What follows belongs to an exercise in optimizing a design on an open flow for small area, a short achievable clock period and few clock cycles per item; a production flow would make more cautious choices.
At most, simulation tests tie the RTL to the original design; equivalence was not proved.
Some runs may be left out. An edit can pass the tests and still lose a function that they never use.
Only the layout flow was run in runs 2 and 5 to 14; the RTL was not checked for function there.

Fig. 1: run 1, cell area per tile
(1 px per µm) 29 x 29 tiles, from black (low) to pale yellow (high), 0 to 100% covered.
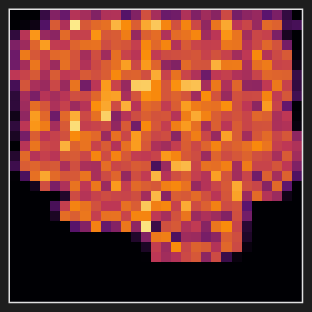
Fig. 2: run 1, routing congestion map
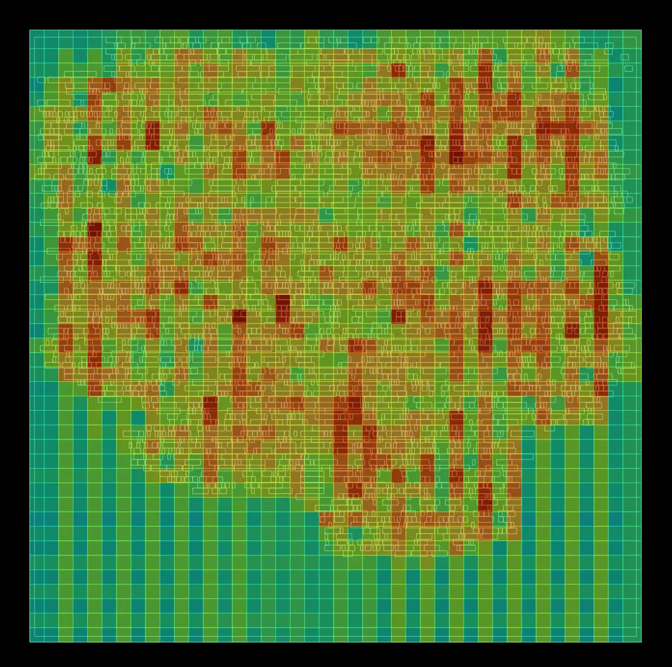
Fig. 3: run 1, clock routing
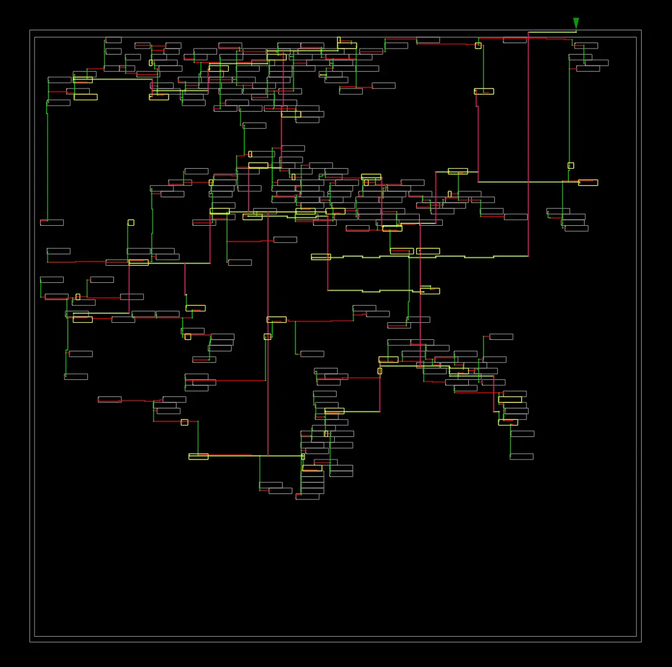
Fig. 4: run 1, signal wires on met2
(2 px per µm)
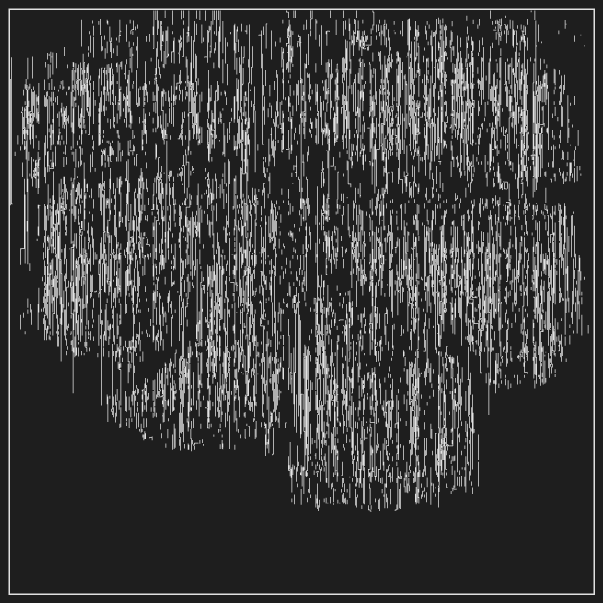
--- flow/design.v: outline only ---
// module tanh: 2492 lines
module tanh (
    input  clk,
    input  rst,
    input  [13:0] i_x,
    input  i_valid,
    output o_ready,
    output [13:0] o_fx,
    output o_valid,
    input  i_ready
);
  // ...
==> flow/run.sh <==
#!/bin/bash
# synth_recipe.tcl (not shown) runs the flow's synth.tcl, then flattens the netlist and writes it again
# the make line also repeats each setting of config.mk as NAME=value (left out here)
make -C /OpenROAD-flow-scripts/flow DESIGN_CONFIG=/design/flow/config.mk WORK_HOME=/design/flow/orfs CLKGATE_MAP_FILE= SYNTH_SCRIPT=/design/flow/synth_recipe.tcl finish
==> flow/config.mk <==
export PLATFORM = sky130hd
export DESIGN_NAME = tanh
export DESIGN_NICKNAME = tanh
export VERILOG_FILES = /design/flow/design.v
export SDC_FILE = /design/flow/constraint.sdc
export NUM_CORES = 4
export LEC_CHECK = 0
export CAP_MARGIN = 20
export CORE_MARGIN = 2
export CORE_UTILIZATION = 40
export SLEW_MARGIN = 20
==> flow/constraint.sdc <==
create_clock -name core_clock -period 8.0 [get_ports {clk}]
set_input_delay 1.6000 -clock core_clock [delete_from_list [all_inputs] [get_ports {clk}]]
set_output_delay 1.6000 -clock core_clock [all_outputs]
set_load 0.01 [all_outputs]
==> impl_metrics.json, run 1 <==
{
  "grt_pass1_vias": 22900,
  "place_area_mm2": 0.0344,
  "slowest_delay_ns": 0.54,
  "worst_pin_slew_ns": 0.964,
  "max_freq_mhz": 135,
  "avgViaCountPerCell": 4.93,
  "core_mm2": 0.0820,
  "postCtsResizedCells": 0,
  "path_clk_slew_ns": 0.07,
  "die_h_um": 292,
  "rsz0062_at_grt": "false",
  "status": "complete, no violations",
  "cp_slowest_cell": "fa_1",
  "slew_headroom": 0.357,
  "postCtsHoldBufs": 0,
  "area_delta_synth_final_pct": 6.66,
  "totalWireLength_mm": 70.2,
  "final_area_mm2": 0.0353,
  "postCtsSetupBuffers": 0,
  "hold_path_depth": 0,
  "synth_fp_nets": 4112,
  "gp_congestion": 0.823,
  "dp_hpwl_mm": 53.0,
  "post_synth.cell_area_avg_um2": 10.3,
  "synth_edf_count": 216,
  "period_minus_slack_ns": 7.41,
  "end_kind": "flop",
  "synth_ff_type": "edfxtp_1",
  "synth.distinct_cells": 65,
  "cts_root_buf": "clkbuf_16",
  "diodes": 0,
  "min_path_type": "reg -> reg",
  "route.vias.total": 21000,
  "rows": 105,
  "grt_pass1_wl_mm": 120,
  "drt_pre_antenna_iters": 5,
  "clockBufferDepth": 3
}
Testbench counts for the RTL of run 1, summed over its fixed seeds: cycles 16,056, items 16,000.
Back to the opening pictures, Fig. 1:
emptiest ninth of the die: south-west
fullest tile: 96%
mean over tiles: 40%
nearly empty tiles: 26%

Back to the opening pictures, Fig. 2:
routed len/inst: 16.5 µm
met2 usage: 0.298
Final Util: 0.431

Back to the opening pictures, Fig. 3:
total CTS buffers: 28
clock skew: 0.0584 ns
num sequential: 225
clk_buf instances: 32

Back to the opening pictures, Fig. 4:
main direction: vertical
nets with wire on the layer: 3427
longest straight run: 73.3 µm

==> run 1: per-stage QoR <==
| step | setup slack [ns] | utilization |
|---|---|---|
| after global placement | 0.515 | 0.420 |
| after CTS | 0.330 | 0.431 |
| after detailed placement | 0.349 | 0.420 |
| after floorplan | 1.37 | - |
| after global routing | 0.0570 | 0.431 |
| final | 0.593 | 0.431 |
==> run 1: worst max-delay path: cells and delay by family (launching register included) <==
kind	cells	cell delay (ns)
and+or+nand+nor	5	0.56
buffers and inverters	5	0.59
DFF	1	0.49
AOI/OAI and AO/OA	11	2.13
xor gates and xnor gates	2	0.49
adders and majority gates	7	2.91
==> run 1: layer usage <==
layer | vias to the layer above | share of wire | global-route usage
met3 | 70 | 0.034 | 0.0180
met1 | 10800 | 0.46 | 0.242
met4 | 0 | 0.016 | 0.0288
met2 | 291 | 0.49 | 0.298
met5 | - | 0 | 0
li1 | 9788 | - | -
==> run 1: final cells by class <==
cell class / instances / area, µm²
Fill cell: 7901 / 46700
Timing Repair Buffer: 46 / 433
Clock buffer: 32 / 716
Tap cell: 1070 / 1340
Inverter: 614 / 2300
Multi-Input combinational cell: 2255 / 23700
Sequential cell: 225 / 6670
Clock inverter: 17 / 199
==> run 1: cell usage after synthesis, types with 31 or more instances <==
cell | n | area share
xnor2_1 | 51 | 0.013
inv_1 | 614 | 0.070
nor2_1 | 88 | 0.010
nor3_1 | 31 | 0.0047
edfxtp_1 | 216 | 0.20
fa_1 | 624 | 0.38
nand2_1 | 305 | 0.035
a21oi_1 | 65 | 0.0098
ha_1 | 248 | 0.094
clkbuf_1 | 120 | 0.014
o21ai_0 | 40 | 0.0060
a21o_1 | 35 | 0.0079
and2_1 | 542 | 0.10
==> run 1: cell usage in the layout, fill, tap and decap left out, types with 5 or more instances in the layout <==
cell type	Yosys	routed
a21boi_0	6	6
nor2b_1	15	15
nor3_1	31	31
xnor2_1	51	50
o211ai_1	6	6
buf_4	1	13
nand2b_1	19	19
nor2_1	88	88
mux2_2	14	14
mux2i_1	9	9
clkbuf_16	0	28
clkdlybuf4s50_1	0	32
and3_1	7	7
a21oi_1	65	65
ha_1	248	248
nand2_1	305	305
fa_1	624	624
dfxtp_1	9	9
and4_1	6	6
and2_1	542	542
or3_1	5	5
xor2_1	29	29
o21a_1	13	13
a211oi_1	11	11
nand3_1	15	15
edfxtp_1	216	216
nand4_1	13	13
a21o_1	35	35
o21bai_1	7	7
inv_1	614	614
o21ai_0	40	40
==> run 1: kinds of logic (layout without fill, tap and decap cells) <==
| group | Yosys count | in the layout | synth area share |
|---|---|---|---|
| muxes | 23 | 23 | 0.00748 |
| buffers and inverters | 742 | 709 | 0.0843 |
| adders and majority gates | 872 | 872 | 0.471 |
| DFF | 225 | 225 | 0.201 |
| and+or+nand+nor | 1056 | 1056 | 0.169 |
| AOI/OAI and AO/OA | 224 | 224 | 0.0456 |
| xor gates and xnor gates | 80 | 80 | 0.0212 |
Fig. 5: run 1, I/O nets highlighted
(1 px per µm)
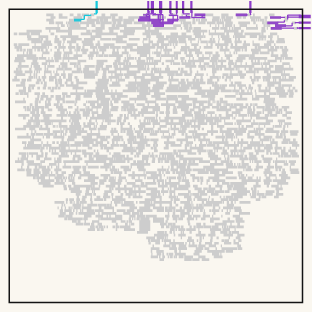

==> run 2: too many edits to list; what changed since run 1 <==
flow/design.v: 2492 -> 1614 lines; modules unchanged: 0
  tanh: edited, 2492 -> 1614 lines
--- a/flow/config.mk
+++ b/flow/config.mk
@@ -9,3 +9,4 @@
 export CORE_MARGIN = 2
 export CORE_UTILIZATION = 40
+export SETUP_SLACK_MARGIN = 3
 export SLEW_MARGIN = 20
Fig. 6: run 2, I/O nets highlighted
(1.5 px per µm)
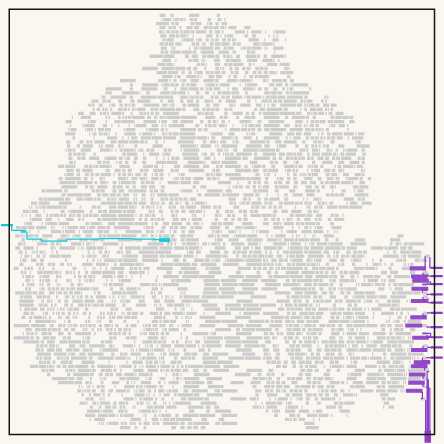
[`o_fx`] purple | bits: 14 | direction: output | edge: 10 east, 4 south | end cells: 14 | buffers: 14 | wire: 252 µm
[`o_ready`] cyan | bits: 1 | direction: output | edge: west | end cells: 1 | buffers: 1 | wire: 124 µm

==> run 2 against run 1 <==
Critical path depth shrank 2. Hold slack gained 0.039 ns. Sequential share of layout area grew 0.17 points. Wire length grew 6.9%. Setup slack gained 0.80 ns. Area after synthesis shrank 6.4%. Non-clock buffer count grew 255. Clock-buffer cell count shrank 4. Clock skew shrank 0.034 ns. Critical path type unchanged.
==> impl_metrics.json, run 2 <==
{
  "status": "complete, no violations",
  "area_delta_synth_final_pct": 21.1,
  "n_fill_cell": 7098,
  "path_clk_slew_ns": 0.07,
  "numCtsBuffers": 27,
  "yosysMostFrequentCell": "inv_1",
  "period_minus_slack_ns": 6.60,
  "diodes": 0,
  "route.vias.total": 23200,
  "gp_congestion": 0.872,
  "final_area_mm2": 0.0376,
  "final_common_cell": "inv_1",
  "yosys.area.top_type": "edfxtp_1",
  "wire_per_inst_um": 17.2,
  "cts_root_buf": "clkbuf_16",
  "critPathKind": "reg -> reg",
  "drtIter0Drc": 1704,
  "synth_top_area_frac": 0.223,
  "cp_slowest_cell": "fa_1",
  "synthTopCellsByCount": "433 x inv_1, 331 x xnor2_1, 305 x fa_1, 298 x ha_1, 286 x a22oi_1",
  "htreeDepth": 1,
  "layout_common_cells": "397 x inv_1, 302 x xnor2_1, 295 x fa_1, 230 x ha_1, 230 x edfxtp_1",
  "synth_ff_type": "edfxtp_1",
  "post_synth.cell_area_avg_um2": 9.79,
  "seq_area_frac_synth": 0.230,
  "grt_max_degree": 87,
  "rsz0062_at_grt": "true",
  "reg2reg_depth": 28,
  "grt_pass1_wl_mm": 122,
  "synth_edf_count": 230,
  "avgViaCountPerCell": 5.33,
  "cp_max_fo": 16,
  "max_freq_mhz": 151,
  "fin_skew_ns": 0.0246,
  "place_area_mm2": 0.0327,
  "grt_pass1_vias": 23100,
  "hold_path_depth": 0,
  "slowest_delay_ns": 0.53,
  "die_h_um": 282,
  "end_kind": "flop",
  "core_mm2": 0.0771,
  "synth_fp_nets": 3790,
  "worst_pin_slew_ns": 0.836,
  "postCtsHoldBufs": 0,
  "min_path_type": "reg -> reg",
  "rows": 102,
  "synth_area_leaders": "edfxtp_1 22%, fa_1 20%, ha_1 12%",
  "clockBufferDepth": 3,
  "slew_headroom": 0.442,
  "dp_hpwl_mm": 51.9,
  "drt_pre_antenna_iters": 5,
  "synth.distinct_cells": 76
}
Fig. 7: run 2, signal wires on met4
(3 px per µm) Supply wires on this layer in gray.
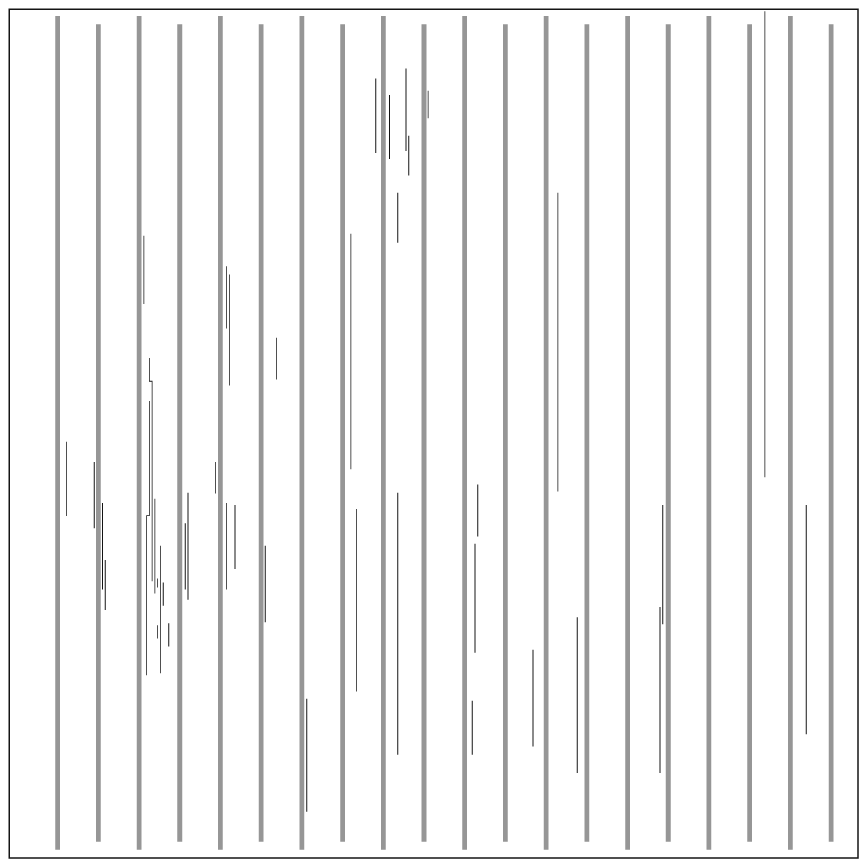
longest straight run: 155 µm
nets with wire on the layer: 36
main direction: vertical
wire length on this layer: 1540 µm

[run 2: layout make-up]
type                       instances  area [µm²]  share of cell area
multi-input combinational       2273       23700               0.631
inverter                         453        1800              0.0480
sequential                       242        7150               0.190
tap                             1040        1300              0.0347
timing repair buffer             301        2660              0.0708
clock inverter                    22         267             0.00710
clock buffer                      28         679              0.0181
[run 2: repair_timing]
| item | 4_1_cts | 5_1_grt |
|---|---|---|
| gates cloned | 4 | 3 |
| setup buffers | 162 | 74 |
| pin swaps | 123 | 141 |
| endpoints found under the setup margin | 81 | 76 |
| resized for setup | 240 | 201 |
[run 2: worst max-delay path, delay by kind of cell, from the launching register on]
family,cells,cell delay (ns)
adder cells (fa/ha/maj),6,2.40
AO/OA/AOI/OAI,9,1.79
AND/OR/NAND/NOR,6,0.79
buffers and inverters,5,0.61
XOR/XNOR,2,0.38
flip-flops,1,0.36
[run 2: metal layers]
layer / share of wire / wire length, µm / global-route usage / up-vias
met1: 0.45 / 33600 / 0.261 / 11500
met3: 0.044 / 3320 / 0.0183 / 93
li1: - / - / - / 11100
met2: 0.49 / 36500 / 0.315 / 558
met4: 0.021 / 1540 / 0.0446 / 0
met5: 0 / 0 / 0 / -
[run 2: cells by family after synthesis]
| kind of cell | Yosys count | synth area share |
|---|---|---|
| multiplexers | 69 | 0.0241 |
| flip-flops | 242 | 0.230 |
| AO/OA/AOI/OAI | 724 | 0.161 |
| buffers and inverters | 661 | 0.0805 |
| adder cells (fa/ha/maj) | 605 | 0.318 |
| XOR/XNOR | 403 | 0.114 |
| AND/OR/NAND/NOR | 465 | 0.0717 |
[run 2: per-stage QoR]
step                hold WS (ns)  worst slack [ns]
floorplan                  0.400              1.54
global placement           0.400             0.534
detailed placement         0.405             0.503
CTS                        0.416              1.35
global route               0.426              1.16
finish                     0.417              1.40
Fig. 8: run 2, signal wires on met2
(2 px per µm)
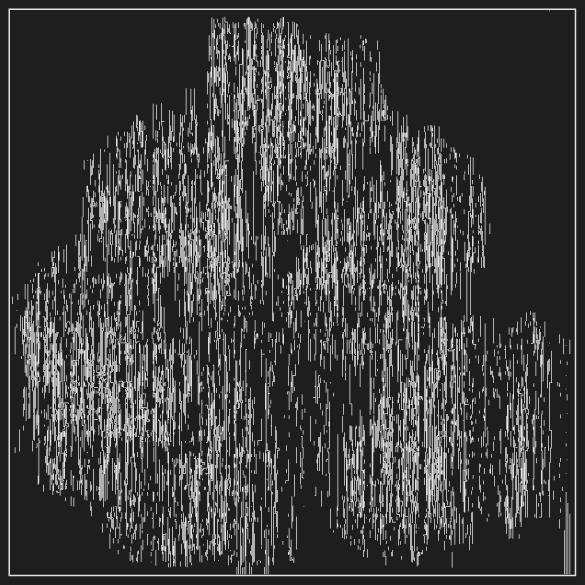

==> run 3: too many edits to list; what changed since run 2 <==
flow/design.v: 1614 -> 1679 lines; modules unchanged: 0
  tanh: edited, 1614 -> 1679 lines
--- a/flow/config.mk
+++ b/flow/config.mk
@@ -9,4 +9,3 @@
 export CORE_MARGIN = 2
 export CORE_UTILIZATION = 40
-export SETUP_SLACK_MARGIN = 3
 export SLEW_MARGIN = 20
Fig. 9: run 3, signal wires on met2
(2 px per µm)
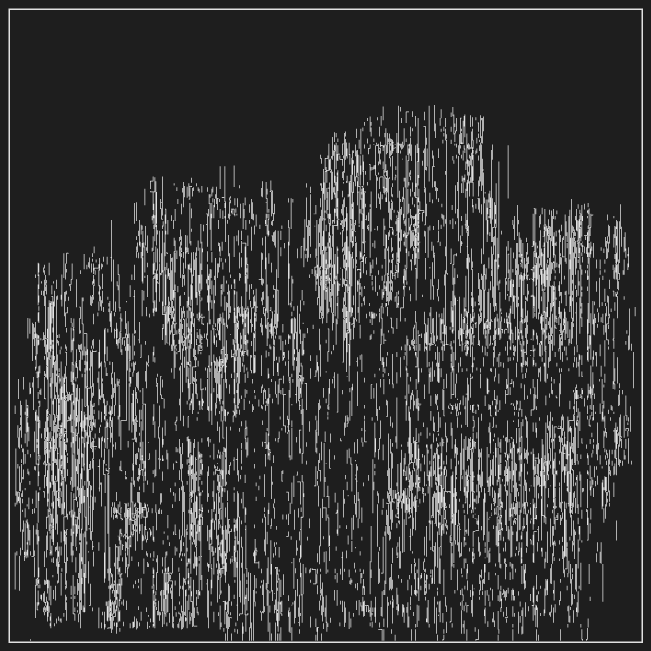
nets with wire on the layer: 3163
longest straight run: 66.6 µm

==> run 3 against run 2 <==
Global-route usage is 3.4 points lower. Critical path depth down 14. Sequential share of layout area up 17 points. Cell area up 12%. Die area grew 25%. Synthesized cell count grew 5.9%. Wire length about the same. Critical endpoint is now hc_s9.
==> impl_metrics.json, run 3 <==
{
  "slew_headroom": 0.316,
  "avgViaCountPerCell": 5.19,
  "drtIter0Drc": 1309,
  "diodes": 0,
  "period_minus_slack_ns": 5.22,
  "numCtsBuffers": 54,
  "grt_max_degree": 193,
  "max_freq_mhz": 192,
  "synth_top_area_frac": 0.380,
  "layout_common_cells": "492 x edfxtp_1, 436 x inv_1, 360 x xnor2_1, 314 x fa_1, 301 x ha_1",
  "critPathKind": "reg -> reg",
  "postCtsResizedCells": 0,
  "multiInputGateArea_mm2": 0.0213,
  "postCtsSetupBuffers": 0,
  "reg2reg_depth": 14,
  "drt_pre_antenna_iters": 6,
  "fin_skew_ns": 0.0259,
  "post_synth.cell_area_avg_um2": 11.6,
  "area_delta_synth_final_pct": 8.03,
  "gp_congestion": 0.841,
  "synth_ff_type": "edfxtp_1",
  "seqCellArea_mm2": 0.0151,
  "die_h_um": 316,
  "fin_hold_ws_ns": 0.414,
  "worst_pin_slew_ns": 1.03,
  "route.vias.total": 23700,
  "rsz0062_at_grt": "false",
  "status": "complete, no violations",
  "yosysMostFrequentCell": "edfxtp_1",
  "grt_pass1_vias": 24000,
  "min_path_type": "reg -> reg",
  "grt_pass1_wl_mm": 126,
  "core_mm2": 0.0964
}
Testbench counts for the RTL of run 3, summed over its fixed seeds: cycles 16,104, items 16,000.
Fig. 10: run 3, I/O nets highlighted
(1 px per µm)
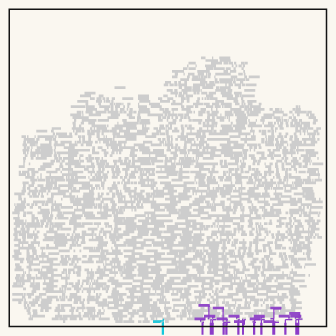
[`o_fx`] purple | bits: 14 | direction: output | edge: south | end cells: 14 | buffers: 14 | wire: 204 µm
[`o_ready`] cyan | bits: 1 | direction: output | edge: south | end cells: 1 | buffers: 1 | wire: 10.1 µm

==> run 3: cells by family after synthesis <==
kind of cell / synth area share
flip-flops: 0.389
buffers and inverters: 0.0635
XOR/XNOR: 0.103
multiplexers: 0.0184
AO/OA/AOI/OAI: 0.113
adder cells (fa/ha/maj): 0.259
AND/OR/NAND/NOR: 0.0541
==> run 3: area by class of cell <==
cell class,count,share of cell area
clock buffer,64,0.0338
clock inverter,37,0.0100
inverter,454,0.0406
multi-input combinational,2194,0.506
sequential,510,0.361
tap,1276,0.0380
timing repair buffer,44,0.0104
==> run 3: critical path: stages, from the launching register on <==
cell,delay (ns)
edfxtp_1,0.77
inv_1,0.41
ha_1,0.69
a22oi_1,0.18
xnor2_1,0.18
fa_1,0.50
inv_1,0.05
fa_1,0.49
fa_1,0.41
ha_1,0.33
nand2_1,0.08
nor2_1,0.04
a2111oi_0,0.41
a21oi_1,0.12
a211o_1,0.28
==> run 3: stage by stage <==
step | util | worst slack [ns] | std cells | cell area, µm²
floorplan | - | 0.245 | 3357 | 38900
global placement | 0.416 | 2.98 | 4478 | 40100
detailed placement | 0.416 | 2.83 | 4478 | 40100
CTS | 0.435 | 2.79 | 4579 | 42000
global route | 0.435 | 2.43 | 4579 | 42000
finish | 0.435 | 2.78 | 4579 | 42000
==> run 3: layer usage <==
metal / GRT usage / vias to the layer above / share of wire
li1: - / 11400 / -
met4: 0.0354 / 0 / 0.017
met2: 0.249 / 473 / 0.47
met5: 0 / - / 0
met3: 0.0174 / 90 / 0.042
met1: 0.222 / 11800 / 0.47
Fig. 11: run 3, cell area per tile
(1 px per µm) 32 x 32 tiles, from black (low) to pale yellow (high), 0 to 100% covered.
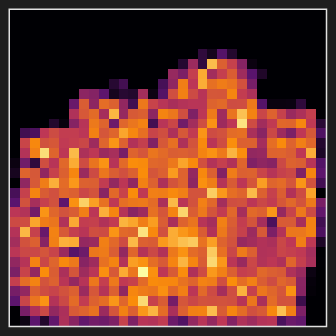

==> inputs of run 4 (changes only) <==
--- a/flow/config.mk
+++ b/flow/config.mk
@@ -8,4 +8,5 @@
 export CAP_MARGIN = 20
 export CORE_MARGIN = 2
 export CORE_UTILIZATION = 40
+export SETUP_SLACK_MARGIN = 5
 export SLEW_MARGIN = 20
Fig. 12: run 4, cell area per tile
(1 px per µm) 32 x 32 tiles, from black (low) to pale yellow (high), 0 to 100% covered.
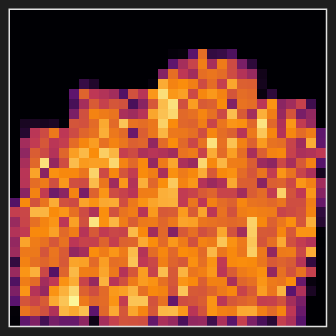
nearly empty tiles: 26%
emptiest ninth of the die: north-west
fullest tile: 98%
mean over tiles: 45%
tiles over 75% full: 17%

Fig. 13: run 4, signal wires on met4
(2 px per µm) Supply wires on this layer in gray.
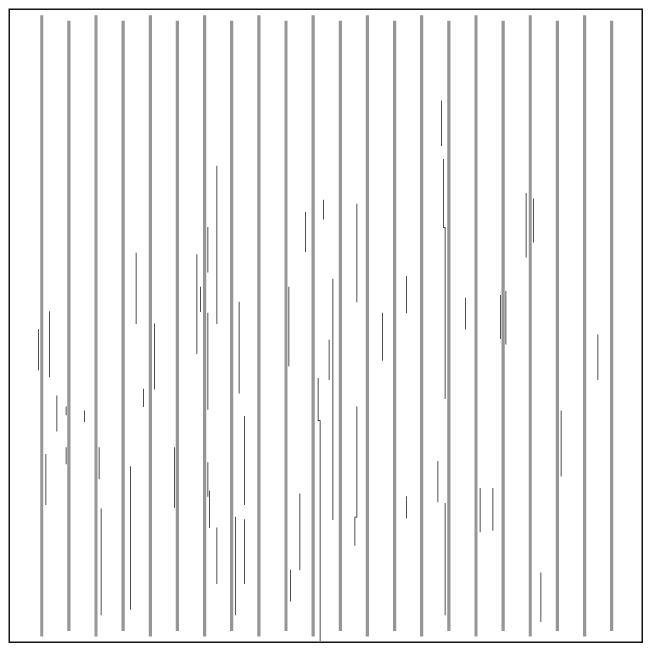
nets with wire on the layer: 33
wire length on this layer: 1830 µm
main direction: vertical

==> run 4 against run 3 <==
Synthesized cell count stayed put. Global-route usage rose by 1.3 points. Flip-flop and latch count is the same. Wire length is 11% higher. Sequential share of layout area down 3.5 points. Die area did not move. Critical path depth decreased by 1. Final cell count up 5.2%. Clock skew increased by 0.0095 ns. Critical path type unchanged. Largest cell class unchanged. Highest routed layer unchanged.
==> impl_metrics.json, run 4 <==
{
  "rrSetupSlack_ns": 3.65,
  "drt_pre_antenna_iters": 5,
  "min_path_type": "reg -> reg",
  "cp-start-kind": "flop",
  "dp_hpwl_mm": 55.3,
  "route.vias.total": 25000,
  "synthTopCellsByCount": "492 x edfxtp_1, 436 x inv_1, 360 x xnor2_1, 314 x fa_1, 301 x ha_1",
  "cts_root_buf": "clkbuf_16",
  "reg2reg_depth": 13,
  "synth_edf_count": 492,
  "synth_top_area_frac": 0.380,
  "seq_area_frac_synth": 0.389,
  "avgViaCountPerCell": 5.20,
  "fin_hold_ws_ns": 0.393,
  "max_freq_mhz": 230,
  "synth_ff_type": "edfxtp_1",
  "drtIter0Drc": 1810,
  "rows": 114,
  "status": "complete, no violations",
  "fin_skew_ns": 0.0354,
  "wire_per_inst_um": 17.3,
  "synth_area_leaders": "edfxtp_1 38%, fa_1 16%, ha_1 9.7%",
  "layout_common_cells": "492 x edfxtp_1, 385 x inv_1, 319 x xnor2_1, 236 x ha_1, 229 x fa_1",
  "hold_path_depth": 0,
  "yosys.area.top_type": "edfxtp_1",
  "gp_congestion": 0.855,
  "final_common_cell": "edfxtp_1",
  "rsz0062_at_grt": "true",
  "totalWireLength_mm": 83.4,
  "period_minus_slack_ns": 4.35,
  "core_mm2": 0.0964,
  "yosysMostFrequentCell": "edfxtp_1",
  "drv_cap": 0,
  "critPathKind": "reg -> reg",
  "numCtsBuffers": 54,
  "synth_fp_nets": 3990,
  "end_kind": "flop",
  "slew_headroom": 0.349,
  "ys_ff_latch": 510,
  "htreeDepth": 2,
  "grt_pass1_vias": 25000,
  "area_delta_synth_final_pct": 19.8,
  "die_h_um": 316,
  "grt_pass1_wl_mm": 135,
  "path_clk_slew_ns": 0.07,
  "grt_max_degree": 205,
  "worst_pin_slew_ns": 0.977,
  "cp_max_fo": 6
}
[run 4: cell counts after synthesis]
No cell type changed its count.
[run 4: metal layers]
layer	global-route usage	up-vias	wire [µm]
met5	0	-	0
met4	0.0395	0	1830
met3	0.0217	137	3610
met2	0.266	550	39400
met1	0.243	12500	38600
li1	-	11900	-
[run 4: layout make-up]
| cell class | instances | area, µm² | share of cell area |
|---|---|---|---|
| Inverter | 454 | 1840 | 0.0396 |
| Sequential cell | 510 | 15100 | 0.325 |
| Tap cell | 1276 | 1600 | 0.0343 |
| Clock inverter | 40 | 505 | 0.0109 |
| Clock buffer | 62 | 1400 | 0.0301 |
| Timing Repair Buffer | 275 | 2570 | 0.0551 |
| Multi-Input combinational cell | 2199 | 23500 | 0.505 |
[run 4: metrics by stage]
step | instances | instance area, µm² | utilization | worst slack [ns]
after floorplan | 3357 | 39900 | - | 2.89
after global placement | 4476 | 40700 | 0.422 | 3.29
after detailed placement | 4476 | 40700 | 0.422 | 3.25
after CTS | 4760 | 45300 | 0.470 | 3.60
after global routing | 4816 | 46500 | 0.483 | 3.52
final | 4816 | 46500 | 0.483 | 3.65
[run 4: critical path, cell delays in order (launching register included)]
cell      delay, ns
edfxtp_1       0.38
buf_6          0.15
and2_4         0.15
fa_1           0.54
fa_1           0.44
fa_1           0.50
inv_1          0.05
fa_1           0.48
ha_4           0.33
nand2_4        0.06
or4b_4         0.52
and3_4         0.22
o21a_1         0.18
xnor2_1        0.11
[run 4: what timing repair did]
item | 4_1_cts | 5_1_grt
hold buffers | 0 | 0
endpoints found under the hold margin | 0 | 0
endpoints found under the setup margin | 239 | 345
resized for setup | 333 | 172
cloned | 4 | 1
pin swaps | 195 | 183
setup buffers | 178 | 55
[run 4: kinds of logic (layout without fill, tap and decap cells)]
group                      count (synthesis)  count (layout)  synth area share
xor gates and xnor gates                 455             455             0.103
adders and majority gates                615             615             0.259
buffers and inverters                    653             831            0.0635
AOI/OAI and AO/OA                        627             627             0.113
DFF                                      510             510             0.389
muxes                                     65              70            0.0184
and+or+nand+nor                          432             432            0.0541
Fig. 14: run 4, routing congestion map
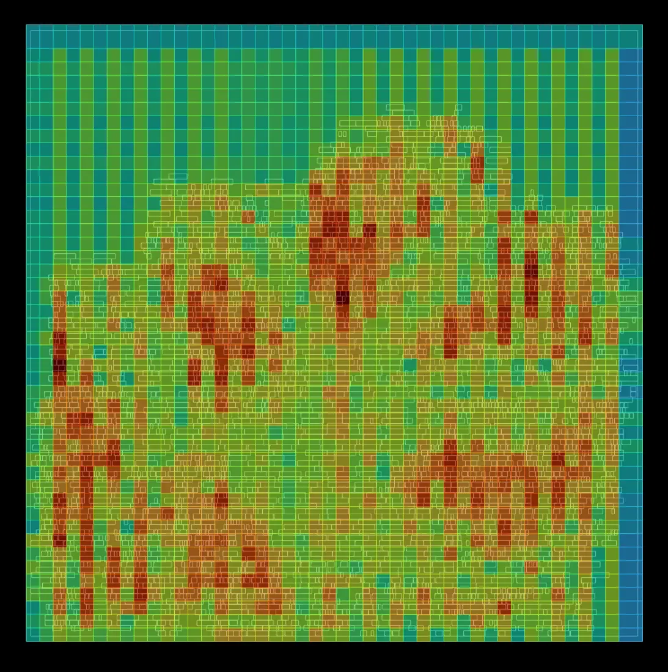

## Run 5: files that changed since run 4, shown whole
==> flow/design.v <==
module tanh (
    input  clk,          
    input  rst,          
    input  [13:0] i_x,   
    input  i_valid,      
    output o_ready,      
    output [13:0] o_fx,  
    output o_valid,      
    input  i_ready       
);
localparam signed [13:0] A0 = 14'b11101010101011;  
localparam signed [13:0] A1 = 14'b00001000100010;  
localparam signed [13:0] A2 = 14'b11111100100011;  
localparam signed [13:0] A3 = 14'b00000001011001;  
localparam signed [13:0] A4 = 14'b11111111011100;  
logic signed [13:0] x_1, x_2, x_3, x_4, x_5, x_6, x_7, x_8, x_9, x_10, 
                    x_11, x_12, x_13, x_14, x_15, x_16, x_17, x_18, x_19, x_20, x_21, x_22;                     
logic signed [13:0] x2_1, x2_2, x2_3, x2_4, x2_5, x2_6, x2_7, x2_8, 
                    x2_9, x2_10, x2_11, x2_12, x2_13, x2_14, x2_15, x2_16, x2_17, x2_18;                        
logic signed [13:0] res_1, res_2, res_3, res_4, res_5, res_6, res_7, res_8, res_9, res_10, res_11;                          
logic signed [13:0] r_o, r_x;                                                                    
logic r_valid1, r_valid2, r_valid3, r_valid4, r_valid5, r_valid6, r_valid7, r_valid8, r_valid9, r_valid10, r_valid11, 
      r_valid12, r_valid13, r_valid14, r_valid15, r_valid16, r_valid17, r_valid18, r_valid19, r_valid20, r_valid21, r_valid22;                              
logic r_o_valid, r_i_valid;                                                                      
logic signed [27:0] temp1, temp2, temp3, temp4, temp5, temp6, temp7, temp8, temp9, temp10, temp11;                                                                        
always_ff @(posedge clk) begin                                                                   
    if (rst) begin                                                                               
        x_1 <= 0; x_2 <= 0; x_3 <= 0; x_4 <= 0; x_5 <= 0;                                        
        x_6 <= 0; x_7 <= 0; x_8 <= 0; x_9 <= 0; x_10 <= 0; x_11 <= 0;                            
        x2_1 <= 0; x2_2 <= 0; x2_3 <= 0; x2_4 <= 0; x2_5 <= 0;                                   
        x2_6 <= 0; x2_7 <= 0; x2_8 <= 0; x2_9 <= 0;                                              
        res_1 <= 0; res_2 <= 0; res_3 <= 0; res_4 <= 0; res_5 <= 0;                              
        res_6 <= 0; res_7 <= 0; res_8 <= 0; res_9 <= 0; res_10 <= 0; res_11 <= 0;                
        r_valid1 <= 0; r_valid2 <= 0; r_valid3 <= 0; r_valid4 <= 0; r_valid5 <= 0;               
        r_valid6 <= 0; r_valid7 <= 0; r_valid8 <= 0; r_valid9 <= 0; r_valid10 <= 0; r_valid11 <= 0;
        r_valid12 <= 0; r_valid13 <= 0; r_valid14 <= 0; r_valid15 <= 0; r_valid16 <= 0;
        r_valid17 <= 0; r_valid18 <= 0; r_valid19 <= 0; r_valid20 <= 0; r_valid21 <= 0;
        r_valid22 <= 0; r_i_valid <= 0;
        r_o <= 0;                                                                                
        r_o_valid <= 0;                                                                          
    end else if (i_ready) begin                                                                  
        r_i_valid <= i_valid;
        r_x <= i_x;
        r_valid1 <= r_i_valid;
        x_1 <= r_x;
        temp1 <= r_x * r_x;
        r_valid2 <= r_valid1;
        x_2 <= x_1;
        x2_2 <= temp1[25:12];
        res_1 <= temp1[25:12];
        r_valid3 <= r_valid2;
        x_3 <= x_2;
        temp2 <= A4 * res_1;
        x2_3 <= x2_2;
        r_valid4 <= r_valid3;
        x_4 <= x_3;
        res_2 <= temp2[25:12];
        x2_4 <= x2_3;
        r_valid5 <= r_valid4;
        x_5 <= x_4;
        temp3 <= res_2 + A3;
        x2_5 <= x2_4;
        r_valid6 <= r_valid5;
        x_6 <= x_5;
        res_3 <= temp3;
        x2_6 <= x2_5;
        r_valid7 <= r_valid6;
        x_7 <= x_6;
        temp4 <= res_3 * x2_6;
        x2_7 <= x2_6;
        r_valid8 <= r_valid7;
        x_8 <= x_7;
        res_4 <= temp4[25:12];
        x2_8 <= x2_7;
        r_valid9 <= r_valid8;
        x_9 <= x_8;
        temp5 <= A2 + res_4;
        x2_9 <= x2_8;
        r_valid10 <= r_valid9;
        x_10 <= x_9;
        res_5 <= temp5;
        x2_10 <= x2_9;
        r_valid11 <= r_valid10;
        x_11 <= x_10;
        temp6 <= res_5 * x2_10;
        x2_11 <= x2_10;
        r_valid12 <= r_valid11;
        x_12 <= x_11;
        res_6 <= temp6[25:12];
        x2_12 <= x2_11;
        r_valid13 <= r_valid12;
        x_13 <= x_12;
        temp7 <= A1 + res_6;
        x2_13 <= x2_12;
        r_valid14 <= r_valid13;
        x_14 <= x_13;
        res_7 <= temp7;
        x2_14 <= x2_13;
        r_valid15 <= r_valid14;
        x_15 <= x_14;
        temp8 <= res_7 * x2_14;
        x2_15 <= x2_14;
        r_valid16 <= r_valid15;
        x_16 <= x_15;
        res_8 <= temp8[25:12];
        x2_16 <= x2_15;
        r_valid17 <= r_valid16;
        x_17 <= x_16;
        temp9 <= A0 + res_8;
        x2_17 <= x2_16;
        r_valid18 <= r_valid17;
        x_18 <= x_17;
        res_9 <= temp9;
        x2_18 <= x2_17;
        r_valid19 <= r_valid18;
        x_19 <= x_18;
        temp10 <= res_9 * x2_18;
        r_valid20 <= r_valid19;
        x_20 <= x_19;
        res_10 <= temp10[25:12];
        r_valid21 <= r_valid20;
        x_21 <= x_20;
        temp11 <= res_10 * x_20;
        r_valid22 <= r_valid21;
        x_22 <= x_21;
        res_11 <= temp11[25:12];
        r_o_valid <= r_valid22;
        r_o <= res_11 + x_22;                                                         
    end                                                                                          
end                                                                                              
assign o_ready = i_ready;
assign o_valid = r_o_valid;
assign o_fx = r_o;
endmodule
==> flow/config.mk <==
export PLATFORM = sky130hd
export DESIGN_NAME = tanh
export DESIGN_NICKNAME = tanh
export VERILOG_FILES = /design/flow/design.v
export SDC_FILE = /design/flow/constraint.sdc
export NUM_CORES = 4
export LEC_CHECK = 0
export CAP_MARGIN = 20
export CORE_MARGIN = 2
export CORE_UTILIZATION = 40
export SLEW_MARGIN = 20
Fig. 15: run 5, routing congestion map
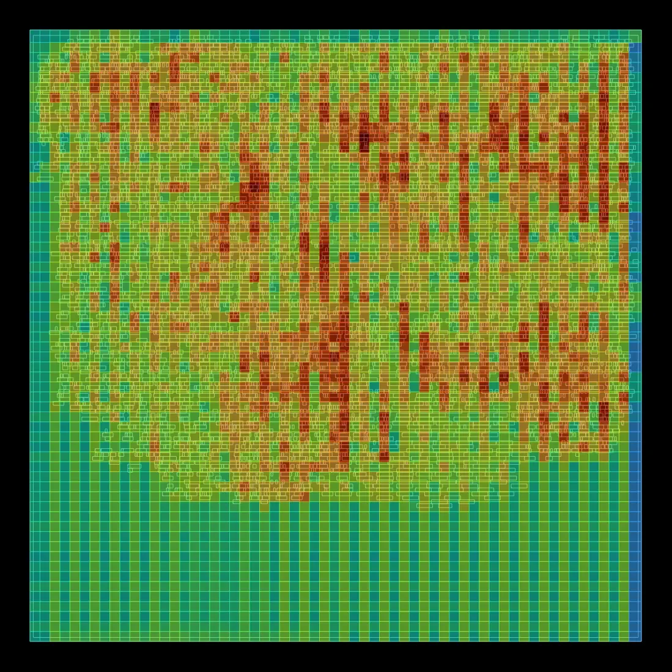
grt met1 use: 0.211
met2 usage: 0.290
met3 usage: 0.0213
busiest grt layer: met2

Fig. 16: run 5, clock routing
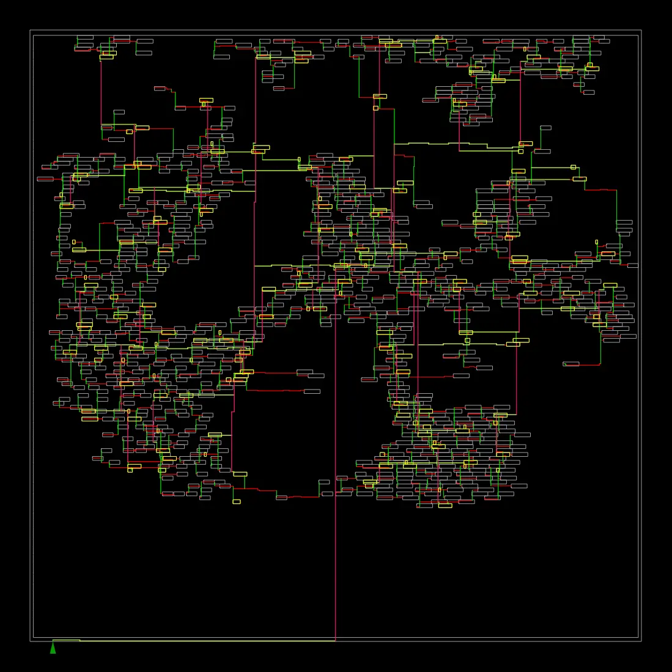
num sequential: 874

==> run 5 against run 4 <==
Largest cell class unchanged. Synthesized cell count is 92% higher. Sequential share of layout area is 3.7 points lower. Clock-buffer cell count is 72 higher. Via count is 66% higher. Flip-flop and latch count is 364 higher. Highest routed layer unchanged.
==> impl_metrics.json, run 5 <==
{
  "crit_path_frequent_cell": "fa_1",
  "area_delta_synth_final_pct": 8.42,
  "reg2reg_depth": 22,
  "seq_area_frac_synth": 0.312,
  "dp_hpwl_mm": 107,
  "totalWireLength_mm": 142,
  "synth_ff_type": "edfxtp_1",
  "grt_pass1_wl_mm": 237,
  "path_clk_slew_ns": 0.07,
  "cp_slowest_cell": "edfxtp_1",
  "route.vias.total": 41600,
  "min_path_type": "reg -> reg",
  "synth_area_leaders": "fa_1 31%, edfxtp_1 19%, dfxtp_1 12%",
  "yosysMostFrequentCell": "inv_1",
  "rrSetupSlack_ns": 1.32,
  "ys_ff_latch": 874,
  "postCtsHoldBufs": 0,
  "worst-path-buf-inv": 5,
  "end_kind": "flop",
  "drtIter0Drc": 1908,
  "yosys.area.top_type": "fa_1",
  "die_h_um": 423,
  "cp-start-kind": "flop",
  "path_cells": "nand2_1 -> fa_1 -> inv_1 -> fa_1 -> fa_1 -> inv_1 -> fa_1 -> inv_1 -> fa_1 -> inv_1 -> fa_1 -> inv_1 -> ha_1 -> a21o_1 -> a21o_1 -> a211oi_1 -> a21o_1 -> a21oi_1 -> o2111ai_1 -> nand3b_1 -> a21oi_1 -> xnor2_1",
  "final_util": 0.437,
  "status": "complete, no violations",
  "layout_common_cells": "1253 x inv_1, 1069 x fa_1, 536 x nor2_1, 511 x and2_1, 466 x nand2_1",
  "rows": 153
}
run 5: cell count changes after synthesis, sizes merged, moves of 123 or more:
cell / change
xnor2: -208
nor2: +473
a22oi: -299
nand2: +308
mux2i: +419
and2: +458
inv: +801
dfxtp: +417
ha: +123
fa: +755
run 5: final cells by class:
cell class / count / area, µm² / share of cell area
diodes: 1 / 2.50 / 0.0000329
clock buffers: 134 / 2720 / 0.0357
clock inverters: 42 / 583 / 0.00767
inverters: 1254 / 4710 / 0.0619
multi-input cells: 4067 / 42500 / 0.560
flip-flops and latches: 874 / 21900 / 0.288
well taps: 2325 / 2910 / 0.0383
repair buffers: 63 / 641 / 0.00843
run 5: kinds of logic (layout without fill, tap and decap cells):
logic type / after synthesis / count (layout) / share of synthesized area
AND/OR/NAND/NOR: 1712 / 1712 / 0.116
buffers and inverters: 1507 / 1493 / 0.0808
adder cells (fa/ha/maj): 1493 / 1493 / 0.381
flip-flops: 874 / 874 / 0.312
multiplexers: 434 / 434 / 0.0620
AO/OA/AOI/OAI: 224 / 224 / 0.0220
XOR/XNOR: 204 / 204 / 0.0255
other: 0 / 1 / 0
run 5: layer usage:
metal / routed length, µm / share of wire
met1: 61200 / 0.43
met2: 72000 / 0.51
met3: 5050 / 0.035
met4: 4240 / 0.030
met5: 0 / 0
run 5: worst register-to-register path, stage by stage, from the launching register on:
cell	delay, ns
edfxtp_1	0.83
nand2_1	0.18
fa_1	0.57
inv_1	0.07
fa_1	0.49
fa_1	0.53
inv_1	0.06
fa_1	0.54
inv_1	0.05
fa_1	0.47
inv_1	0.05
fa_1	0.47
inv_1	0.04
ha_1	0.28
a21o_1	0.18
a21o_1	0.17
a211oi_1	0.36
a21o_1	0.24
a21oi_1	0.12
o2111ai_1	0.31
nand3b_1	0.17
a21oi_1	0.20
xnor2_1	0.07
run 5: per-stage QoR:
step | hold WS, ns | TNS, ns
final | 0.410 | 0
after global routing | 0.416 | 0
after CTS | 0.407 | 0
after detailed placement | 0.405 | 0
after global placement | 0.400 | 0
after floorplan | 0.400 | -375.90
Fig. 17: run 5, signal wires on met4
(2 px per µm) Supply wires on this layer in gray.
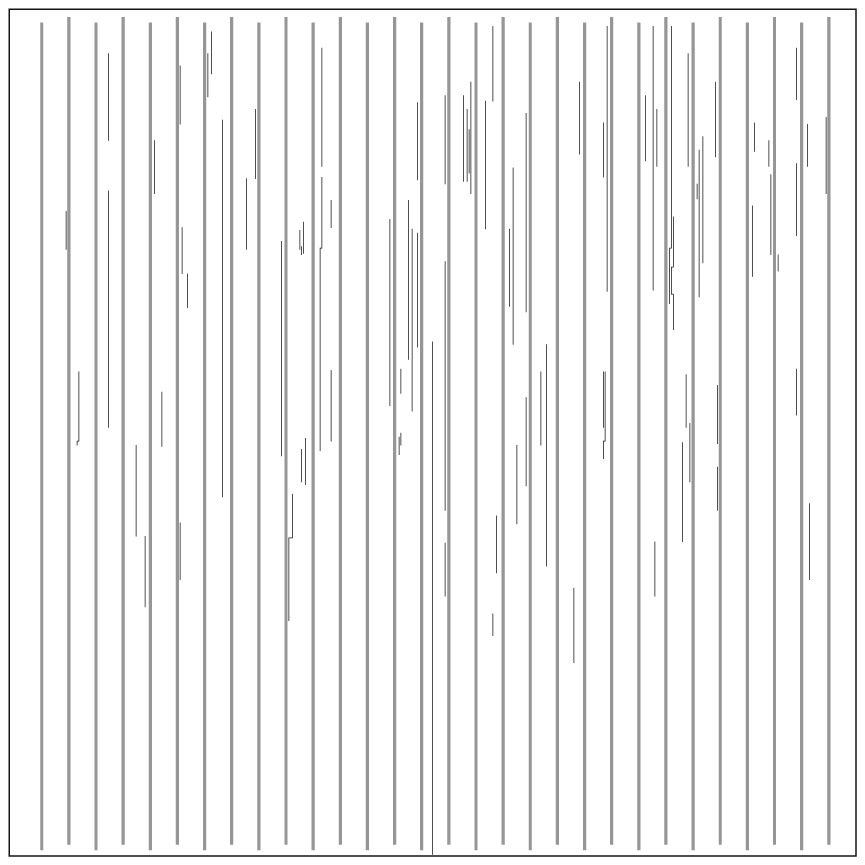

--- run 6: outline of the changes from run 5 ---
flow/design.v: 134 -> 1859 lines; modules unchanged: 0
  tanh: edited, 134 -> 1859 lines
--- a/flow/config.mk
+++ b/flow/config.mk
@@ -9,3 +9,4 @@
 export CORE_MARGIN = 2
 export CORE_UTILIZATION = 40
+export SETUP_SLACK_MARGIN = 4
 export SLEW_MARGIN = 20
Fig. 18: run 6, signal wires on met4
(2 px per µm) Supply wires on this layer in gray.
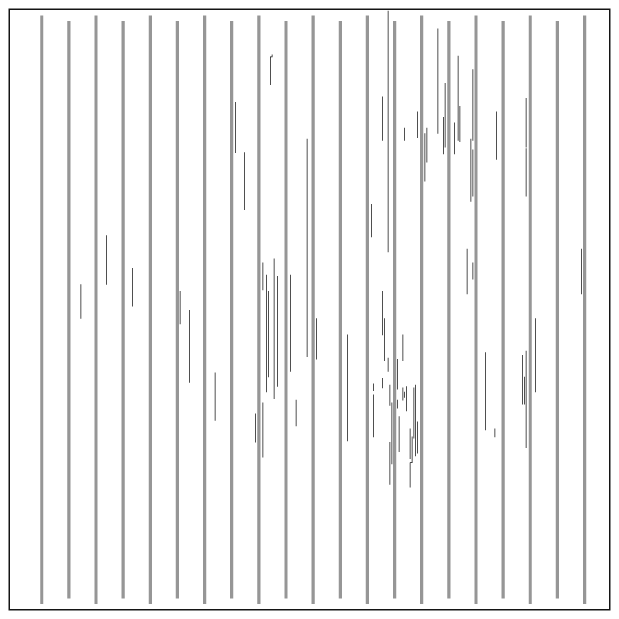
wire length on this layer: 1840 µm
longest straight run: 120 µm

==> run 6 against run 5 <==
Still clean. Cell area down 43%. Sequential share of layout area down 6.2 points. Hold slack better by 0.0050 ns. Setup slack better by 1.2 ns. Clock skew up 0.0024 ns. Non-clock buffer count up 471. Area after synthesis down 50%. First-iteration DRC count down 3.0%. Largest cell class unchanged.
==> impl_metrics.json, run 6 <==
{
  "layout_common_cells": "484 x inv_1, 404 x buf_4, 358 x xnor2_1, 336 x fa_1, 320 x edfxtp_1",
  "place_ws_ns": 2.06,
  "worst_pin_slew_ns": 1.03,
  "max_freq_mhz": 183,
  "drt_pre_antenna_iters": 6,
  "critPathKind": "reg -> reg",
  "place_area_mm2": 0.0367,
  "drv_cap": 0,
  "cp_max_fo": 3,
  "worst_slack_ns": 2.53,
  "diodes": 0,
  "ios": 34,
  "cp_slowest_cell": "fa_1",
  "numCtsBuffers": 38,
  "fin_tns_setup_ns": 0,
  "grt_util_all_layers": 0.186,
  "htreeDepth": 2,
  "antenna_found_initial": 1,
  "avgViaCountPerCell": 5.20,
  "yosys.area.top_type": "edfxtp_1",
  "crit_cells": 16,
  "core_mm2": 0.0866,
  "final_common_cell": "inv_1",
  "rows": 108,
  "fin_skew_ns": 0.0360,
  "post_synth.cell_area_avg_um2": 10.5,
  "drtIter0Drc": 1851,
  "synth_fp_nets": 3989,
  "path_cells": "buf_4 -> a22oi_1 -> mux2_2 -> fa_1 -> fa_1 -> fa_1 -> inv_1 -> fa_2 -> ha_4 -> a21o_1 -> a22o_1 -> or2_4 -> a221o_1 -> a211o_1 -> a21oi_2 -> xnor2_1",
  "gp_congestion": 0.835,
  "grt_max_degree": 88,
  "synth_area_leaders": "edfxtp_1 28%, fa_1 20%, ha_1 11%",
  "slew_headroom": 0.312,
  "grt_pass1_vias": 26400,
  "clockBufferDepth": 3,
  "ys_ff_latch": 333,
  "grt_pass1_wl_mm": 137,
  "cp-start-kind": "flop",
  "reg2reg_depth": 16,
  "path_clk_slew_ns": 0.06,
  "worst-path-buf-inv": 2,
  "end_kind": "flop",
  "dp_hpwl_mm": 53.5,
  "seq_area_frac_synth": 0.283,
  "synth_edf_count": 320,
  "totalWireLength_mm": 83.4,
  "synthTopCellsByCount": "501 x inv_1, 393 x xnor2_1, 352 x fa_1, 320 x edfxtp_1, 318 x a22oi_1",
  "synth_ff_type": "edfxtp_1",
  "rrSetupSlack_ns": 2.53,
  "min_path_type": "reg -> reg",
  "slew_violations": 0,
  "rsz0062_at_grt": "true",
  "status": "complete, no violations",
  "route.vias.total": 25400,
  "final_area_mm2": 0.0437,
  "yosysMostFrequentCell": "inv_1"
}
Fig. 19: run 6, I/O nets highlighted
(1 px per µm)
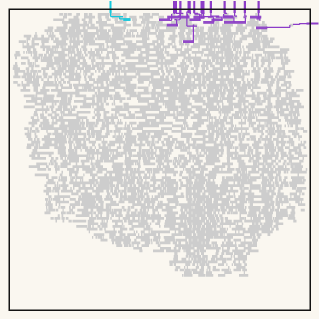
[`o_ready`] cyan | bits: 1 | direction: output | edge: north | end cells: 1 | buffers: 1 | wire: 31.0 µm
[`o_fx`] purple | bits: 14 | direction: output | edge: 13 north, 1 east | end cells: 14 | buffers: 14 | wire: 282 µm

## run 6: changes by cell type after synthesis, sizes merged, moves of 242 or more
cell | before | now
dfxtp | 435 | 13
a22oi | 1 | 318
fa | 1069 | 352
inv | 1254 | 506
and2 | 511 | 54
mux2i | 433 | 14
nor2 | 537 | 102
nand2 | 466 | 152
xnor2 | 152 | 394
## run 6: cell families after synthesis
family,after synthesis,share of synthesized area
fa+ha+maj,648,0.308
buf+inv,705,0.0760
compound gates,648,0.130
simple gates,416,0.0551
flops,333,0.283
mux,70,0.0221
xor+xnor,503,0.126
## run 6: metrics by stage
| stage | hold slack, ns | cells | utilization |
|---|---|---|---|
| floorplan | 0.400 | 3323 | - |
| CTS | 0.416 | 4803 | 0.488 |
| detailed placement | 0.405 | 4321 | 0.423 |
| global placement | 0.401 | 4321 | 0.423 |
| global route | 0.416 | 4886 | 0.504 |
| finish | 0.415 | 4886 | 0.504 |
## run 6: timing repair
item / 4_1_cts / 5_1_grt
hold buffers: 0 / 0
hold endpoints to repair: 0 / 0
cloned: 0 / 0
resized for setup: 180 / 166
setup endpoints to repair: 89 / 89
pin swaps: 170 / 144
buffers inserted: 412 / 83
## run 6: cell type report
| class | count | area (µm²) |
|---|---|---|
| timing repair buffer | 534 | 4680 |
| clock buffer | 43 | 970 |
| inverter | 509 | 1910 |
| fill | 7621 | 42900 |
| tap | 1155 | 1450 |
| clock inverter | 27 | 313 |
| multi-input combinational | 2285 | 24500 |
| sequential | 333 | 9870 |
## run 6: routing by layer
metal  wire [µm]  track usage  share of wire
met4        1840       0.0450          0.022
met2       40800        0.314           0.49
met3        3790       0.0242          0.045
met1       37000        0.253           0.44
met5           0            0              0
Fig. 20: run 6, cell area per tile
(1 px per µm) 30 x 30 tiles, from black (low) to pale yellow (high), 0 to 100% covered.
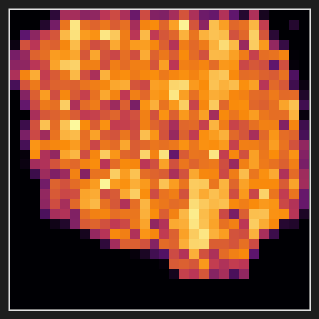

==> inputs of run 7 (changes only) <==
--- a/flow/config.mk
+++ b/flow/config.mk
@@ -8,5 +8,4 @@
 export CAP_MARGIN = 20
 export CORE_MARGIN = 2
 export CORE_UTILIZATION = 40
-export SETUP_SLACK_MARGIN = 4
 export SLEW_MARGIN = 20
Fig. 21: run 7, cell area per tile
(1 px per µm) 30 x 30 tiles, from black (low) to pale yellow (high), 0 to 100% covered.
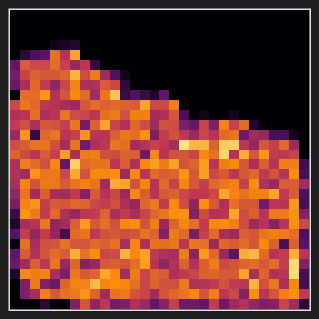
emptiest ninth of the die: north-east
tiles over 75% full: 7.0%
fullest tile: 94%
mean over tiles: 40%
nearly empty tiles: 28%

==> run 7 against run 6 <==
Final cell count down 10%. Highest routed layer is now met5. Maximum frequency down 10%. Die area unchanged. Core utilization down 7.3 points. Via count down 8.9%.
==> impl_metrics.json, run 7 <==
{
  "n_fill_cell": 8183,
  "die_h_um": 299,
  "synth_edf_count": 320,
  "ios": 34,
  "gp_congestion": 0.854,
  "grt_pass1_vias": 23700,
  "postCtsResizedCells": 0,
  "synth_fp_nets": 3989,
  "drt_pre_antenna_iters": 6,
  "synth_ff_type": "edfxtp_1",
  "clockBufferDepth": 3,
  "slew_violations": 0,
  "reg2reg_depth": 18,
  "grt_pass1_wl_mm": 130,
  "drtIter0Drc": 1548,
  "postCtsSetupBuffers": 0,
  "postCtsHoldBufs": 0,
  "wl_met3_mm": 3.55,
  "route.vias.total": 23200,
  "numCtsBuffers": 40,
  "yosys.area.top_type": "edfxtp_1",
  "seq_area_frac_synth": 0.283,
  "slew_headroom": 0.282,
  "cts_root_buf": "clkbuf_16",
  "post_synth.cell_area_avg_um2": 10.5,
  "max_freq_mhz": 165,
  "area_delta_synth_final_pct": 6.94,
  "rsz0062_at_grt": "false",
  "layout_common_cells": "501 x inv_1, 393 x xnor2_1, 352 x fa_1, 320 x edfxtp_1, 318 x a22oi_1",
  "rows": 108,
  "fin_tns_setup_ns": 0,
  "synth.distinct_cells": 70,
  "avgViaCountPerCell": 5.27,
  "final_area_mm2": 0.0373,
  "hold_path_depth": 0,
  "rrSetupSlack_ns": 1.93,
  "min_path_type": "reg -> reg",
  "grt_max_degree": 84,
  "dp_hpwl_mm": 59.1,
  "drv_cap": 0,
  "totalWireLength_mm": 79.4,
  "end_kind": "flop",
  "status": "complete, no violations",
  "ys_ff_latch": 333,
  "final_common_cell": "inv_1",
  "yosysMostFrequentCell": "inv_1",
  "wl_met1_mm": 35.4,
  "wire_per_inst_um": 18.1,
  "cp_max_fo": 13,
  "synth_area_leaders": "edfxtp_1 28%, fa_1 20%, ha_1 11%",
  "synth_top_area_frac": 0.275
}
Fig. 22: run 7, signal wires on met2
(2 px per µm)
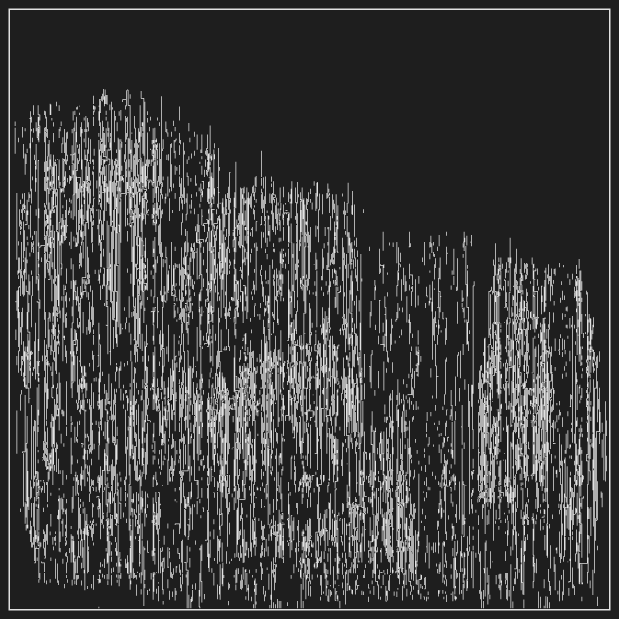
main direction: vertical
wire length on this layer: 38.4 mm

[run 7: changes by cell type in the layout (fill, tap and decap cells not counted), sizes merged]
cell,change
diode,+1
buf,-490
clkbuf,+3
clkinv,+4
clkinvlp,-5
[run 7: layout make-up]
cell class | instances | area, µm² | area share
multi-input cells | 2285 | 22400 | 0.600
flip-flops and latches | 333 | 9870 | 0.264
inverters | 509 | 1910 | 0.0512
well taps | 1155 | 1450 | 0.0387
clock buffers | 46 | 1040 | 0.0279
repair buffers | 44 | 413 | 0.0111
clock inverters | 26 | 250 | 0.00670
diodes | 1 | 2.50 | 0.0000670
[run 7: per-stage QoR]
stage,hold WS (ns),instances
floorplan,0.400,3323
global placement,0.401,4326
detailed placement,0.405,4326
CTS,0.414,4398
global route,0.416,4398
finish,0.415,4399
[run 7: cells by family after synthesis]
kind of cell / share of synthesized area
multiplexers: 0.0221
AND/OR/NAND/NOR: 0.0551
buffers and inverters: 0.0760
XOR/XNOR: 0.126
flip-flops: 0.283
adder cells (fa/ha/maj): 0.308
AO/OA/AOI/OAI: 0.130
[run 7: per-layer routing]
layer	vias up	global-route usage
met3	123	0.0210
met4	2	0.0515
met2	558	0.303
met5	-	0
met1	11500	0.245
li1	11000	-
[run 7: critical path, stage by stage, from the launching register on]
cell and delay (ns):
edfxtp_1 0.81, clkinv_1 0.49, xnor2_1 0.27, fa_1 0.51, inv_1 0.05, fa_1 0.53, inv_1 0.05, fa_1 0.53
inv_1 0.06, fa_1 0.47, ha_1 0.34, o21a_1 0.20, o21ai_0 0.21, o311a_4 0.28, o211ai_2 0.14, a221o_1 0.36
a21oi_2 0.18, xnor2_2 0.08, mux2_2 0.26
Fig. 23: run 7, signal wires on met4
(2 px per µm) Supply wires on this layer in gray.
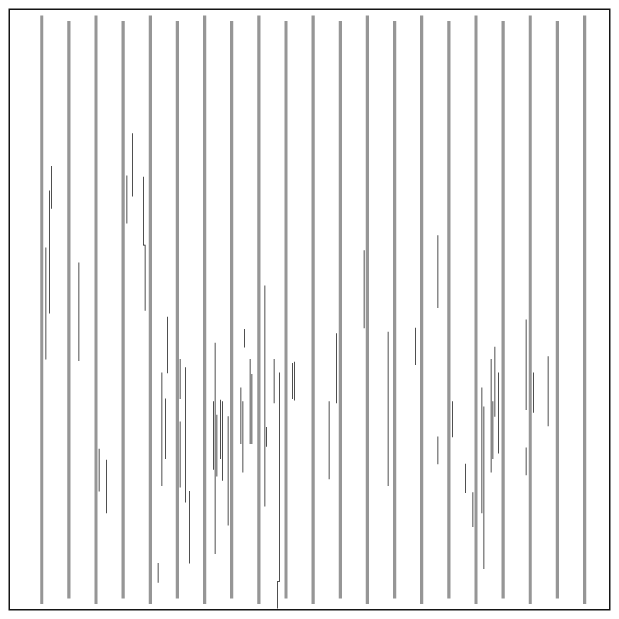

--- run 8: outline of the changes from run 7 ---
flow/design.v: 1859 -> 1667 lines; modules unchanged: 0
  tanh: edited, 1859 -> 1667 lines
--- a/flow/config.mk
+++ b/flow/config.mk
@@ -9,3 +9,4 @@
 export CORE_MARGIN = 2
 export CORE_UTILIZATION = 40
+export SETUP_SLACK_MARGIN = 5
 export SLEW_MARGIN = 20
Fig. 24: run 8, signal wires on met4
(2 px per µm) Supply wires on this layer in gray.
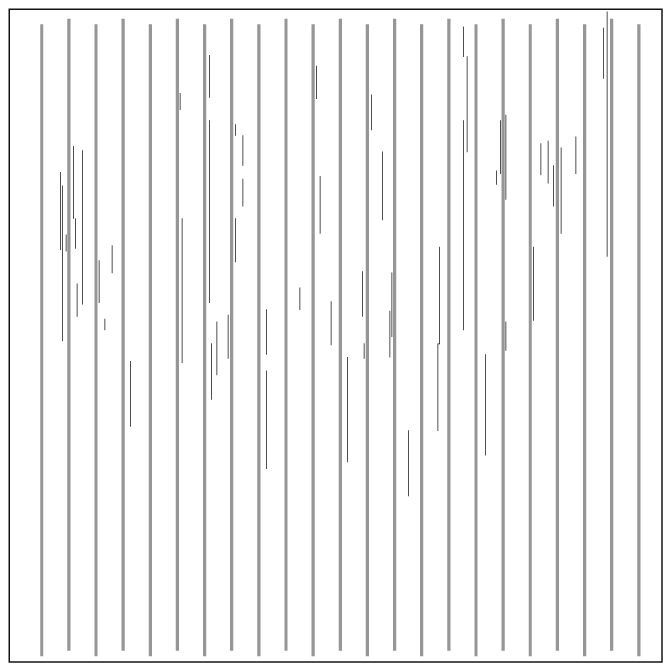
wire length on this layer: 1740 µm
nets with wire on the layer: 34
longest straight run: 122 µm
share of all routed wire: 2.0%
main direction: vertical

==> run 8 against run 7 <==
Still clean. Synthesized cell count rose by 3.5%. Hold slack got worse by 0.025 ns. Area after synthesis rose by 18%. Clock-buffer cell count rose by 24. Largest cell class unchanged. Highest routed layer is now met4.
==> impl_metrics.json, run 8 <==
{
  "cts_root_buf": "clkbuf_16",
  "ios": 34,
  "slew_headroom": 0.361,
  "hold_path_depth": 0,
  "post_synth.cell_area_avg_um2": 12.0,
  "wire_per_inst_um": 16.7,
  "htreeDepth": 2,
  "path_clk_slew_ns": 0.07,
  "diodes": 0,
  "synth_top_area_frac": 0.410,
  "postCtsHoldBufs": 0,
  "yosys.area.top_type": "edfxtp_1",
  "route.vias.total": 26500,
  "final_area_mm2": 0.0498,
  "synth.distinct_cells": 68,
  "rrSetupSlack_ns": 4.14,
  "met1_usage": 0.217,
  "place_ws_ns": 3.90,
  "fin_hold_ws_ns": 0.389,
  "synth_edf_count": 565,
  "gp_congestion": 0.846,
  "ys_ff_latch": 584,
  "drv_cap": 0,
  "die_h_um": 326,
  "final_common_cell": "edfxtp_1",
  "worst_slack_ns": 4.14,
  "drt_pre_antenna_iters": 5,
  "fin_tns_setup_ns": 0,
  "area_delta_synth_final_pct": 20.3,
  "grt_util_all_layers": 0.160,
  "grt_pass1_vias": 26900,
  "synth_area_leaders": "edfxtp_1 41%, fa_1 15%, ha_1 9.2%",
  "fin_cells": 5176,
  "top_usage_layer": "met2",
  "status": "complete, no violations",
  "worst_pin_slew_ns": 0.959,
  "place_area_mm2": 0.0431,
  "min_path_type": "reg -> reg",
  "max_freq_mhz": 259,
  "clockBufferDepth": 3,
  "rsz0062_at_grt": "true",
  "drtIter0Drc": 1897,
  "grt_use_met3": 0.0181,
  "avgViaCountPerCell": 5.12,
  "antenna_found_initial": 0,
  "synthTopCellsByCount": "565 x edfxtp_1, 469 x inv_1, 357 x a22oi_1, 317 x fa_1, 305 x ha_1",
  "synth_fp_nets": 4080,
  "use_met2": 0.274,
  "seq_area_frac_synth": 0.419
}
Fig. 25: run 8, I/O nets highlighted
(1 px per µm)
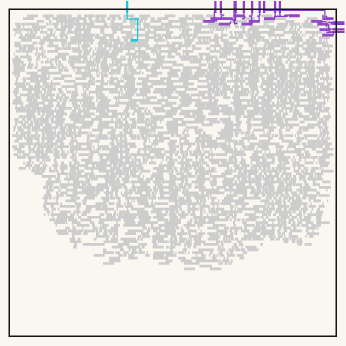
[`o_ready`] cyan | bits: 1 | direction: output | edge: north | end cells: 1 | buffers: 1 | wire: 44.3 µm
[`o_fx`] purple | bits: 14 | direction: output | edge: 10 north, 4 east | end cells: 14 | buffers: 14 | wire: 277 µm

run 8: cell count changes after synthesis, moves of 10 or more:
| cell | delta |
|---|---|
| edfxtp_1 | +245 |
| a22oi_1 | +39 |
| a21oi_1 | -45 |
| and2_1 | +13 |
| fa_1 | -35 |
| inv_1 | -32 |
| a22o_1 | -24 |
| nor2b_1 | +10 |
| xnor2_1 | -89 |
| nand2_1 | -31 |
| xor2_1 | +64 |
| nor2_1 | -27 |
| mux2_2 | -12 |
run 8: cell type report:
type,count,area [µm²]
inverters,469,1760
well taps,1368,1710
multi-input cells,2177,22800
flip-flops and latches,584,17400
fillers,9057,52400
repair buffers,462,3930
clock inverters,46,633
clock buffers,70,1560
run 8: routing by layer:
metal  share of wire  wire [µm]  vias to the layer above
li1                -          -                    12500
met1            0.44      37900                    13300
met2            0.50      42900                      605
met3           0.044       3830                      126
met4           0.020       1740                        0
met5               0          0                        -
run 8: cell families (layout without fill, tap and decap cells):
logic type | Yosys count | count (layout) | share of synthesized area
buffers and inverters | 679 | 1047 | 0.0616
AO/OA/AOI/OAI | 629 | 629 | 0.109
adder cells (fa/ha/maj) | 622 | 622 | 0.246
flip-flops | 584 | 584 | 0.419
XOR/XNOR | 477 | 477 | 0.101
AND/OR/NAND/NOR | 384 | 384 | 0.0458
multiplexers | 65 | 65 | 0.0172
run 8: critical path: stages (launching register included):
cell,delay [ns]
edfxtp_1,0.45
buf_4,0.17
buf_4,0.12
a22oi_1,0.20
xor2_1,0.23
fa_1,0.22
inv_1,0.06
fa_1,0.53
inv_1,0.05
fa_1,0.47
inv_1,0.04
ha_1,0.30
a21o_1,0.18
a21o_1,0.15
a21oi_2,0.13
nand2_1,0.09
a211oi_2,0.14
nor2_1,0.06
run 8: repair_timing:
action	in CTS	in global routing
pin swaps	142	151
setup buffers	320	96
endpoints found under the setup margin	322	359
gates resized for setup	195	169
Fig. 26: run 8, cell area per tile
(1 px per µm) 33 x 33 tiles, from black (low) to pale yellow (high), 0 to 100% covered.
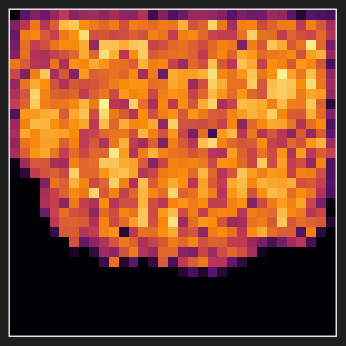

==> inputs of run 9 (changes only) <==
--- a/flow/design.v
+++ b/flow/design.v
@@ -14,9 +14,9 @@
 logic [1:0]  cnt;
 logic        ov_r;
 logic [13:0] e0, e1;
-logic [13:0] m1_ha;
-logic [13:0] m1_hb;
 logic [0:0] m1_hc;
+logic [17:0] m1_ha;
+logic [17:0] m1_hb;
 logic [13:0] x_s1;
 logic [13:0] q_s2;
 logic [13:0] x_s2;
@@ -25,9 +25,9 @@
 logic [4:0] d1_neg;
 logic [13:0] q_s3;
 logic [13:0] x_s3;
-logic [13:0] m2_ha;
-logic [13:0] m2_hb;
 logic [0:0] m2_hc;
+logic [17:0] m2_ha;
+logic [17:0] m2_hb;
 logic [13:0] x_s4;
 logic [13:0] q_s4;
 logic [5:0] d2_one;
@@ -35,9 +35,9 @@
 logic [5:0] d2_neg;
 logic [13:0] x_s5;
 logic [13:0] q_s5;
-logic [13:0] m3_ha;
-logic [13:0] m3_hb;
 logic [0:0] m3_hc;
+logic [17:0] m3_ha;
+logic [17:0] m3_hb;
 logic [13:0] x_s6;
 logic [13:0] q_s6;
 logic [5:0] d3_one;
@@ -45,9 +45,9 @@
 logic [5:0] d3_neg;
 logic [13:0] x_s7;
 logic [13:0] q_s7;
-logic [13:0] m4_ha;
-logic [13:0] m4_hb;
 logic [0:0] m4_hc;
+logic [17:0] m4_ha;
+logic [17:0] m4_hb;
 logic [13:0] x_s8;
 logic [13:0] q_s8;
 logic [6:0] d4_one;
@@ -55,17 +55,17 @@
 logic [6:0] d4_neg;
 logic [13:0] x_s9;
 logic [13:0] q_s9;
-logic [13:0] m5_ha;
-logic [13:0] m5_hb;
 logic [0:0] m5_hc;
+logic [17:0] m5_ha;
+logic [17:0] m5_hb;
 logic [13:0] x_s10;
 logic [6:0] d5_one;
 logic [6:0] d5_two;
 logic [6:0] d5_neg;
 logic [13:0] x_s11;
-logic [13:0] m6_ha;
-logic [13:0] m6_hb;
 logic [0:0] m6_hc;
+logic [17:0] m6_ha;
+logic [17:0] m6_hb;
 logic v0, v1, v2, v3, v4, v5, v6, v7, v8, v9, v10, v11, v12;
 wire acc     = i_valid & rdy_r;
 wire in_v    = skid_v | acc;
@@ -296,8 +296,9 @@
 wire m1_c_222 = (m1_pp_88 & m1_pp_89) | (m1_pp_88 & x0[12]) | (m1_pp_89 & x0[12]);
 wire [25:0] m1_ra = {m1_pp_90, m1_s_221, m1_s_219, m1_s_217, m1_s_215, m1_s_213, m1_s_211, m1_s_209, m1_s_207, m1_s_205, m1_s_203, m1_s_201, m1_s_199, m1_s_197, m1_s_195, m1_s_193, m1_s_191, m1_s_189, m1_s_187, m1_s_185, m1_s_183, m1_s_181, m1_pp_2, m1_pp_1, 1'b0, x0[0]};
 wire [25:0] m1_rb = {m1_c_222, m1_c_220, m1_c_218, m1_c_216, m1_c_214, m1_c_212, m1_c_210, m1_c_208, m1_c_206, m1_c_204, m1_c_202, m1_c_200, m1_c_198, m1_c_196, m1_c_194, m1_c_192, m1_c_190, m1_c_188, m1_c_186, m1_c_184, m1_c_182, x0[2], 1'b0, x0[1], 1'b0, 1'b0};
-wire [12:0] m1_lo = m1_ra[11:0] + m1_rb[11:0];
-wire [13:0] m1_sum = m1_ha + m1_hb + {13'd0, m1_hc};
+wire [8:0] m1_lo = m1_ra[7:0] + m1_rb[7:0];
+wire [17:0] m1_full = m1_ha + m1_hb + {17'd0, m1_hc};
+wire [13:0] m1_sum = m1_full[17:4];
 wire m2a_pp_223 = ~(q_s2[0]);
 wire m2a_pp_224 = ~(q_s2[1]);
 wire m2a_pp_225 = ~(q_s2[2]);
@@ -529,8 +530,9 @@
 wire m2_c_444 = m2_pp_332 & m2_c_404;
 wire [25:0] m2_ra = {1'b1, 1'b1, 1'b1, m2_pp_333, m2_s_443, m2_s_441, m2_s_439, m2_s_437, m2_s_435, m2_s_433, m2_s_431, m2_s_429, m2_s_427, m2_s_425, m2_s_423, m2_s_421, m2_s_419, m2_s_417, m2_s_415, m2_s_413, m2_s_411, m2_s_409, m2_s_407, m2_s_405, m2_pp_260, m2_pp_259};
 wire [25:0] m2_rb = {1'b0, 1'b0, 1'b0, m2_c_444, m2_c_442, m2_c_440, m2_c_438, m2_c_436, m2_c_434, m2_c_432, m2_c_430, m2_c_428, m2_c_426, m2_c_424, m2_c_422, m2_c_420, m2_c_418, m2_c_416, m2_c_414, m2_c_412, m2_c_410, m2_c_408, m2_c_406, d1_neg[1], 1'b0, d1_neg[0]};
-wire [12:0] m2_lo = m2_ra[11:0] + m2_rb[11:0];
-wire [13:0] m2_sum = m2_ha + m2_hb + {13'd0, m2_hc};
+wire [8:0] m2_lo = m2_ra[7:0] + m2_rb[7:0];
+wire [17:0] m2_full = m2_ha + m2_hb + {17'd0, m2_hc};
+wire [13:0] m2_sum = m2_full[17:4];
 wire [9:0] m2_r = m2_sum[9:0];
 wire [5:0] d2_one_w = {~m2_r[9], (m2_r[8] ^ m2_r[7]), (m2_r[6] ^ m2_r[5]), (m2_r[4] ^ m2_r[3]), (m2_r[2] ^ m2_r[1]), m2_r[0]};
 wire [5:0] d2_two_w = {1'b0, ((m2_r[9] & (~m2_r[8] & ~m2_r[7])) | (~m2_r[9] & (m2_r[8] & m2_r[7]))), ((m2_r[7] & (~m2_r[6] & ~m2_r[5])) | (~m2_r[7] & (m2_r[6] & m2_r[5]))), ((m2_r[5] & (~m2_r[4] & ~m2_r[3])) | (~m2_r[5] & (m2_r[4] & m2_r[3]))), ((m2_r[3] & (~m2_r[2] & ~m2_r[1])) | (~m2_r[3] & (m2_r[2] & m2_r[1]))), (m2_r[1] & ~m2_r[0])};
@@ -762,8 +764,9 @@
 wire m3_s_669 = ~m3_pp_533;
 wire [25:0] m3_ra = {1'b1, m3_pp_534, m3_s_669, m3_s_667, m3_s_665, m3_s_663, m3_s_661, m3_s_659, m3_s_657, m3_s_655, m3_s_653, m3_s_651, m3_s_649, m3_s_647, m3_s_645, m3_s_643, m3_s_641, m3_s_639, m3_s_637, m3_s_635, m3_s_633, m3_s_631, m3_s_629, m3_s_627, m3_pp_446, m3_pp_445};
 wire [25:0] m3_rb = {1'b0, m3_pp_533, m3_c_668, m3_c_666, m3_c_664, m3_c_662, m3_c_660, m3_c_658, m3_c_656, m3_c_654, m3_c_652, m3_c_650, m3_c_648, m3_c_646, m3_c_644, m3_c_642, m3_c_640, m3_c_638, m3_c_636, m3_c_634, m3_c_632, m3_c_630, m3_c_628, d2_neg[1], 1'b0, d2_neg[0]};
-wire [12:0] m3_lo = m3_ra[11:0] + m3_rb[11:0];
-wire [13:0] m3_sum = m3_ha + m3_hb + {13'd0, m3_hc};
+wire [8:0] m3_lo = m3_ra[7:0] + m3_rb[7:0];
+wire [17:0] m3_full = m3_ha + m3_hb + {17'd0, m3_hc};
+wire [13:0] m3_sum = m3_full[17:4];
 wire [10:0] m3_r = m3_sum[10:0];
 wire [5:0] d3_one_w = {(m3_r[10] ^ m3_r[9]), (m3_r[8] ^ m3_r[7]), (m3_r[6] ^ m3_r[5]), (m3_r[4] ^ m3_r[3]), (m3_r[2] ^ m3_r[1]), m3_r[0]};
 wire [5:0] d3_two_w = {(m3_r[10] & m3_r[9]), ((m3_r[9] & (~m3_r[8] & ~m3_r[7])) | (~m3_r[9] & (m3_r[8] & m3_r[7]))), ((m3_r[7] & (~m3_r[6] & ~m3_r[5])) | (~m3_r[7] & (m3_r[6] & m3_r[5]))), ((m3_r[5] & (~m3_r[4] & ~m3_r[3])) | (~m3_r[5] & (m3_r[4] & m3_r[3]))), ((m3_r[3] & (~m3_r[2] & ~m3_r[1])) | (~m3_r[3] & (m3_r[2] & m3_r[1]))), (m3_r[1] & ~m3_r[0])};
@@ -990,8 +993,9 @@
 wire m4_c_889 = m4_pp_744 | m4_pp_757;
 wire [25:0] m4_ra = {1'b1, m4_pp_759, m4_pp_758, m4_s_888, m4_s_886, m4_s_884, m4_s_882, m4_s_880, m4_s_878, m4_s_876, m4_s_874, m4_s_872, m4_s_870, m4_s_868, m4_s_866, m4_s_864, m4_s_862, m4_s_860, m4_s_858, m4_s_856, m4_s_854, m4_s_852, m4_s_850, m4_s_848, m4_pp_671, m4_pp_670};
 wire [25:0] m4_rb = {1'b0, 1'b0, m4_c_889, m4_c_887, m4_c_885, m4_c_883, m4_c_881, m4_c_879, m4_c_877, m4_c_875, m4_c_873, m4_c_871, m4_c_869, m4_c_867, m4_c_865, m4_c_863, m4_c_861, m4_c_859, m4_c_857, m4_c_855, m4_c_853, m4_c_851, m4_c_849, d3_neg[1], 1'b0, d3_neg[0]};
-wire [12:0] m4_lo = m4_ra[11:0] + m4_rb[11:0];
-wire [13:0] m4_sum = m4_ha + m4_hb + {13'd0, m4_hc};
+wire [8:0] m4_lo = m4_ra[7:0] + m4_rb[7:0];
+wire [17:0] m4_full = m4_ha + m4_hb + {17'd0, m4_hc};
+wire [13:0] m4_sum = m4_full[17:4];
 wire [12:0] m4_r = m4_sum[12:0];
 wire [6:0] d4_one_w = {(m4_r[12] ^ m4_r[11]), (m4_r[10] ^ m4_r[9]), (m4_r[8] ^ m4_r[7]), (m4_r[6] ^ m4_r[5]), (m4_r[4] ^ m4_r[3]), (m4_r[2] ^ m4_r[1]), m4_r[0]};
 wire [6:0] d4_two_w = {(~m4_r[12] & ~m4_r[11]), ((m4_r[11] & (~m4_r[10] & ~m4_r[9])) | (~m4_r[11] & (m4_r[10] & m4_r[9]))), ((m4_r[9] & (~m4_r[8] & ~m4_r[7])) | (~m4_r[9] & (m4_r[8] & m4_r[7]))), ((m4_r[7] & (~m4_r[6] & ~m4_r[5])) | (~m4_r[7] & (m4_r[6] & m4_r[5]))), ((m4_r[5] & (~m4_r[4] & ~m4_r[3])) | (~m4_r[5] & (m4_r[4] & m4_r[3]))), ((m4_r[3] & (~m4_r[2] & ~m4_r[1])) | (~m4_r[3] & (m4_r[2] & m4_r[1]))), (m4_r[1] & ~m4_r[0])};
@@ -1268,8 +1272,9 @@
 wire m5_s_1159 = ~m5_pp_993;
 wire [25:0] m5_ra = {m5_s_1159, m5_s_1157, m5_s_1155, m5_s_1153, m5_s_1151, m5_s_1149, m5_s_1147, m5_s_1145, m5_s_1143, m5_s_1141, m5_s_1139, m5_s_1137, m5_s_1135, m5_s_1133, m5_s_1131, m5_s_1129, m5_s_1127, m5_s_1125, m5_s_1123, m5_s_1121, m5_s_1119, m5_s_1117, m5_s_1115, m5_s_1113, m5_pp_891, m5_pp_890};
 wire [25:0] m5_rb = {m5_c_1158, m5_c_1156, m5_c_1154, m5_c_1152, m5_c_1150, m5_c_1148, m5_c_1146, m5_c_1144, m5_c_1142, m5_c_1140, m5_c_1138, m5_c_1136, m5_c_1134, m5_c_1132, m5_c_1130, m5_c_1128, m5_c_1126, m5_c_1124, m5_c_1122, m5_c_1120, m5_c_1118, m5_c_1116, m5_c_1114, d4_neg[1], 1'b0, d4_neg[0]};
-wire [12:0] m5_lo = m5_ra[11:0] + m5_rb[11:0];
-wire [13:0] m5_sum = m5_ha + m5_hb + {13'd0, m5_hc};
+wire [8:0] m5_lo = m5_ra[7:0] + m5_rb[7:0];
+wire [17:0] m5_full = m5_ha + m5_hb + {17'd0, m5_hc};
+wire [13:0] m5_sum = m5_full[17:4];
 wire [13:0] m5_r = m5_sum[13:0];
 wire [6:0] d5_one_w = {(m5_r[12] ^ m5_r[11]), (m5_r[10] ^ m5_r[9]), (m5_r[8] ^ m5_r[7]), (m5_r[6] ^ m5_r[5]), (m5_r[4] ^ m5_r[3]), (m5_r[2] ^ m5_r[1]), m5_r[0]};
 wire [6:0] d5_two_w = {((m5_r[13] & (~m5_r[12] & ~m5_r[11])) | (~m5_r[13] & (m5_r[12] & m5_r[11]))), ((m5_r[11] & (~m5_r[10] & ~m5_r[9])) | (~m5_r[11] & (m5_r[10] & m5_r[9]))), ((m5_r[9] & (~m5_r[8] & ~m5_r[7])) | (~m5_r[9] & (m5_r[8] & m5_r[7]))), ((m5_r[7] & (~m5_r[6] & ~m5_r[5])) | (~m5_r[7] & (m5_r[6] & m5_r[5]))), ((m5_r[5] & (~m5_r[4] & ~m5_r[3])) | (~m5_r[5] & (m5_r[4] & m5_r[3]))), ((m5_r[3] & (~m5_r[2] & ~m5_r[1])) | (~m5_r[3] & (m5_r[2] & m5_r[1]))), (m5_r[1] & ~m5_r[0])};
@@ -1569,8 +1574,9 @@
 wire m6_c_1452 = (m6_pp_1263 & m6_pp_1264) | (m6_pp_1263 & m6_c_1404) | (m6_pp_1264 & m6_c_1404);
 wire [25:0] m6_ra = {m6_s_1451, m6_s_1449, m6_s_1447, m6_s_1445, m6_s_1443, m6_s_1441, m6_s_1439, m6_s_1437, m6_s_1435, m6_s_1433, m6_s_1431, m6_s_1429, m6_s_1427, m6_s_1425, m6_s_1423, m6_s_1421, m6_s_1419, m6_s_1417, m6_s_1415, m6_s_1413, m6_s_1411, m6_s_1409, m6_s_1407, m6_s_1405, m6_pp_1161, m6_pp_1160};
 wire [25:0] m6_rb = {m6_c_1450, m6_c_1448, m6_c_1446, m6_c_1444, m6_c_1442, m6_c_1440, m6_c_1438, m6_c_1436, m6_c_1434, m6_c_1432, m6_c_1430, m6_c_1428, m6_c_1426, m6_c_1424, m6_c_1422, m6_c_1420, m6_c_1418, m6_c_1416, m6_c_1414, m6_c_1412, m6_c_1410, m6_c_1408, m6_c_1406, d5_neg[1], 1'b0, d5_neg[0]};
-wire [12:0] m6_lo = m6_ra[11:0] + m6_rb[11:0];
-wire [13:0] m6_sum = m6_ha + m6_hb + {13'd0, m6_hc};
+wire [8:0] m6_lo = m6_ra[7:0] + m6_rb[7:0];
+wire [17:0] m6_full = m6_ha + m6_hb + {17'd0, m6_hc};
+wire [13:0] m6_sum = m6_full[17:4];
 wire [13:0] fres = m6_sum;
 always_ff @(posedge clk) begin
     if (rst) begin
@@ -1599,9 +1605,9 @@
     if (!adv && !skid_v) skid_x <= i_x;
     if (adv) begin
         x0 <= skid_v ? skid_x : i_x;
-        m1_ha <= m1_ra[25:12];
-        m1_hb <= m1_rb[25:12];
-        m1_hc <= m1_lo[12];
+        m1_hc <= m1_lo[8:8];
+        m1_ha <= m1_ra[25:8];
+        m1_hb <= m1_rb[25:8];
         x_s1 <= x0;
         q_s2 <= m1_sum;
         x_s2 <= x_s1;
@@ -1610,9 +1616,9 @@
         d1_neg <= d1_neg_w;
         q_s3 <= q_s2;
         x_s3 <= x_s2;
-        m2_ha <= m2_ra[25:12];
-        m2_hb <= m2_rb[25:12];
-        m2_hc <= m2_lo[12];
+        m2_hc <= m2_lo[8:8];
+        m2_ha <= m2_ra[25:8];
+        m2_hb <= m2_rb[25:8];
         x_s4 <= x_s3;
         q_s4 <= q_s3;
         d2_one <= d2_one_w;
@@ -1620,9 +1626,9 @@
         d2_neg <= d2_neg_w;
         x_s5 <= x_s4;
         q_s5 <= q_s4;
-        m3_ha <= m3_ra[25:12];
-        m3_hb <= m3_rb[25:12];
-        m3_hc <= m3_lo[12];
+        m3_hc <= m3_lo[8:8];
+        m3_ha <= m3_ra[25:8];
+        m3_hb <= m3_rb[25:8];
         x_s6 <= x_s5;
         q_s6 <= q_s5;
         d3_one <= d3_one_w;
@@ -1630,9 +1636,9 @@
         d3_neg <= d3_neg_w;
         x_s7 <= x_s6;
         q_s7 <= q_s6;
-        m4_ha <= m4_ra[25:12];
-        m4_hb <= m4_rb[25:12];
-        m4_hc <= m4_lo[12];
+        m4_hc <= m4_lo[8:8];
+        m4_ha <= m4_ra[25:8];
+        m4_hb <= m4_rb[25:8];
         x_s8 <= x_s7;
         q_s8 <= q_s7;
         d4_one <= d4_one_w;
@@ -1640,17 +1646,17 @@
         d4_neg <= d4_neg_w;
         x_s9 <= x_s8;
         q_s9 <= q_s8;
-        m5_ha <= m5_ra[25:12];
-        m5_hb <= m5_rb[25:12];
-        m5_hc <= m5_lo[12];
+        m5_hc <= m5_lo[8:8];
+        m5_ha <= m5_ra[25:8];
+        m5_hb <= m5_rb[25:8];
         x_s10 <= x_s9;
         d5_one <= d5_one_w;
         d5_two <= d5_two_w;
         d5_neg <= d5_neg_w;
         x_s11 <= x_s10;
-        m6_ha <= m6_ra[25:12];
-        m6_hb <= m6_rb[25:12];
-        m6_hc <= m6_lo[12];
+        m6_hc <= m6_lo[8:8];
+        m6_ha <= m6_ra[25:8];
+        m6_hb <= m6_rb[25:8];
     end
 end
 always_ff @(posedge clk) begin
Fig. 27: run 9, cell area per tile
(1 px per µm) 33 x 33 tiles, from black (low) to pale yellow (high), 0 to 100% covered.
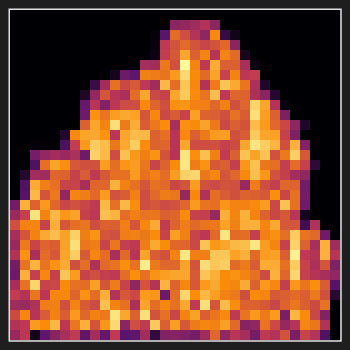
emptiest ninth of the die: north-west
tiles over 75% full: 20%
nearly empty tiles: 26%
mean over tiles: 47%
fullest tile: 99%

Fig. 28: run 9, clock routing
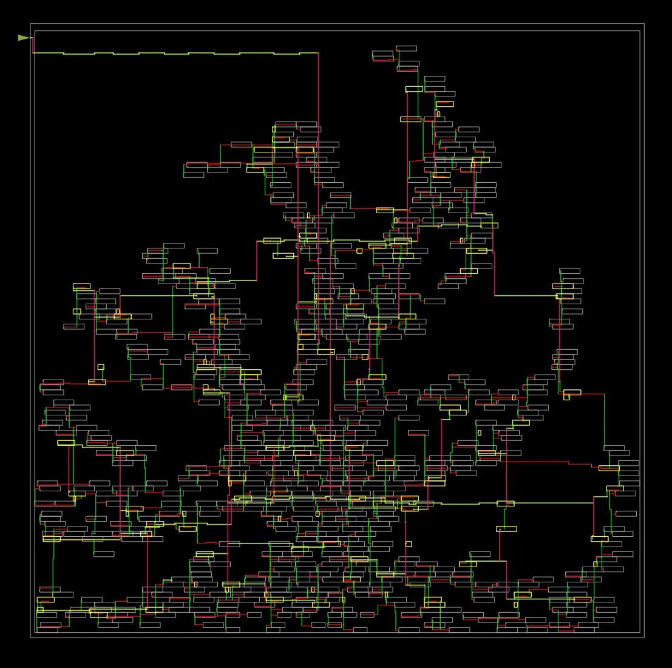
worst-skew pair later-pin latency: 0.66 ns
num sequential: 632
Sink Count: 632

==> run 9 against run 8 <==
Still clean. Final cell count grew 1.8%. Area after synthesis grew 3.0%. Register-to-register slack gained 0.56 ns. Synthesized cell count shrank 0.20%. Clock skew shrank 0.0071 ns. Critical path type unchanged. Critical endpoint is now m5_ha[5].
==> impl_metrics.json, run 9 <==
{
  "status": "complete, no violations",
  "gp_congestion": 0.821,
  "worst_slack_ns": 4.70,
  "drtIter0Drc": 1524,
  "max_freq_mhz": 303,
  "hold_path_depth": 0,
  "ys_ff_latch": 632,
  "end_kind": "flop",
  "seq_area_frac_synth": 0.441,
  "yosys.area.top_type": "edfxtp_1",
  "ios": 34,
  "layout_common_cells": "613 x edfxtp_1, 395 x inv_1, 361 x buf_4, 348 x xnor2_1, 276 x ha_1",
  "final_common_cell": "edfxtp_1",
  "cts_root_buf": "clkbuf_16",
  "critPathKind": "reg -> reg",
  "avgViaCountPerCell": 5.15,
  "synth_edf_count": 613,
  "numCtsBuffers": 74,
  "dp_hpwl_mm": 55.2,
  "fin_skew_ns": 0.0235,
  "place_area_mm2": 0.0444,
  "core_mm2": 0.105,
  "synth_ff_type": "edfxtp_1",
  "rows": 119,
  "path_clk_slew_ns": 0.06,
  "slowest_delay_ns": 0.55,
  "synth_top_area_frac": 0.432,
  "reg2reg_depth": 8,
  "slew_headroom": 0.311,
  "place_inst": 4661,
  "grt_util_all_layers": 0.167,
  "area_delta_synth_final_pct": 23.2,
  "drv_cap": 0,
  "wire_per_inst_um": 17.3,
  "worst_pin_slew_ns": 1.03,
  "fin_cells": 5268,
  "slew_violations": 0,
  "cp_max_fo": 3,
  "synthTopCellsByCount": "613 x edfxtp_1, 448 x inv_1, 370 x xnor2_1, 361 x a22oi_1, 311 x ha_1",
  "grt_pass1_vias": 27600,
  "cp-start-kind": "flop",
  "post_synth.cell_area_avg_um2": 12.4,
  "totalWireLength_mm": 91.3,
  "antenna_found_initial": 0
}
## run 9: cell types whose count changed after synthesis, sizes merged, moves of 13 or more
cell,previous run,this run
nand2,121,96
inv,469,456
a21oi,54,74
edfxtp,565,613
and2,67,86
xnor2,304,370
xor2,173,117
nor2,76,54
## run 9: kinds of logic (layout without fill, tap and decap cells)
group | after synthesis | in the layout | synth area share
buf+inv | 657 | 1101 | 0.0579
compound gates | 653 | 653 | 0.110
flops | 632 | 632 | 0.441
fa+ha+maj | 616 | 616 | 0.235
xor+xnor | 487 | 487 | 0.100
simple gates | 316 | 316 | 0.0371
mux | 72 | 72 | 0.0189
## run 9: area by class of cell
type | count | area (µm²) | area share
inverter | 457 | 1720 | 0.0328
clock inverter | 48 | 621 | 0.0118
clock buffer | 81 | 1880 | 0.0358
timing repair buffer | 515 | 4670 | 0.0890
multi-input combinational | 2144 | 23000 | 0.439
tap | 1391 | 1740 | 0.0332
sequential | 632 | 18800 | 0.358
## run 9: metrics by stage
step	utilization
final	0.498
after floorplan	-
after detailed placement	0.421
after global placement	0.421
after global routing	0.498
after CTS	0.485
## run 9: metal layers
layer / up-vias / wire [µm] / GRT usage / part of all wire
met4: 0 / 3040 / 0.0594 / 0.033
met3: 204 / 3970 / 0.0259 / 0.043
li1: 12700 / - / - / -
met5: - / 0 / 0 / 0
met1: 13600 / 39000 / 0.218 / 0.43
met2: 638 / 45300 / 0.282 / 0.50
## run 9: timing repair
item / CTS / global route
hold buffers: 0 / 0
gates cloned: 2 / 0
pin swaps: 205 / 178
buffers inserted: 408 / 68
gates resized for setup: 255 / 179
endpoints found under the setup margin: 251 / 219
Fig. 29: run 9, I/O nets highlighted
(1 px per µm)
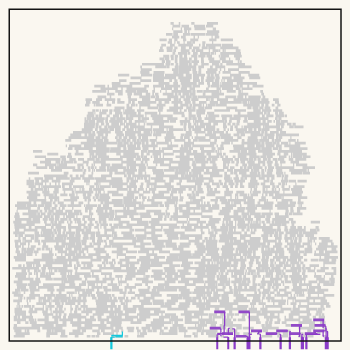

==> inputs of run 10 (changes only) <==
--- a/flow/config.mk
+++ b/flow/config.mk
@@ -7,6 +7,6 @@
 export LEC_CHECK = 0
 export CAP_MARGIN = 20
 export CORE_MARGIN = 2
-export CORE_UTILIZATION = 40
+export CORE_UTILIZATION = 65
 export SETUP_SLACK_MARGIN = 5
 export SLEW_MARGIN = 20
Fig. 30: run 10, I/O nets highlighted
(1.5 px per µm)
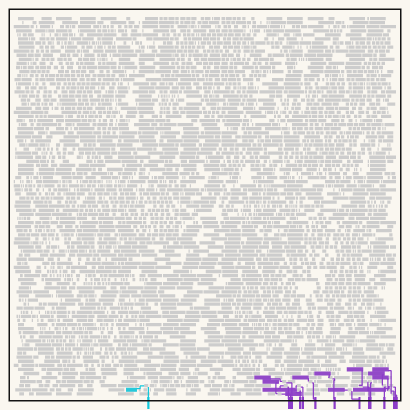
[`o_ready`] cyan | bits: 1 | direction: output | edge: south | end cells: 1 | buffers: 1 | wire: 15.1 µm
[`o_fx`] purple | bits: 14 | direction: output | edge: south | end cells: 14 | buffers: 14 | wire: 242 µm

==> run 10 against run 9 <==
Hold slack gained 0.0083 ns. Core utilization increased by 31 points. Largest cell class unchanged. Critical endpoint is now m4_ha[4]. Area after synthesis is the same. Sequential share of layout area increased by 0.41 points.
==> impl_metrics.json, run 10 <==
{
  "status": "complete, no violations",
  "yosys.area.top_type": "edfxtp_1",
  "min_path_type": "reg -> reg",
  "fin_hold_ws_ns": 0.414,
  "final_common_cell": "edfxtp_1",
  "synth_ff_type": "edfxtp_1",
  "ios": 34,
  "avgViaCountPerCell": 5.90,
  "synth_area_leaders": "edfxtp_1 43%, fa_1 14%, ha_1 9.1%",
  "gp_congestion": 0.873,
  "grt_pass1_vias": 29000,
  "htreeDepth": 3,
  "cp-start-kind": "flop",
  "slew_headroom": 0.298,
  "cp_max_fo": 4,
  "rrSetupSlack_ns": 4.65,
  "layout_common_cells": "613 x edfxtp_1, 391 x inv_1, 384 x buf_4, 343 x xnor2_1, 285 x ha_1",
  "fin_skew_ns": 0.0147,
  "worst_pin_slew_ns": 1.05,
  "synthTopCellsByCount": "613 x edfxtp_1, 448 x inv_1, 370 x xnor2_1, 361 x a22oi_1, 311 x ha_1",
  "synth_fp_nets": 4067,
  "reg2reg_depth": 8,
  "path_clk_slew_ns": 0.06,
  "antenna_found_initial": 0,
  "core_mm2": 0.0646,
  "rows": 93,
  "drt_pre_antenna_iters": 5,
  "drtIter0Drc": 2161,
  "post_synth.cell_area_avg_um2": 12.4,
  "clockBufferDepth": 3
}
Fig. 31: run 10, routing congestion map
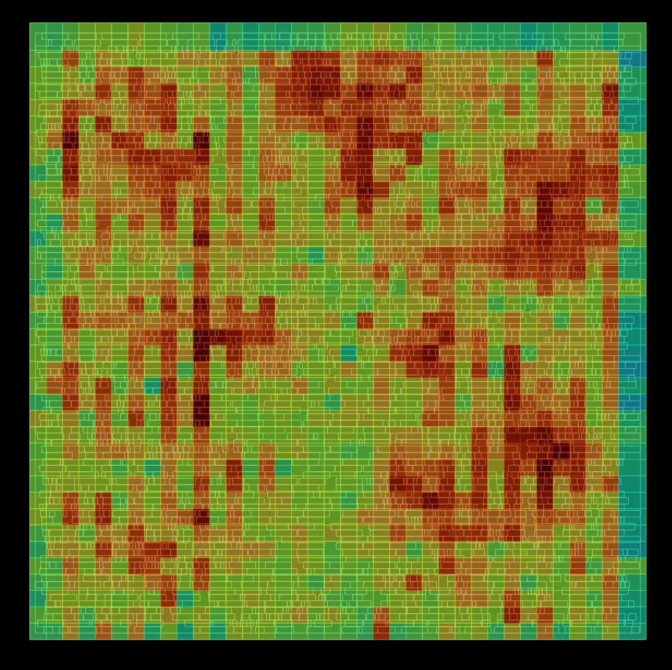
Final Util: 0.803
grt met1 use: 0.364
gr usage total: 0.276

==> run 10: cell types whose count changed in the layout (fill, tap and decap cells not counted), sizes merged <==
cell / before / now
clkinv: 34 / 35
clkinvlp: 3 / 1
bufinv: 9 / 5
inv: 459 / 462
buf: 482 / 508
==> run 10: routing by layer <==
layer  up-vias  routed length, µm
li1      12700                  -
met1     14000              38600
met2      1026              46800
met3       271               6060
met4         0               3700
met5         -                  0
==> run 10: cell families after synthesis <==
logic type | after synthesis | share of synthesized area
simple gates | 316 | 0.0371
xor+xnor | 487 | 0.100
fa+ha+maj | 616 | 0.235
compound gates | 653 | 0.110
flops | 632 | 0.441
mux | 72 | 0.0189
buf+inv | 657 | 0.0579
==> run 10: timing repair <==
item                       in CTS  in global routing
gates cloned                    0                  2
pin swaps                     194                179
setup buffers                 406                 97
setup endpoints to repair     200                346
resized for setup             245                232
==> run 10: final cells by class <==
class                   count  area, µm²  area share
clock buffers              79       1820      0.0350
well taps                 855       1070      0.0206
inverters                 457       1720      0.0332
repair buffers            543       4870      0.0938
clock inverters            46        399     0.00769
flip-flops and latches    632      18800       0.362
multi-input cells        2144      23200       0.447
==> run 10: worst max-delay path: stages (launching register included) <==
cell      delay [ns]
edfxtp_1        0.53
buf_6           0.19
a22oi_2         0.17
xor2_1          0.21
fa_1            0.50
fa_2            0.56
fa_1            0.42
inv_2           0.07
fa_2            0.41
==> run 10: stage by stage <==
stage          instance area (µm²)  std cells
2_1_floorplan                43500       3433
3_3_place_gp                 43700       4126
3_5_place_dp                 43700       4126
4_1_cts                      50000       4657
5_1_grt                      51900       4756
6_report                     51900       4756
Fig. 32: run 10, signal wires on met2
(2 px per µm)
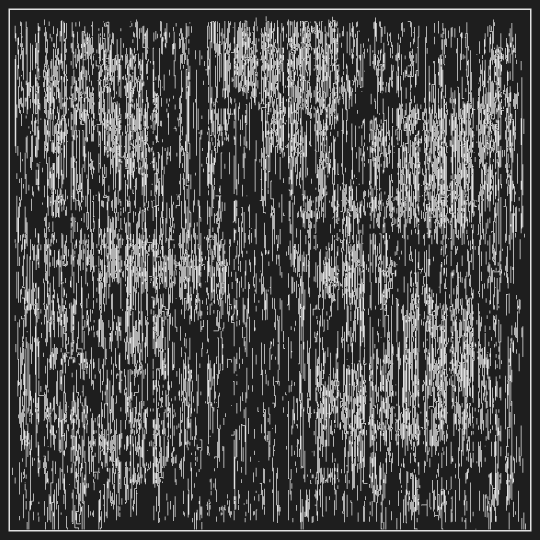

==> inputs of run 11 (changes only) <==
--- a/flow/config.mk
+++ b/flow/config.mk
@@ -7,6 +7,6 @@
 export LEC_CHECK = 0
 export CAP_MARGIN = 20
 export CORE_MARGIN = 2
-export CORE_UTILIZATION = 65
-export SETUP_SLACK_MARGIN = 5
+export CORE_UTILIZATION = 40
+export SETUP_SLACK_MARGIN = 4.5
 export SLEW_MARGIN = 20
Fig. 33: run 11, signal wires on met2
(1.5 px per µm)
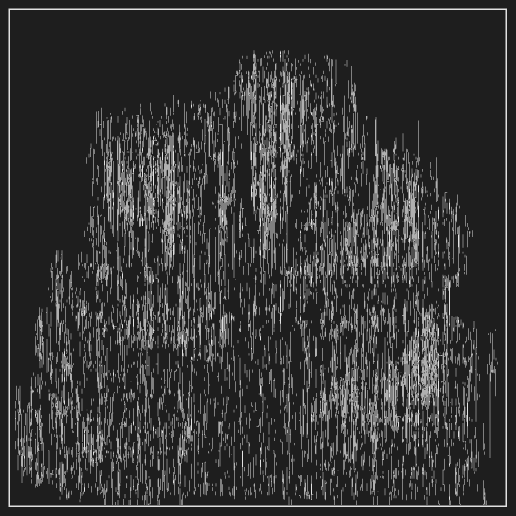
main direction: vertical
longest straight run: 70.0 µm
share of all routed wire: 48%

Fig. 34: run 11, clock routing
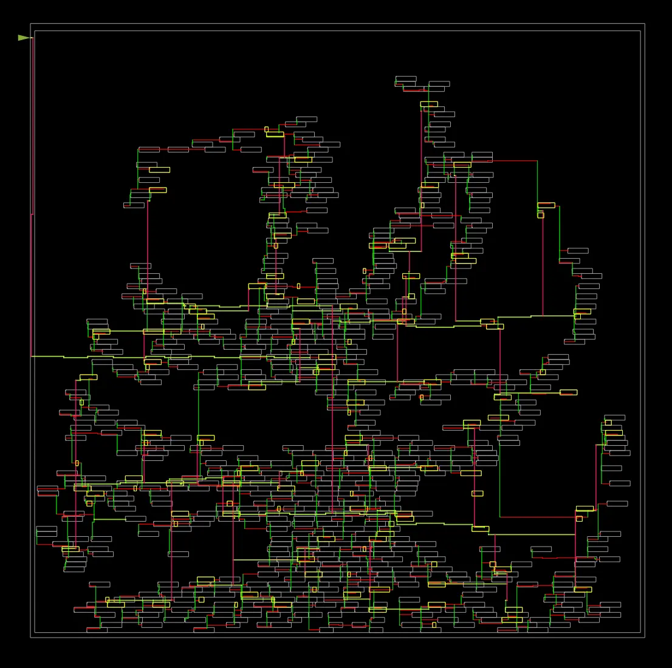
total CTS buffers: 75
worst-skew pair later-pin latency: 0.63 ns

==> run 11 against run 10 <==
First-iteration DRC count shrank 26%. Cell area is 6.4% lower. Non-clock buffer count decreased by 278. Still clean. Critical path type unchanged. Die area increased by 61%. Register-to-register slack worse by 0.098 ns.
==> impl_metrics.json, run 11 <==
{
  "status": "complete, no violations",
  "synth_area_leaders": "edfxtp_1 43%, fa_1 14%, ha_1 9.1%",
  "cts_root_buf": "clkbuf_16",
  "wire_per_inst_um": 15.8,
  "slew_headroom": 0.279,
  "cp_top_family": "adder cells",
  "final_common_cell": "edfxtp_1",
  "worst_pin_slew_ns": 1.08,
  "die_h_um": 330,
  "core_mm2": 0.105,
  "met1_usage": 0.202,
  "synthTopCellsByCount": "613 x edfxtp_1, 448 x inv_1, 370 x xnor2_1, 361 x a22oi_1, 311 x ha_1",
  "cp_max_fo": 12,
  "final_area_mm2": 0.0486,
  "period_minus_slack_ns": 3.45,
  "drv_cap": 0,
  "drt_pre_antenna_iters": 6,
  "slowest_delay_ns": 0.57,
  "avgViaCountPerCell": 5.05,
  "synth_fp_nets": 4067,
  "synth_top_area_frac": 0.432,
  "synth_edf_count": 613,
  "rsz0062_at_grt": "true",
  "n_fill_cell": 9577,
  "postCtsHoldBufs": 0,
  "cp_slowest_cell": "edfxtp_1",
  "yosys.area.top_type": "edfxtp_1",
  "seq_area_frac_synth": 0.441,
  "fin_tns_setup_ns": 0,
  "ys_ff_latch": 632,
  "gp_congestion": 0.821,
  "htreeDepth": 3,
  "fin_skew_ns": 0.0302,
  "path_clk_slew_ns": 0.06,
  "grt_pass1_vias": 25600,
  "rrSetupSlack_ns": 4.55,
  "antenna_found_initial": 0,
  "grt_max_degree": 147,
  "fin_hold_ws_ns": 0.414,
  "area_delta_synth_final_pct": 14.0,
  "worst-path-buf-inv": 1,
  "max_freq_mhz": 290,
  "crit_cells": 7,
  "end_kind": "flop",
  "ios": 34,
  "grt_util_all_layers": 0.147,
  "synth_ff_type": "edfxtp_1",
  "min_path_type": "reg -> reg",
  "place_area_mm2": 0.0441
}
==> run 11: cell types whose count changed in the layout (fill, tap and decap cells not counted), sizes merged <==
cell,change
buf,-276
clkdlybuf4s50,+16
dlygate4sd2,-16
clkbuf,+8
clkinv,-8
clkinvlp,+6
bufinv,+4
inv,-2
==> run 11: kinds of logic after synthesis <==
family	share of synthesized area
muxes	0.0189
buffers and inverters	0.0579
xor gates and xnor gates	0.100
and+or+nand+nor	0.0371
adders and majority gates	0.235
DFF	0.441
AOI/OAI and AO/OA	0.110
==> run 11: stage by stage <==
stage | std cells | setup slack [ns] | util
after floorplan | 3433 | 1.99 | -
after global placement | 4664 | 4.17 | 0.419
after detailed placement | 4664 | 4.12 | 0.419
after CTS | 4844 | 4.36 | 0.446
after global routing | 5024 | 4.44 | 0.461
final | 5024 | 4.55 | 0.461
==> run 11: final cells by class <==
cell class | instances | area (µm²) | share of cell area
sequential | 632 | 18800 | 0.387
tap | 1391 | 1740 | 0.0358
multi-input combinational | 2144 | 21600 | 0.444
clock inverter | 46 | 527 | 0.0108
inverter | 457 | 1720 | 0.0354
timing repair buffer | 265 | 2250 | 0.0463
clock buffer | 89 | 1970 | 0.0406
==> run 11: worst register-to-register path: stages, from the launching register on <==
cell	delay, ns
edfxtp_1	0.57
a22oi_1	0.32
xor2_1	0.24
fa_1	0.47
fa_1	0.53
fa_1	0.55
inv_1	0.06
fa_1	0.46
==> run 11: layer usage <==
layer	vias to the layer above	part of all wire
li1	12200	-
met1	12600	0.46
met2	453	0.48
met3	109	0.039
met4	0	0.022
met5	-	0
==> run 11: repair_timing <==
item                       4_1_cts  5_1_grt
gates resized for setup          2       20
setup endpoints to repair       18       33
pin swaps                        1        6
buffers inserted                45      180
Fig. 35: run 11, signal wires on met4
(2 px per µm) Supply wires on this layer in gray.
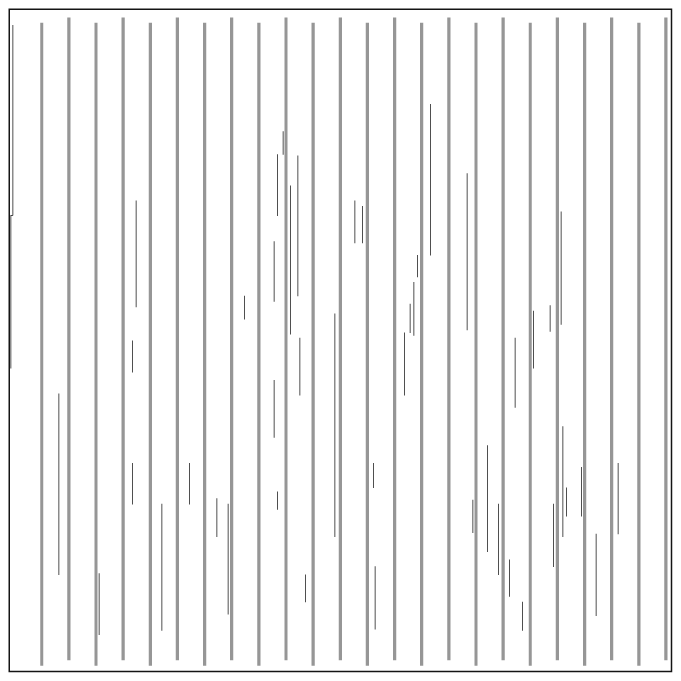

==> inputs of run 12 (changes only) <==
--- a/flow/config.mk
+++ b/flow/config.mk
@@ -8,5 +8,5 @@
 export CAP_MARGIN = 20
 export CORE_MARGIN = 2
 export CORE_UTILIZATION = 40
-export SETUP_SLACK_MARGIN = 4.5
+export SETUP_SLACK_MARGIN = 4.0
 export SLEW_MARGIN = 20
Fig. 36: run 12, signal wires on met4
(2 px per µm) Supply wires on this layer in gray.
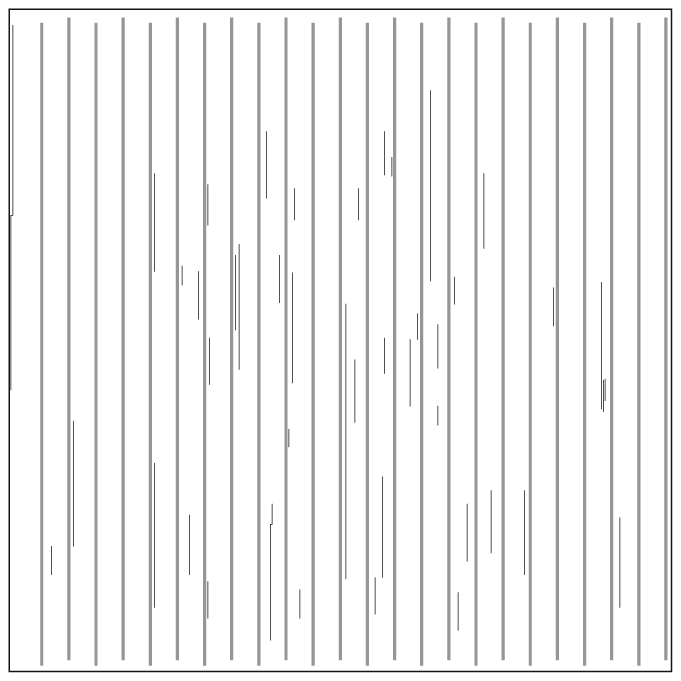
wire length on this layer: 1630 µm
main direction: vertical

Fig. 37: run 12, clock routing
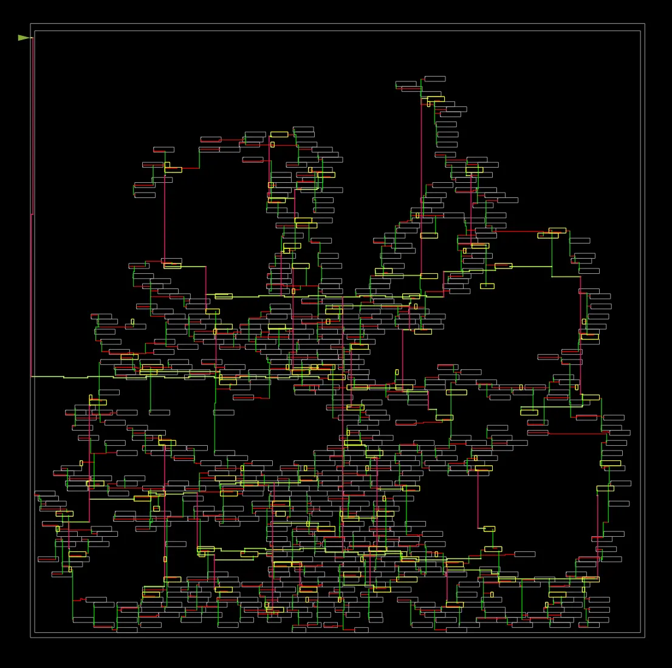
clk_buf instances: 89

==> run 12 against run 11 <==
Still clean. Global-route usage shrank 0.13 points. Flip-flop and latch count unchanged. Clock-buffer cell count unchanged. Hold slack lost 0.013 ns. Setup slack worse by 0.22 ns. Register-to-register slack got worse by 0.22 ns. Cell area down 4.3%. Area after synthesis did not move. Critical endpoint is now d5_two[5]. Largest cell class unchanged. Highest routed layer unchanged.
==> impl_metrics.json, run 12 <==
{
  "drt_pre_antenna_iters": 5,
  "synth_edf_count": 613,
  "synth_top_area_frac": 0.432,
  "grt_max_degree": 190,
  "slew_headroom": 0.266,
  "yosysMostFrequentCell": "edfxtp_1",
  "place_inst": 4660,
  "end_kind": "flop",
  "slew_violations": 0,
  "dp_hpwl_mm": 53.4,
  "synth_area_leaders": "edfxtp_1 43%, fa_1 14%, ha_1 9.1%",
  "area_delta_synth_final_pct": 9.07,
  "yosys.area.top_type": "edfxtp_1",
  "htreeDepth": 3,
  "route.vias.total": 24500,
  "rrSetupSlack_ns": 4.33,
  "layout_common_cells": "613 x edfxtp_1, 447 x inv_1, 369 x xnor2_1, 361 x a22oi_1, 309 x ha_1",
  "ios": 34,
  "synthTopCellsByCount": "613 x edfxtp_1, 448 x inv_1, 370 x xnor2_1, 361 x a22oi_1, 311 x ha_1",
  "fin_tns_setup_ns": 0,
  "fin_skew_ns": 0.0311,
  "reg2reg_depth": 12,
  "diodes": 0,
  "post_synth.cell_area_avg_um2": 12.4,
  "seqCellArea_mm2": 0.0188,
  "slowest_delay_ns": 0.50,
  "cp_max_fo": 5,
  "synth_ff_type": "edfxtp_1",
  "numCtsBuffers": 71,
  "grt_util_all_layers": 0.145,
  "min_path_type": "reg -> reg",
  "drv_cap": 0,
  "n_fill_cell": 9668,
  "path_clk_slew_ns": 0.06,
  "period_minus_slack_ns": 3.67,
  "cp_slowest_cell": "a211oi_1",
  "clk_latency_ns": 0.63,
  "rows": 119,
  "clockBufferDepth": 3,
  "synth_fp_nets": 4067,
  "die_h_um": 330,
  "status": "complete, no violations"
}
-- run 12: logic make-up after synthesis --
| kind of cell | count (synthesis) | synth area share |
|---|---|---|
| muxes | 72 | 0.0189 |
| adders and majority gates | 616 | 0.235 |
| AOI/OAI and AO/OA | 653 | 0.110 |
| buffers and inverters | 657 | 0.0579 |
| DFF | 632 | 0.441 |
| xor gates and xnor gates | 487 | 0.100 |
| and+or+nand+nor | 316 | 0.0371 |
-- run 12: area by class of cell --
type	instances	area share
flip-flops and latches	632	0.404
well taps	1391	0.0375
multi-input cells	2144	0.462
clock inverters	41	0.00967
repair buffers	38	0.00873
inverters	457	0.0369
clock buffers	89	0.0406
-- run 12: metal layers --
layer | up-vias | part of all wire | GRT usage
li1 | 11700 | - | -
met1 | 12200 | 0.47 | 0.202
met2 | 418 | 0.47 | 0.237
met3 | 109 | 0.038 | 0.0226
met4 | 0 | 0.021 | 0.0407
met5 | - | 0 | 0
-- run 12: repair_timing --
action,4_1_cts,5_1_grt
endpoints found under the setup margin,0,1
endpoints found under the hold margin,0,0
gates resized for setup,0,1
hold buffers,0,0
setup buffers,0,2
-- run 12: stage by stage --
| step | hold slack (ns) | setup WS (ns) | area (µm²) |
|---|---|---|---|
| final | 0.401 | 4.33 | 46500 |
| after global routing | 0.404 | 4.04 | 46500 |
| after CTS | 0.396 | 4.19 | 46400 |
| after detailed placement | 0.405 | 4.12 | 44100 |
| after global placement | 0.400 | 4.17 | 44100 |
| after floorplan | 0.400 | 1.99 | 42700 |
-- run 12: critical path, delay by kind of cell (launching register included) --
family	cells	cell delay, ns
buf+inv	1	0.09
compound gates	4	1.15
fa+ha+maj	2	0.56
flops	1	0.36
xor+xnor	1	0.38
simple gates	3	0.42
mux	1	0.45
Fig. 38: run 12, signal wires on met2
(1.5 px per µm)
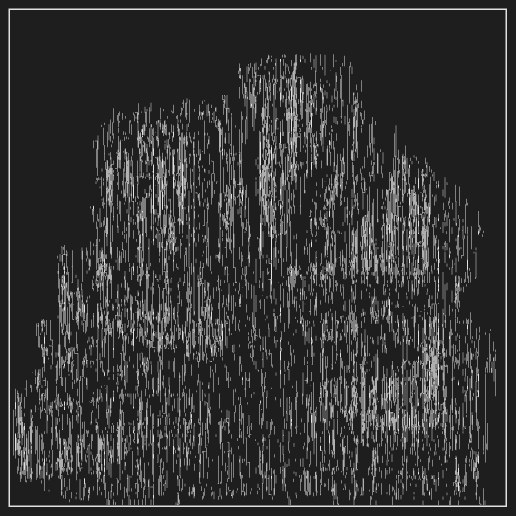

==> run 13: too many edits to list; what changed since run 12 <==
flow/design.v: 1673 -> 1429 lines; modules unchanged: 0
  tanh: edited, 1673 -> 1429 lines
--- a/flow/config.mk
+++ b/flow/config.mk
@@ -9,4 +9,4 @@
 export CORE_MARGIN = 2
 export CORE_UTILIZATION = 40
-export SETUP_SLACK_MARGIN = 4.0
+export SETUP_SLACK_MARGIN = 5
 export SLEW_MARGIN = 20
Fig. 39: run 13, signal wires on met2
(1.5 px per µm)
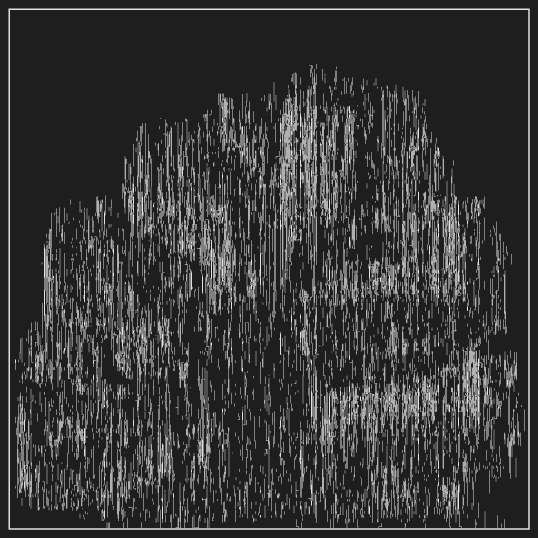
main direction: vertical
longest straight run: 66.6 µm

Fig. 40: run 13, routing congestion map
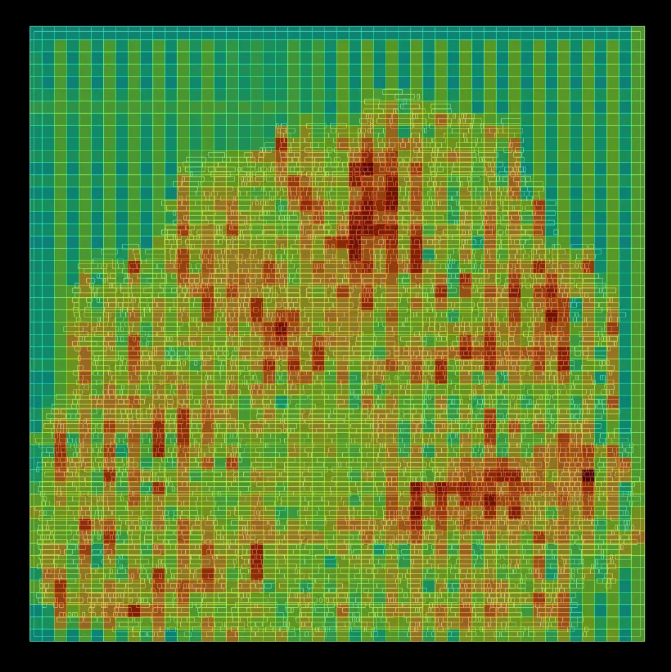
Final Util: 0.486
routed len/inst: 17.1 µm
gr usage total: 0.157
met2 usage: 0.258

==> run 13 against run 12 <==
Critical endpoint is now d3_two[4]. Critical path depth up 4. Area after synthesis is 9.5% higher. Cell area rose by 21%. Die area grew 9.4%. Via count grew 17%. Maximum frequency shrank 7.3%.
==> impl_metrics.json, run 13 <==
{
  "rows": 125,
  "clk_latency_ns": 0.66,
  "period_minus_slack_ns": 3.96,
  "cp_slowest_cell": "fa_1",
  "critPathKind": "reg -> reg",
  "n_fill_cell": 10100,
  "status": "complete, no violations",
  "cp-start-kind": "flop",
  "post_synth.cell_area_avg_um2": 12.6,
  "slowest_delay_ns": 0.55,
  "rsz0062_at_grt": "true",
  "layout_common_cells": "701 x edfxtp_1, 507 x inv_1, 326 x a22oi_1, 303 x ha_1, 297 x fa_1",
  "drt_pre_antenna_iters": 6,
  "slew_violations": 0,
  "yosys.area.top_type": "edfxtp_1",
  "yosysMostFrequentCell": "edfxtp_1",
  "antenna_found_initial": 0,
  "synth_ff_type": "edfxtp_1",
  "area_delta_synth_final_pct": 20.7,
  "seq_area_frac_synth": 0.459,
  "fin_cells": 5558,
  "worst_pin_slew_ns": 0.980,
  "gp_congestion": 0.796,
  "fin_skew_ns": 0.0472,
  "numCtsBuffers": 82,
  "cp_max_fo": 2
}
[run 13: what timing repair did]
item                                    4_1_cts  5_1_grt
setup buffers                               216      103
endpoints found under the setup margin      394      205
gates resized for setup                     272      236
endpoints found under the hold margin         0        0
hold buffers                                  0        0
cloned                                        0        1
pin swaps                                   138      186
[run 13: layer usage]
| metal | vias up | share of wire | global-route usage |
|---|---|---|---|
| li1 | 13400 | - | - |
| met1 | 14400 | 0.45 | 0.214 |
| met2 | 571 | 0.48 | 0.258 |
| met3 | 175 | 0.047 | 0.0271 |
| met4 | 0 | 0.025 | 0.0454 |
| met5 | - | 0 | 0 |
[run 13: worst max-delay path: cells and delay by family, from the launching register on]
family                   cells  cell delay [ns]
AO/OA/AOI/OAI                7             1.49
adder cells (fa/ha/maj)      4             1.33
multiplexers                 1             0.18
AND/OR/NAND/NOR              2             0.27
flip-flops                   1             0.33
buffers and inverters        2             0.08
[run 13: logic make-up after synthesis]
family                     count (synthesis)  share of synthesized area
AOI/OAI and AO/OA                        645                      0.101
xor gates and xnor gates                 486                     0.0914
adders and majority gates                681                      0.233
buffers and inverters                    747                     0.0601
DFF                                      720                      0.459
muxes                                     66                     0.0155
and+or+nand+nor                          368                     0.0404
[run 13: metrics by stage]
step | cell area, µm² | setup slack (ns) | hold WS [ns] | util
after detailed placement | 48700 | 4.00 | 0.405 | 0.420
after floorplan | 47300 | 1.48 | 0.400 | -
final | 56300 | 4.04 | 0.403 | 0.486
after CTS | 54300 | 4.04 | 0.402 | 0.469
after global placement | 48700 | 4.10 | 0.401 | 0.420
after global routing | 56300 | 3.86 | 0.410 | 0.486
[run 13: final cells by class]
class                      instances  share of cell area
multi-input combinational       2246               0.441
sequential                       720               0.381
timing repair buffer             378              0.0589
clock buffer                      90              0.0370
inverter                         540              0.0360
tap                             1524              0.0339
clock inverter                    60              0.0131
Fig. 41: run 13, cell area per tile
(1 px per µm) 35 x 35 tiles, from black (low) to pale yellow (high), 0 to 100% covered.
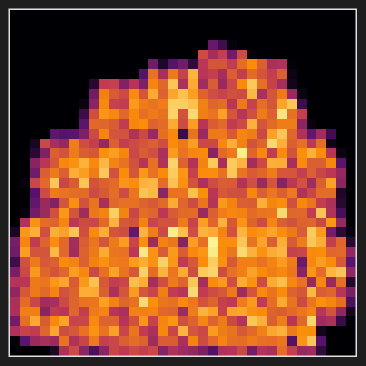

## Run 14: large edit since run 13, in outline
flow/design.v: 1429 -> 1642 lines; modules unchanged: 0
  tanh: edited, 1429 -> 1642 lines
--- a/flow/config.mk
+++ b/flow/config.mk
@@ -9,4 +9,4 @@
 export CORE_MARGIN = 2
 export CORE_UTILIZATION = 40
-export SETUP_SLACK_MARGIN = 5
+export SETUP_SLACK_MARGIN = 4.5
 export SLEW_MARGIN = 20
Fig. 42: run 14, cell area per tile
(1 px per µm) 33 x 33 tiles, from black (low) to pale yellow (high), 0 to 100% covered.
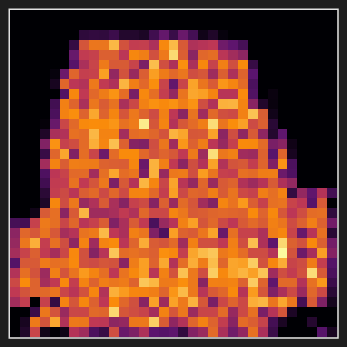
fullest tile: 99%
emptiest ninth of the die: north-east
tiles over 75% full: 9.1%
nearly empty tiles: 24%
mean over tiles: 43%

Fig. 43: run 14, clock routing
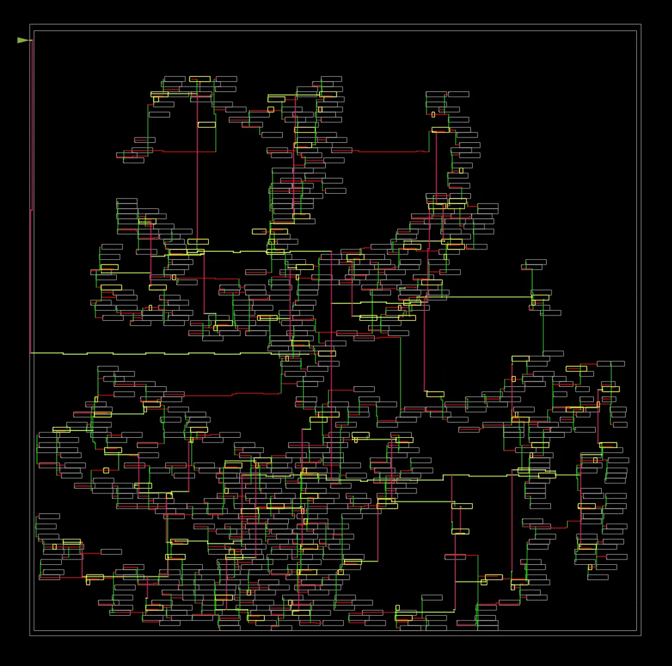
num sequential: 617
worst-skew pair later-pin latency: 0.64 ns
total CTS buffers: 71
clk_buf instances: 81
Sink Count: 617

==> run 14 against run 13 <==
Global-route usage decreased by 0.85 points. Area after synthesis fell by 10%. Still clean on timing, DRC and antenna. Critical endpoint is now m6_ha[8]. Register-to-register slack improved by 0.52 ns. Wire length shrank 16%. Setup slack gained 0.52 ns. Die area fell by 10%.
==> impl_metrics.json, run 14 <==
{
  "max_freq_mhz": 291,
  "gp_congestion": 0.821,
  "rsz0062_at_grt": "true",
  "grt_max_degree": 179,
  "period_minus_slack_ns": 3.44,
  "synth-adder-area-share": 0.234,
  "clockBufferDepth": 3,
  "diodes": 0,
  "fin_hold_ws_ns": 0.410,
  "status": "complete, no violations",
  "path_cells": "buf_4 -> a22oi_2 -> xor2_1 -> fa_1 -> fa_1 -> fa_1 -> inv_1 -> fa_1",
  "path_clk_slew_ns": 0.06,
  "slew_violations": 0,
  "rows": 118,
  "synth_ff_type": "edfxtp_1",
  "wire_per_inst_um": 16.1,
  "cp_top_family": "adder cells",
  "drt_pre_antenna_iters": 8,
  "synth_area_leaders": "edfxtp_1 43%, fa_1 14%, ha_1 9.3%",
  "yosysMostFrequentCell": "edfxtp_1",
  "worst_pin_slew_ns": 1.02,
  "drv_cap": 0,
  "synth-simple-area-share": 0.0377,
  "hold_path_depth": 0,
  "crit_path_frequent_cell": "fa_1",
  "ys_ff_latch": 617,
  "synth_fp_nets": 4023,
  "synth.distinct_cells": 70,
  "htreeDepth": 3,
  "ios": 34,
  "synthMuxAreaShare": 0.0149,
  "synth-compound-area-share": 0.112,
  "n_fill_cell": 9316,
  "critPathKind": "reg -> reg",
  "slew_headroom": 0.319,
  "synth_top_family_by_area": "adder cells",
  "placement.io_buffers": 33,
  "postCtsHoldBufs": 0,
  "fin_tns_setup_ns": 0,
  "dp_hpwl_mm": 53.4,
  "final_common_cell": "edfxtp_1",
  "reg2reg_depth": 8,
  "crit_cells": 8,
  "grt_util_all_layers": 0.149,
  "cts_root_buf": "clkbuf_16",
  "grt_pass1_vias": 25200,
  "cp_slowest_cell": "fa_1",
  "area_delta_synth_final_pct": 13.0,
  "grt_pass1_wl_mm": 131,
  "avgViaCountPerCell": 5.06,
  "die_h_um": 327,
  "core_mm2": 0.103,
  "seq_area_frac_synth": 0.439,
  "totalWireLength_mm": 79.6
}
-- run 14: changes by cell type in the layout (fill, tap and decap cells not counted), moves of 46 or more --
cell / before / now
ha_4: 48 / 2
buf_6: 68 / 5
a21oi_1: 20 / 70
edfxtp_1: 701 / 600
xnor2_1: 292 / 352
buf_4: 263 / 195
inv_1: 507 / 442
-- run 14: logic make-up after synthesis --
group	Yosys count
flops	617
fa+ha+maj	605
buf+inv	653
mux	57
xor+xnor	489
compound gates	664
simple gates	315
-- run 14: area by class of cell --
class | count | area [µm²] | area share
clock buffers | 81 | 1810 | 0.0384
clock inverters | 45 | 517 | 0.0110
inverters | 451 | 1690 | 0.0359
multi-input cells | 2130 | 21100 | 0.447
flip-flops and latches | 617 | 18400 | 0.389
well taps | 1380 | 1730 | 0.0366
repair buffers | 241 | 1980 | 0.0419
-- run 14: worst register-to-register path, delay by kind of cell, from the launching register on --
| kind | cells | cell delay, ns |
|---|---|---|
| AOI/OAI and AO/OA | 1 | 0.17 |
| adders and majority gates | 4 | 2.01 |
| xor gates and xnor gates | 1 | 0.20 |
| DFF | 1 | 0.54 |
| buffers and inverters | 2 | 0.28 |
-- run 14: through the flow --
stage,instance area (µm²),setup WS (ns),std cells,utilization
floorplan,41900,2.25,3400,-
global placement,43200,4.25,4616,0.418
detailed placement,43200,4.19,4616,0.418
CTS,46000,4.43,4794,0.444
global route,47200,4.44,4945,0.456
finish,47200,4.56,4945,0.456
-- run 14: what timing repair did --
action                     4_1_cts  5_1_grt
resized for setup                1       16
pin swaps                        0       10
gates cloned                     0        0
setup endpoints to repair       17      109
buffers inserted                52      151
-- run 14: per-layer routing --
layer	global-route usage	up-vias	routed length [µm]
met5	0	-	0
met2	0.247	472	38300
met3	0.0227	100	3130
li1	-	12000	-
met4	0.0412	0	1590
met1	0.202	12400	36500

-- separate check: timing with driven ports --
In the flow no input, the clock included, has a driving cell. The finished layouts below were timed again as built, in two steps. Step 1 assumes that a clkbuf_16 drives the clock port and a buf_2 every other input. Step 2 times the ports against the registers' clock, not the clock port: input delays grow and output delays shrink by t, the midpoint of the rising clock arrivals with the driver on. Three values: ideal ports, drivers, drivers and shift; two values: the first two.
run | t (ns) | slack for setup (ns) | hold slack, ns | slew at the worst register clock pin (ns) | cell pins on the clock port's net
run 1 | 0.641 | 0.593 / 0.593 / 0.593 | 0.378 / 0.378 / 0.378 | 0.07 / 0.07 | 1
run 2 | 0.619 | 1.396 / 1.396 / 1.396 | 0.417 / 0.417 / 0.417 | 0.08 / 0.08 | 1
run 3 | 0.661 | 2.780 / 2.780 / 2.780 | 0.414 / 0.414 / 0.414 | 0.06 / 0.06 | 1
run 4 | 0.672 | 3.648 / 3.648 / 3.648 | 0.393 / 0.393 / 0.393 | 0.07 / 0.07 | 1
run 5 | 0.799 | 1.319 / 1.319 / 1.319 | 0.410 / 0.410 / 0.410 | 0.07 / 0.07 | 1
run 6 | 0.629 | 2.534 / 2.534 / 2.534 | 0.415 / 0.415 / 0.415 | 0.07 / 0.07 | 1
run 7 | 0.611 | 1.927 / 1.927 / 1.927 | 0.415 / 0.415 / 0.415 | 0.06 / 0.06 | 1
run 8 | 0.709 | 4.139 / 4.139 / 4.139 | 0.389 / 0.389 / 0.389 | 0.07 / 0.07 | 1
run 9 | 0.709 | 4.702 / 4.702 / 4.555 | 0.405 / 0.405 / 0.405 | 0.07 / 0.07 | 1
run 10 | 0.664 | 4.652 / 4.652 / 4.556 | 0.414 / 0.414 / 0.414 | 0.06 / 0.06 | 1
run 11 | 0.676 | 4.554 / 4.554 / 4.141 | 0.414 / 0.414 / 0.414 | 0.07 / 0.07 | 1
run 12 | 0.679 | 4.334 / 4.334 / 4.144 | 0.401 / 0.401 / 0.401 | 0.06 / 0.06 | 1
run 13 | 0.712 | 4.045 / 4.045 / 4.045 | 0.403 / 0.403 / 0.403 | 0.06 / 0.06 | 1
run 14 | 0.685 | 4.561 / 4.561 / 4.212 | 0.410 / 0.410 / 0.410 | 0.07 / 0.07 | 1
After both steps every run listed still meets setup and hold. The setup slack of run 11, which loses most, moves by 0.000 ns with the drivers and by -0.413 ns with both steps.
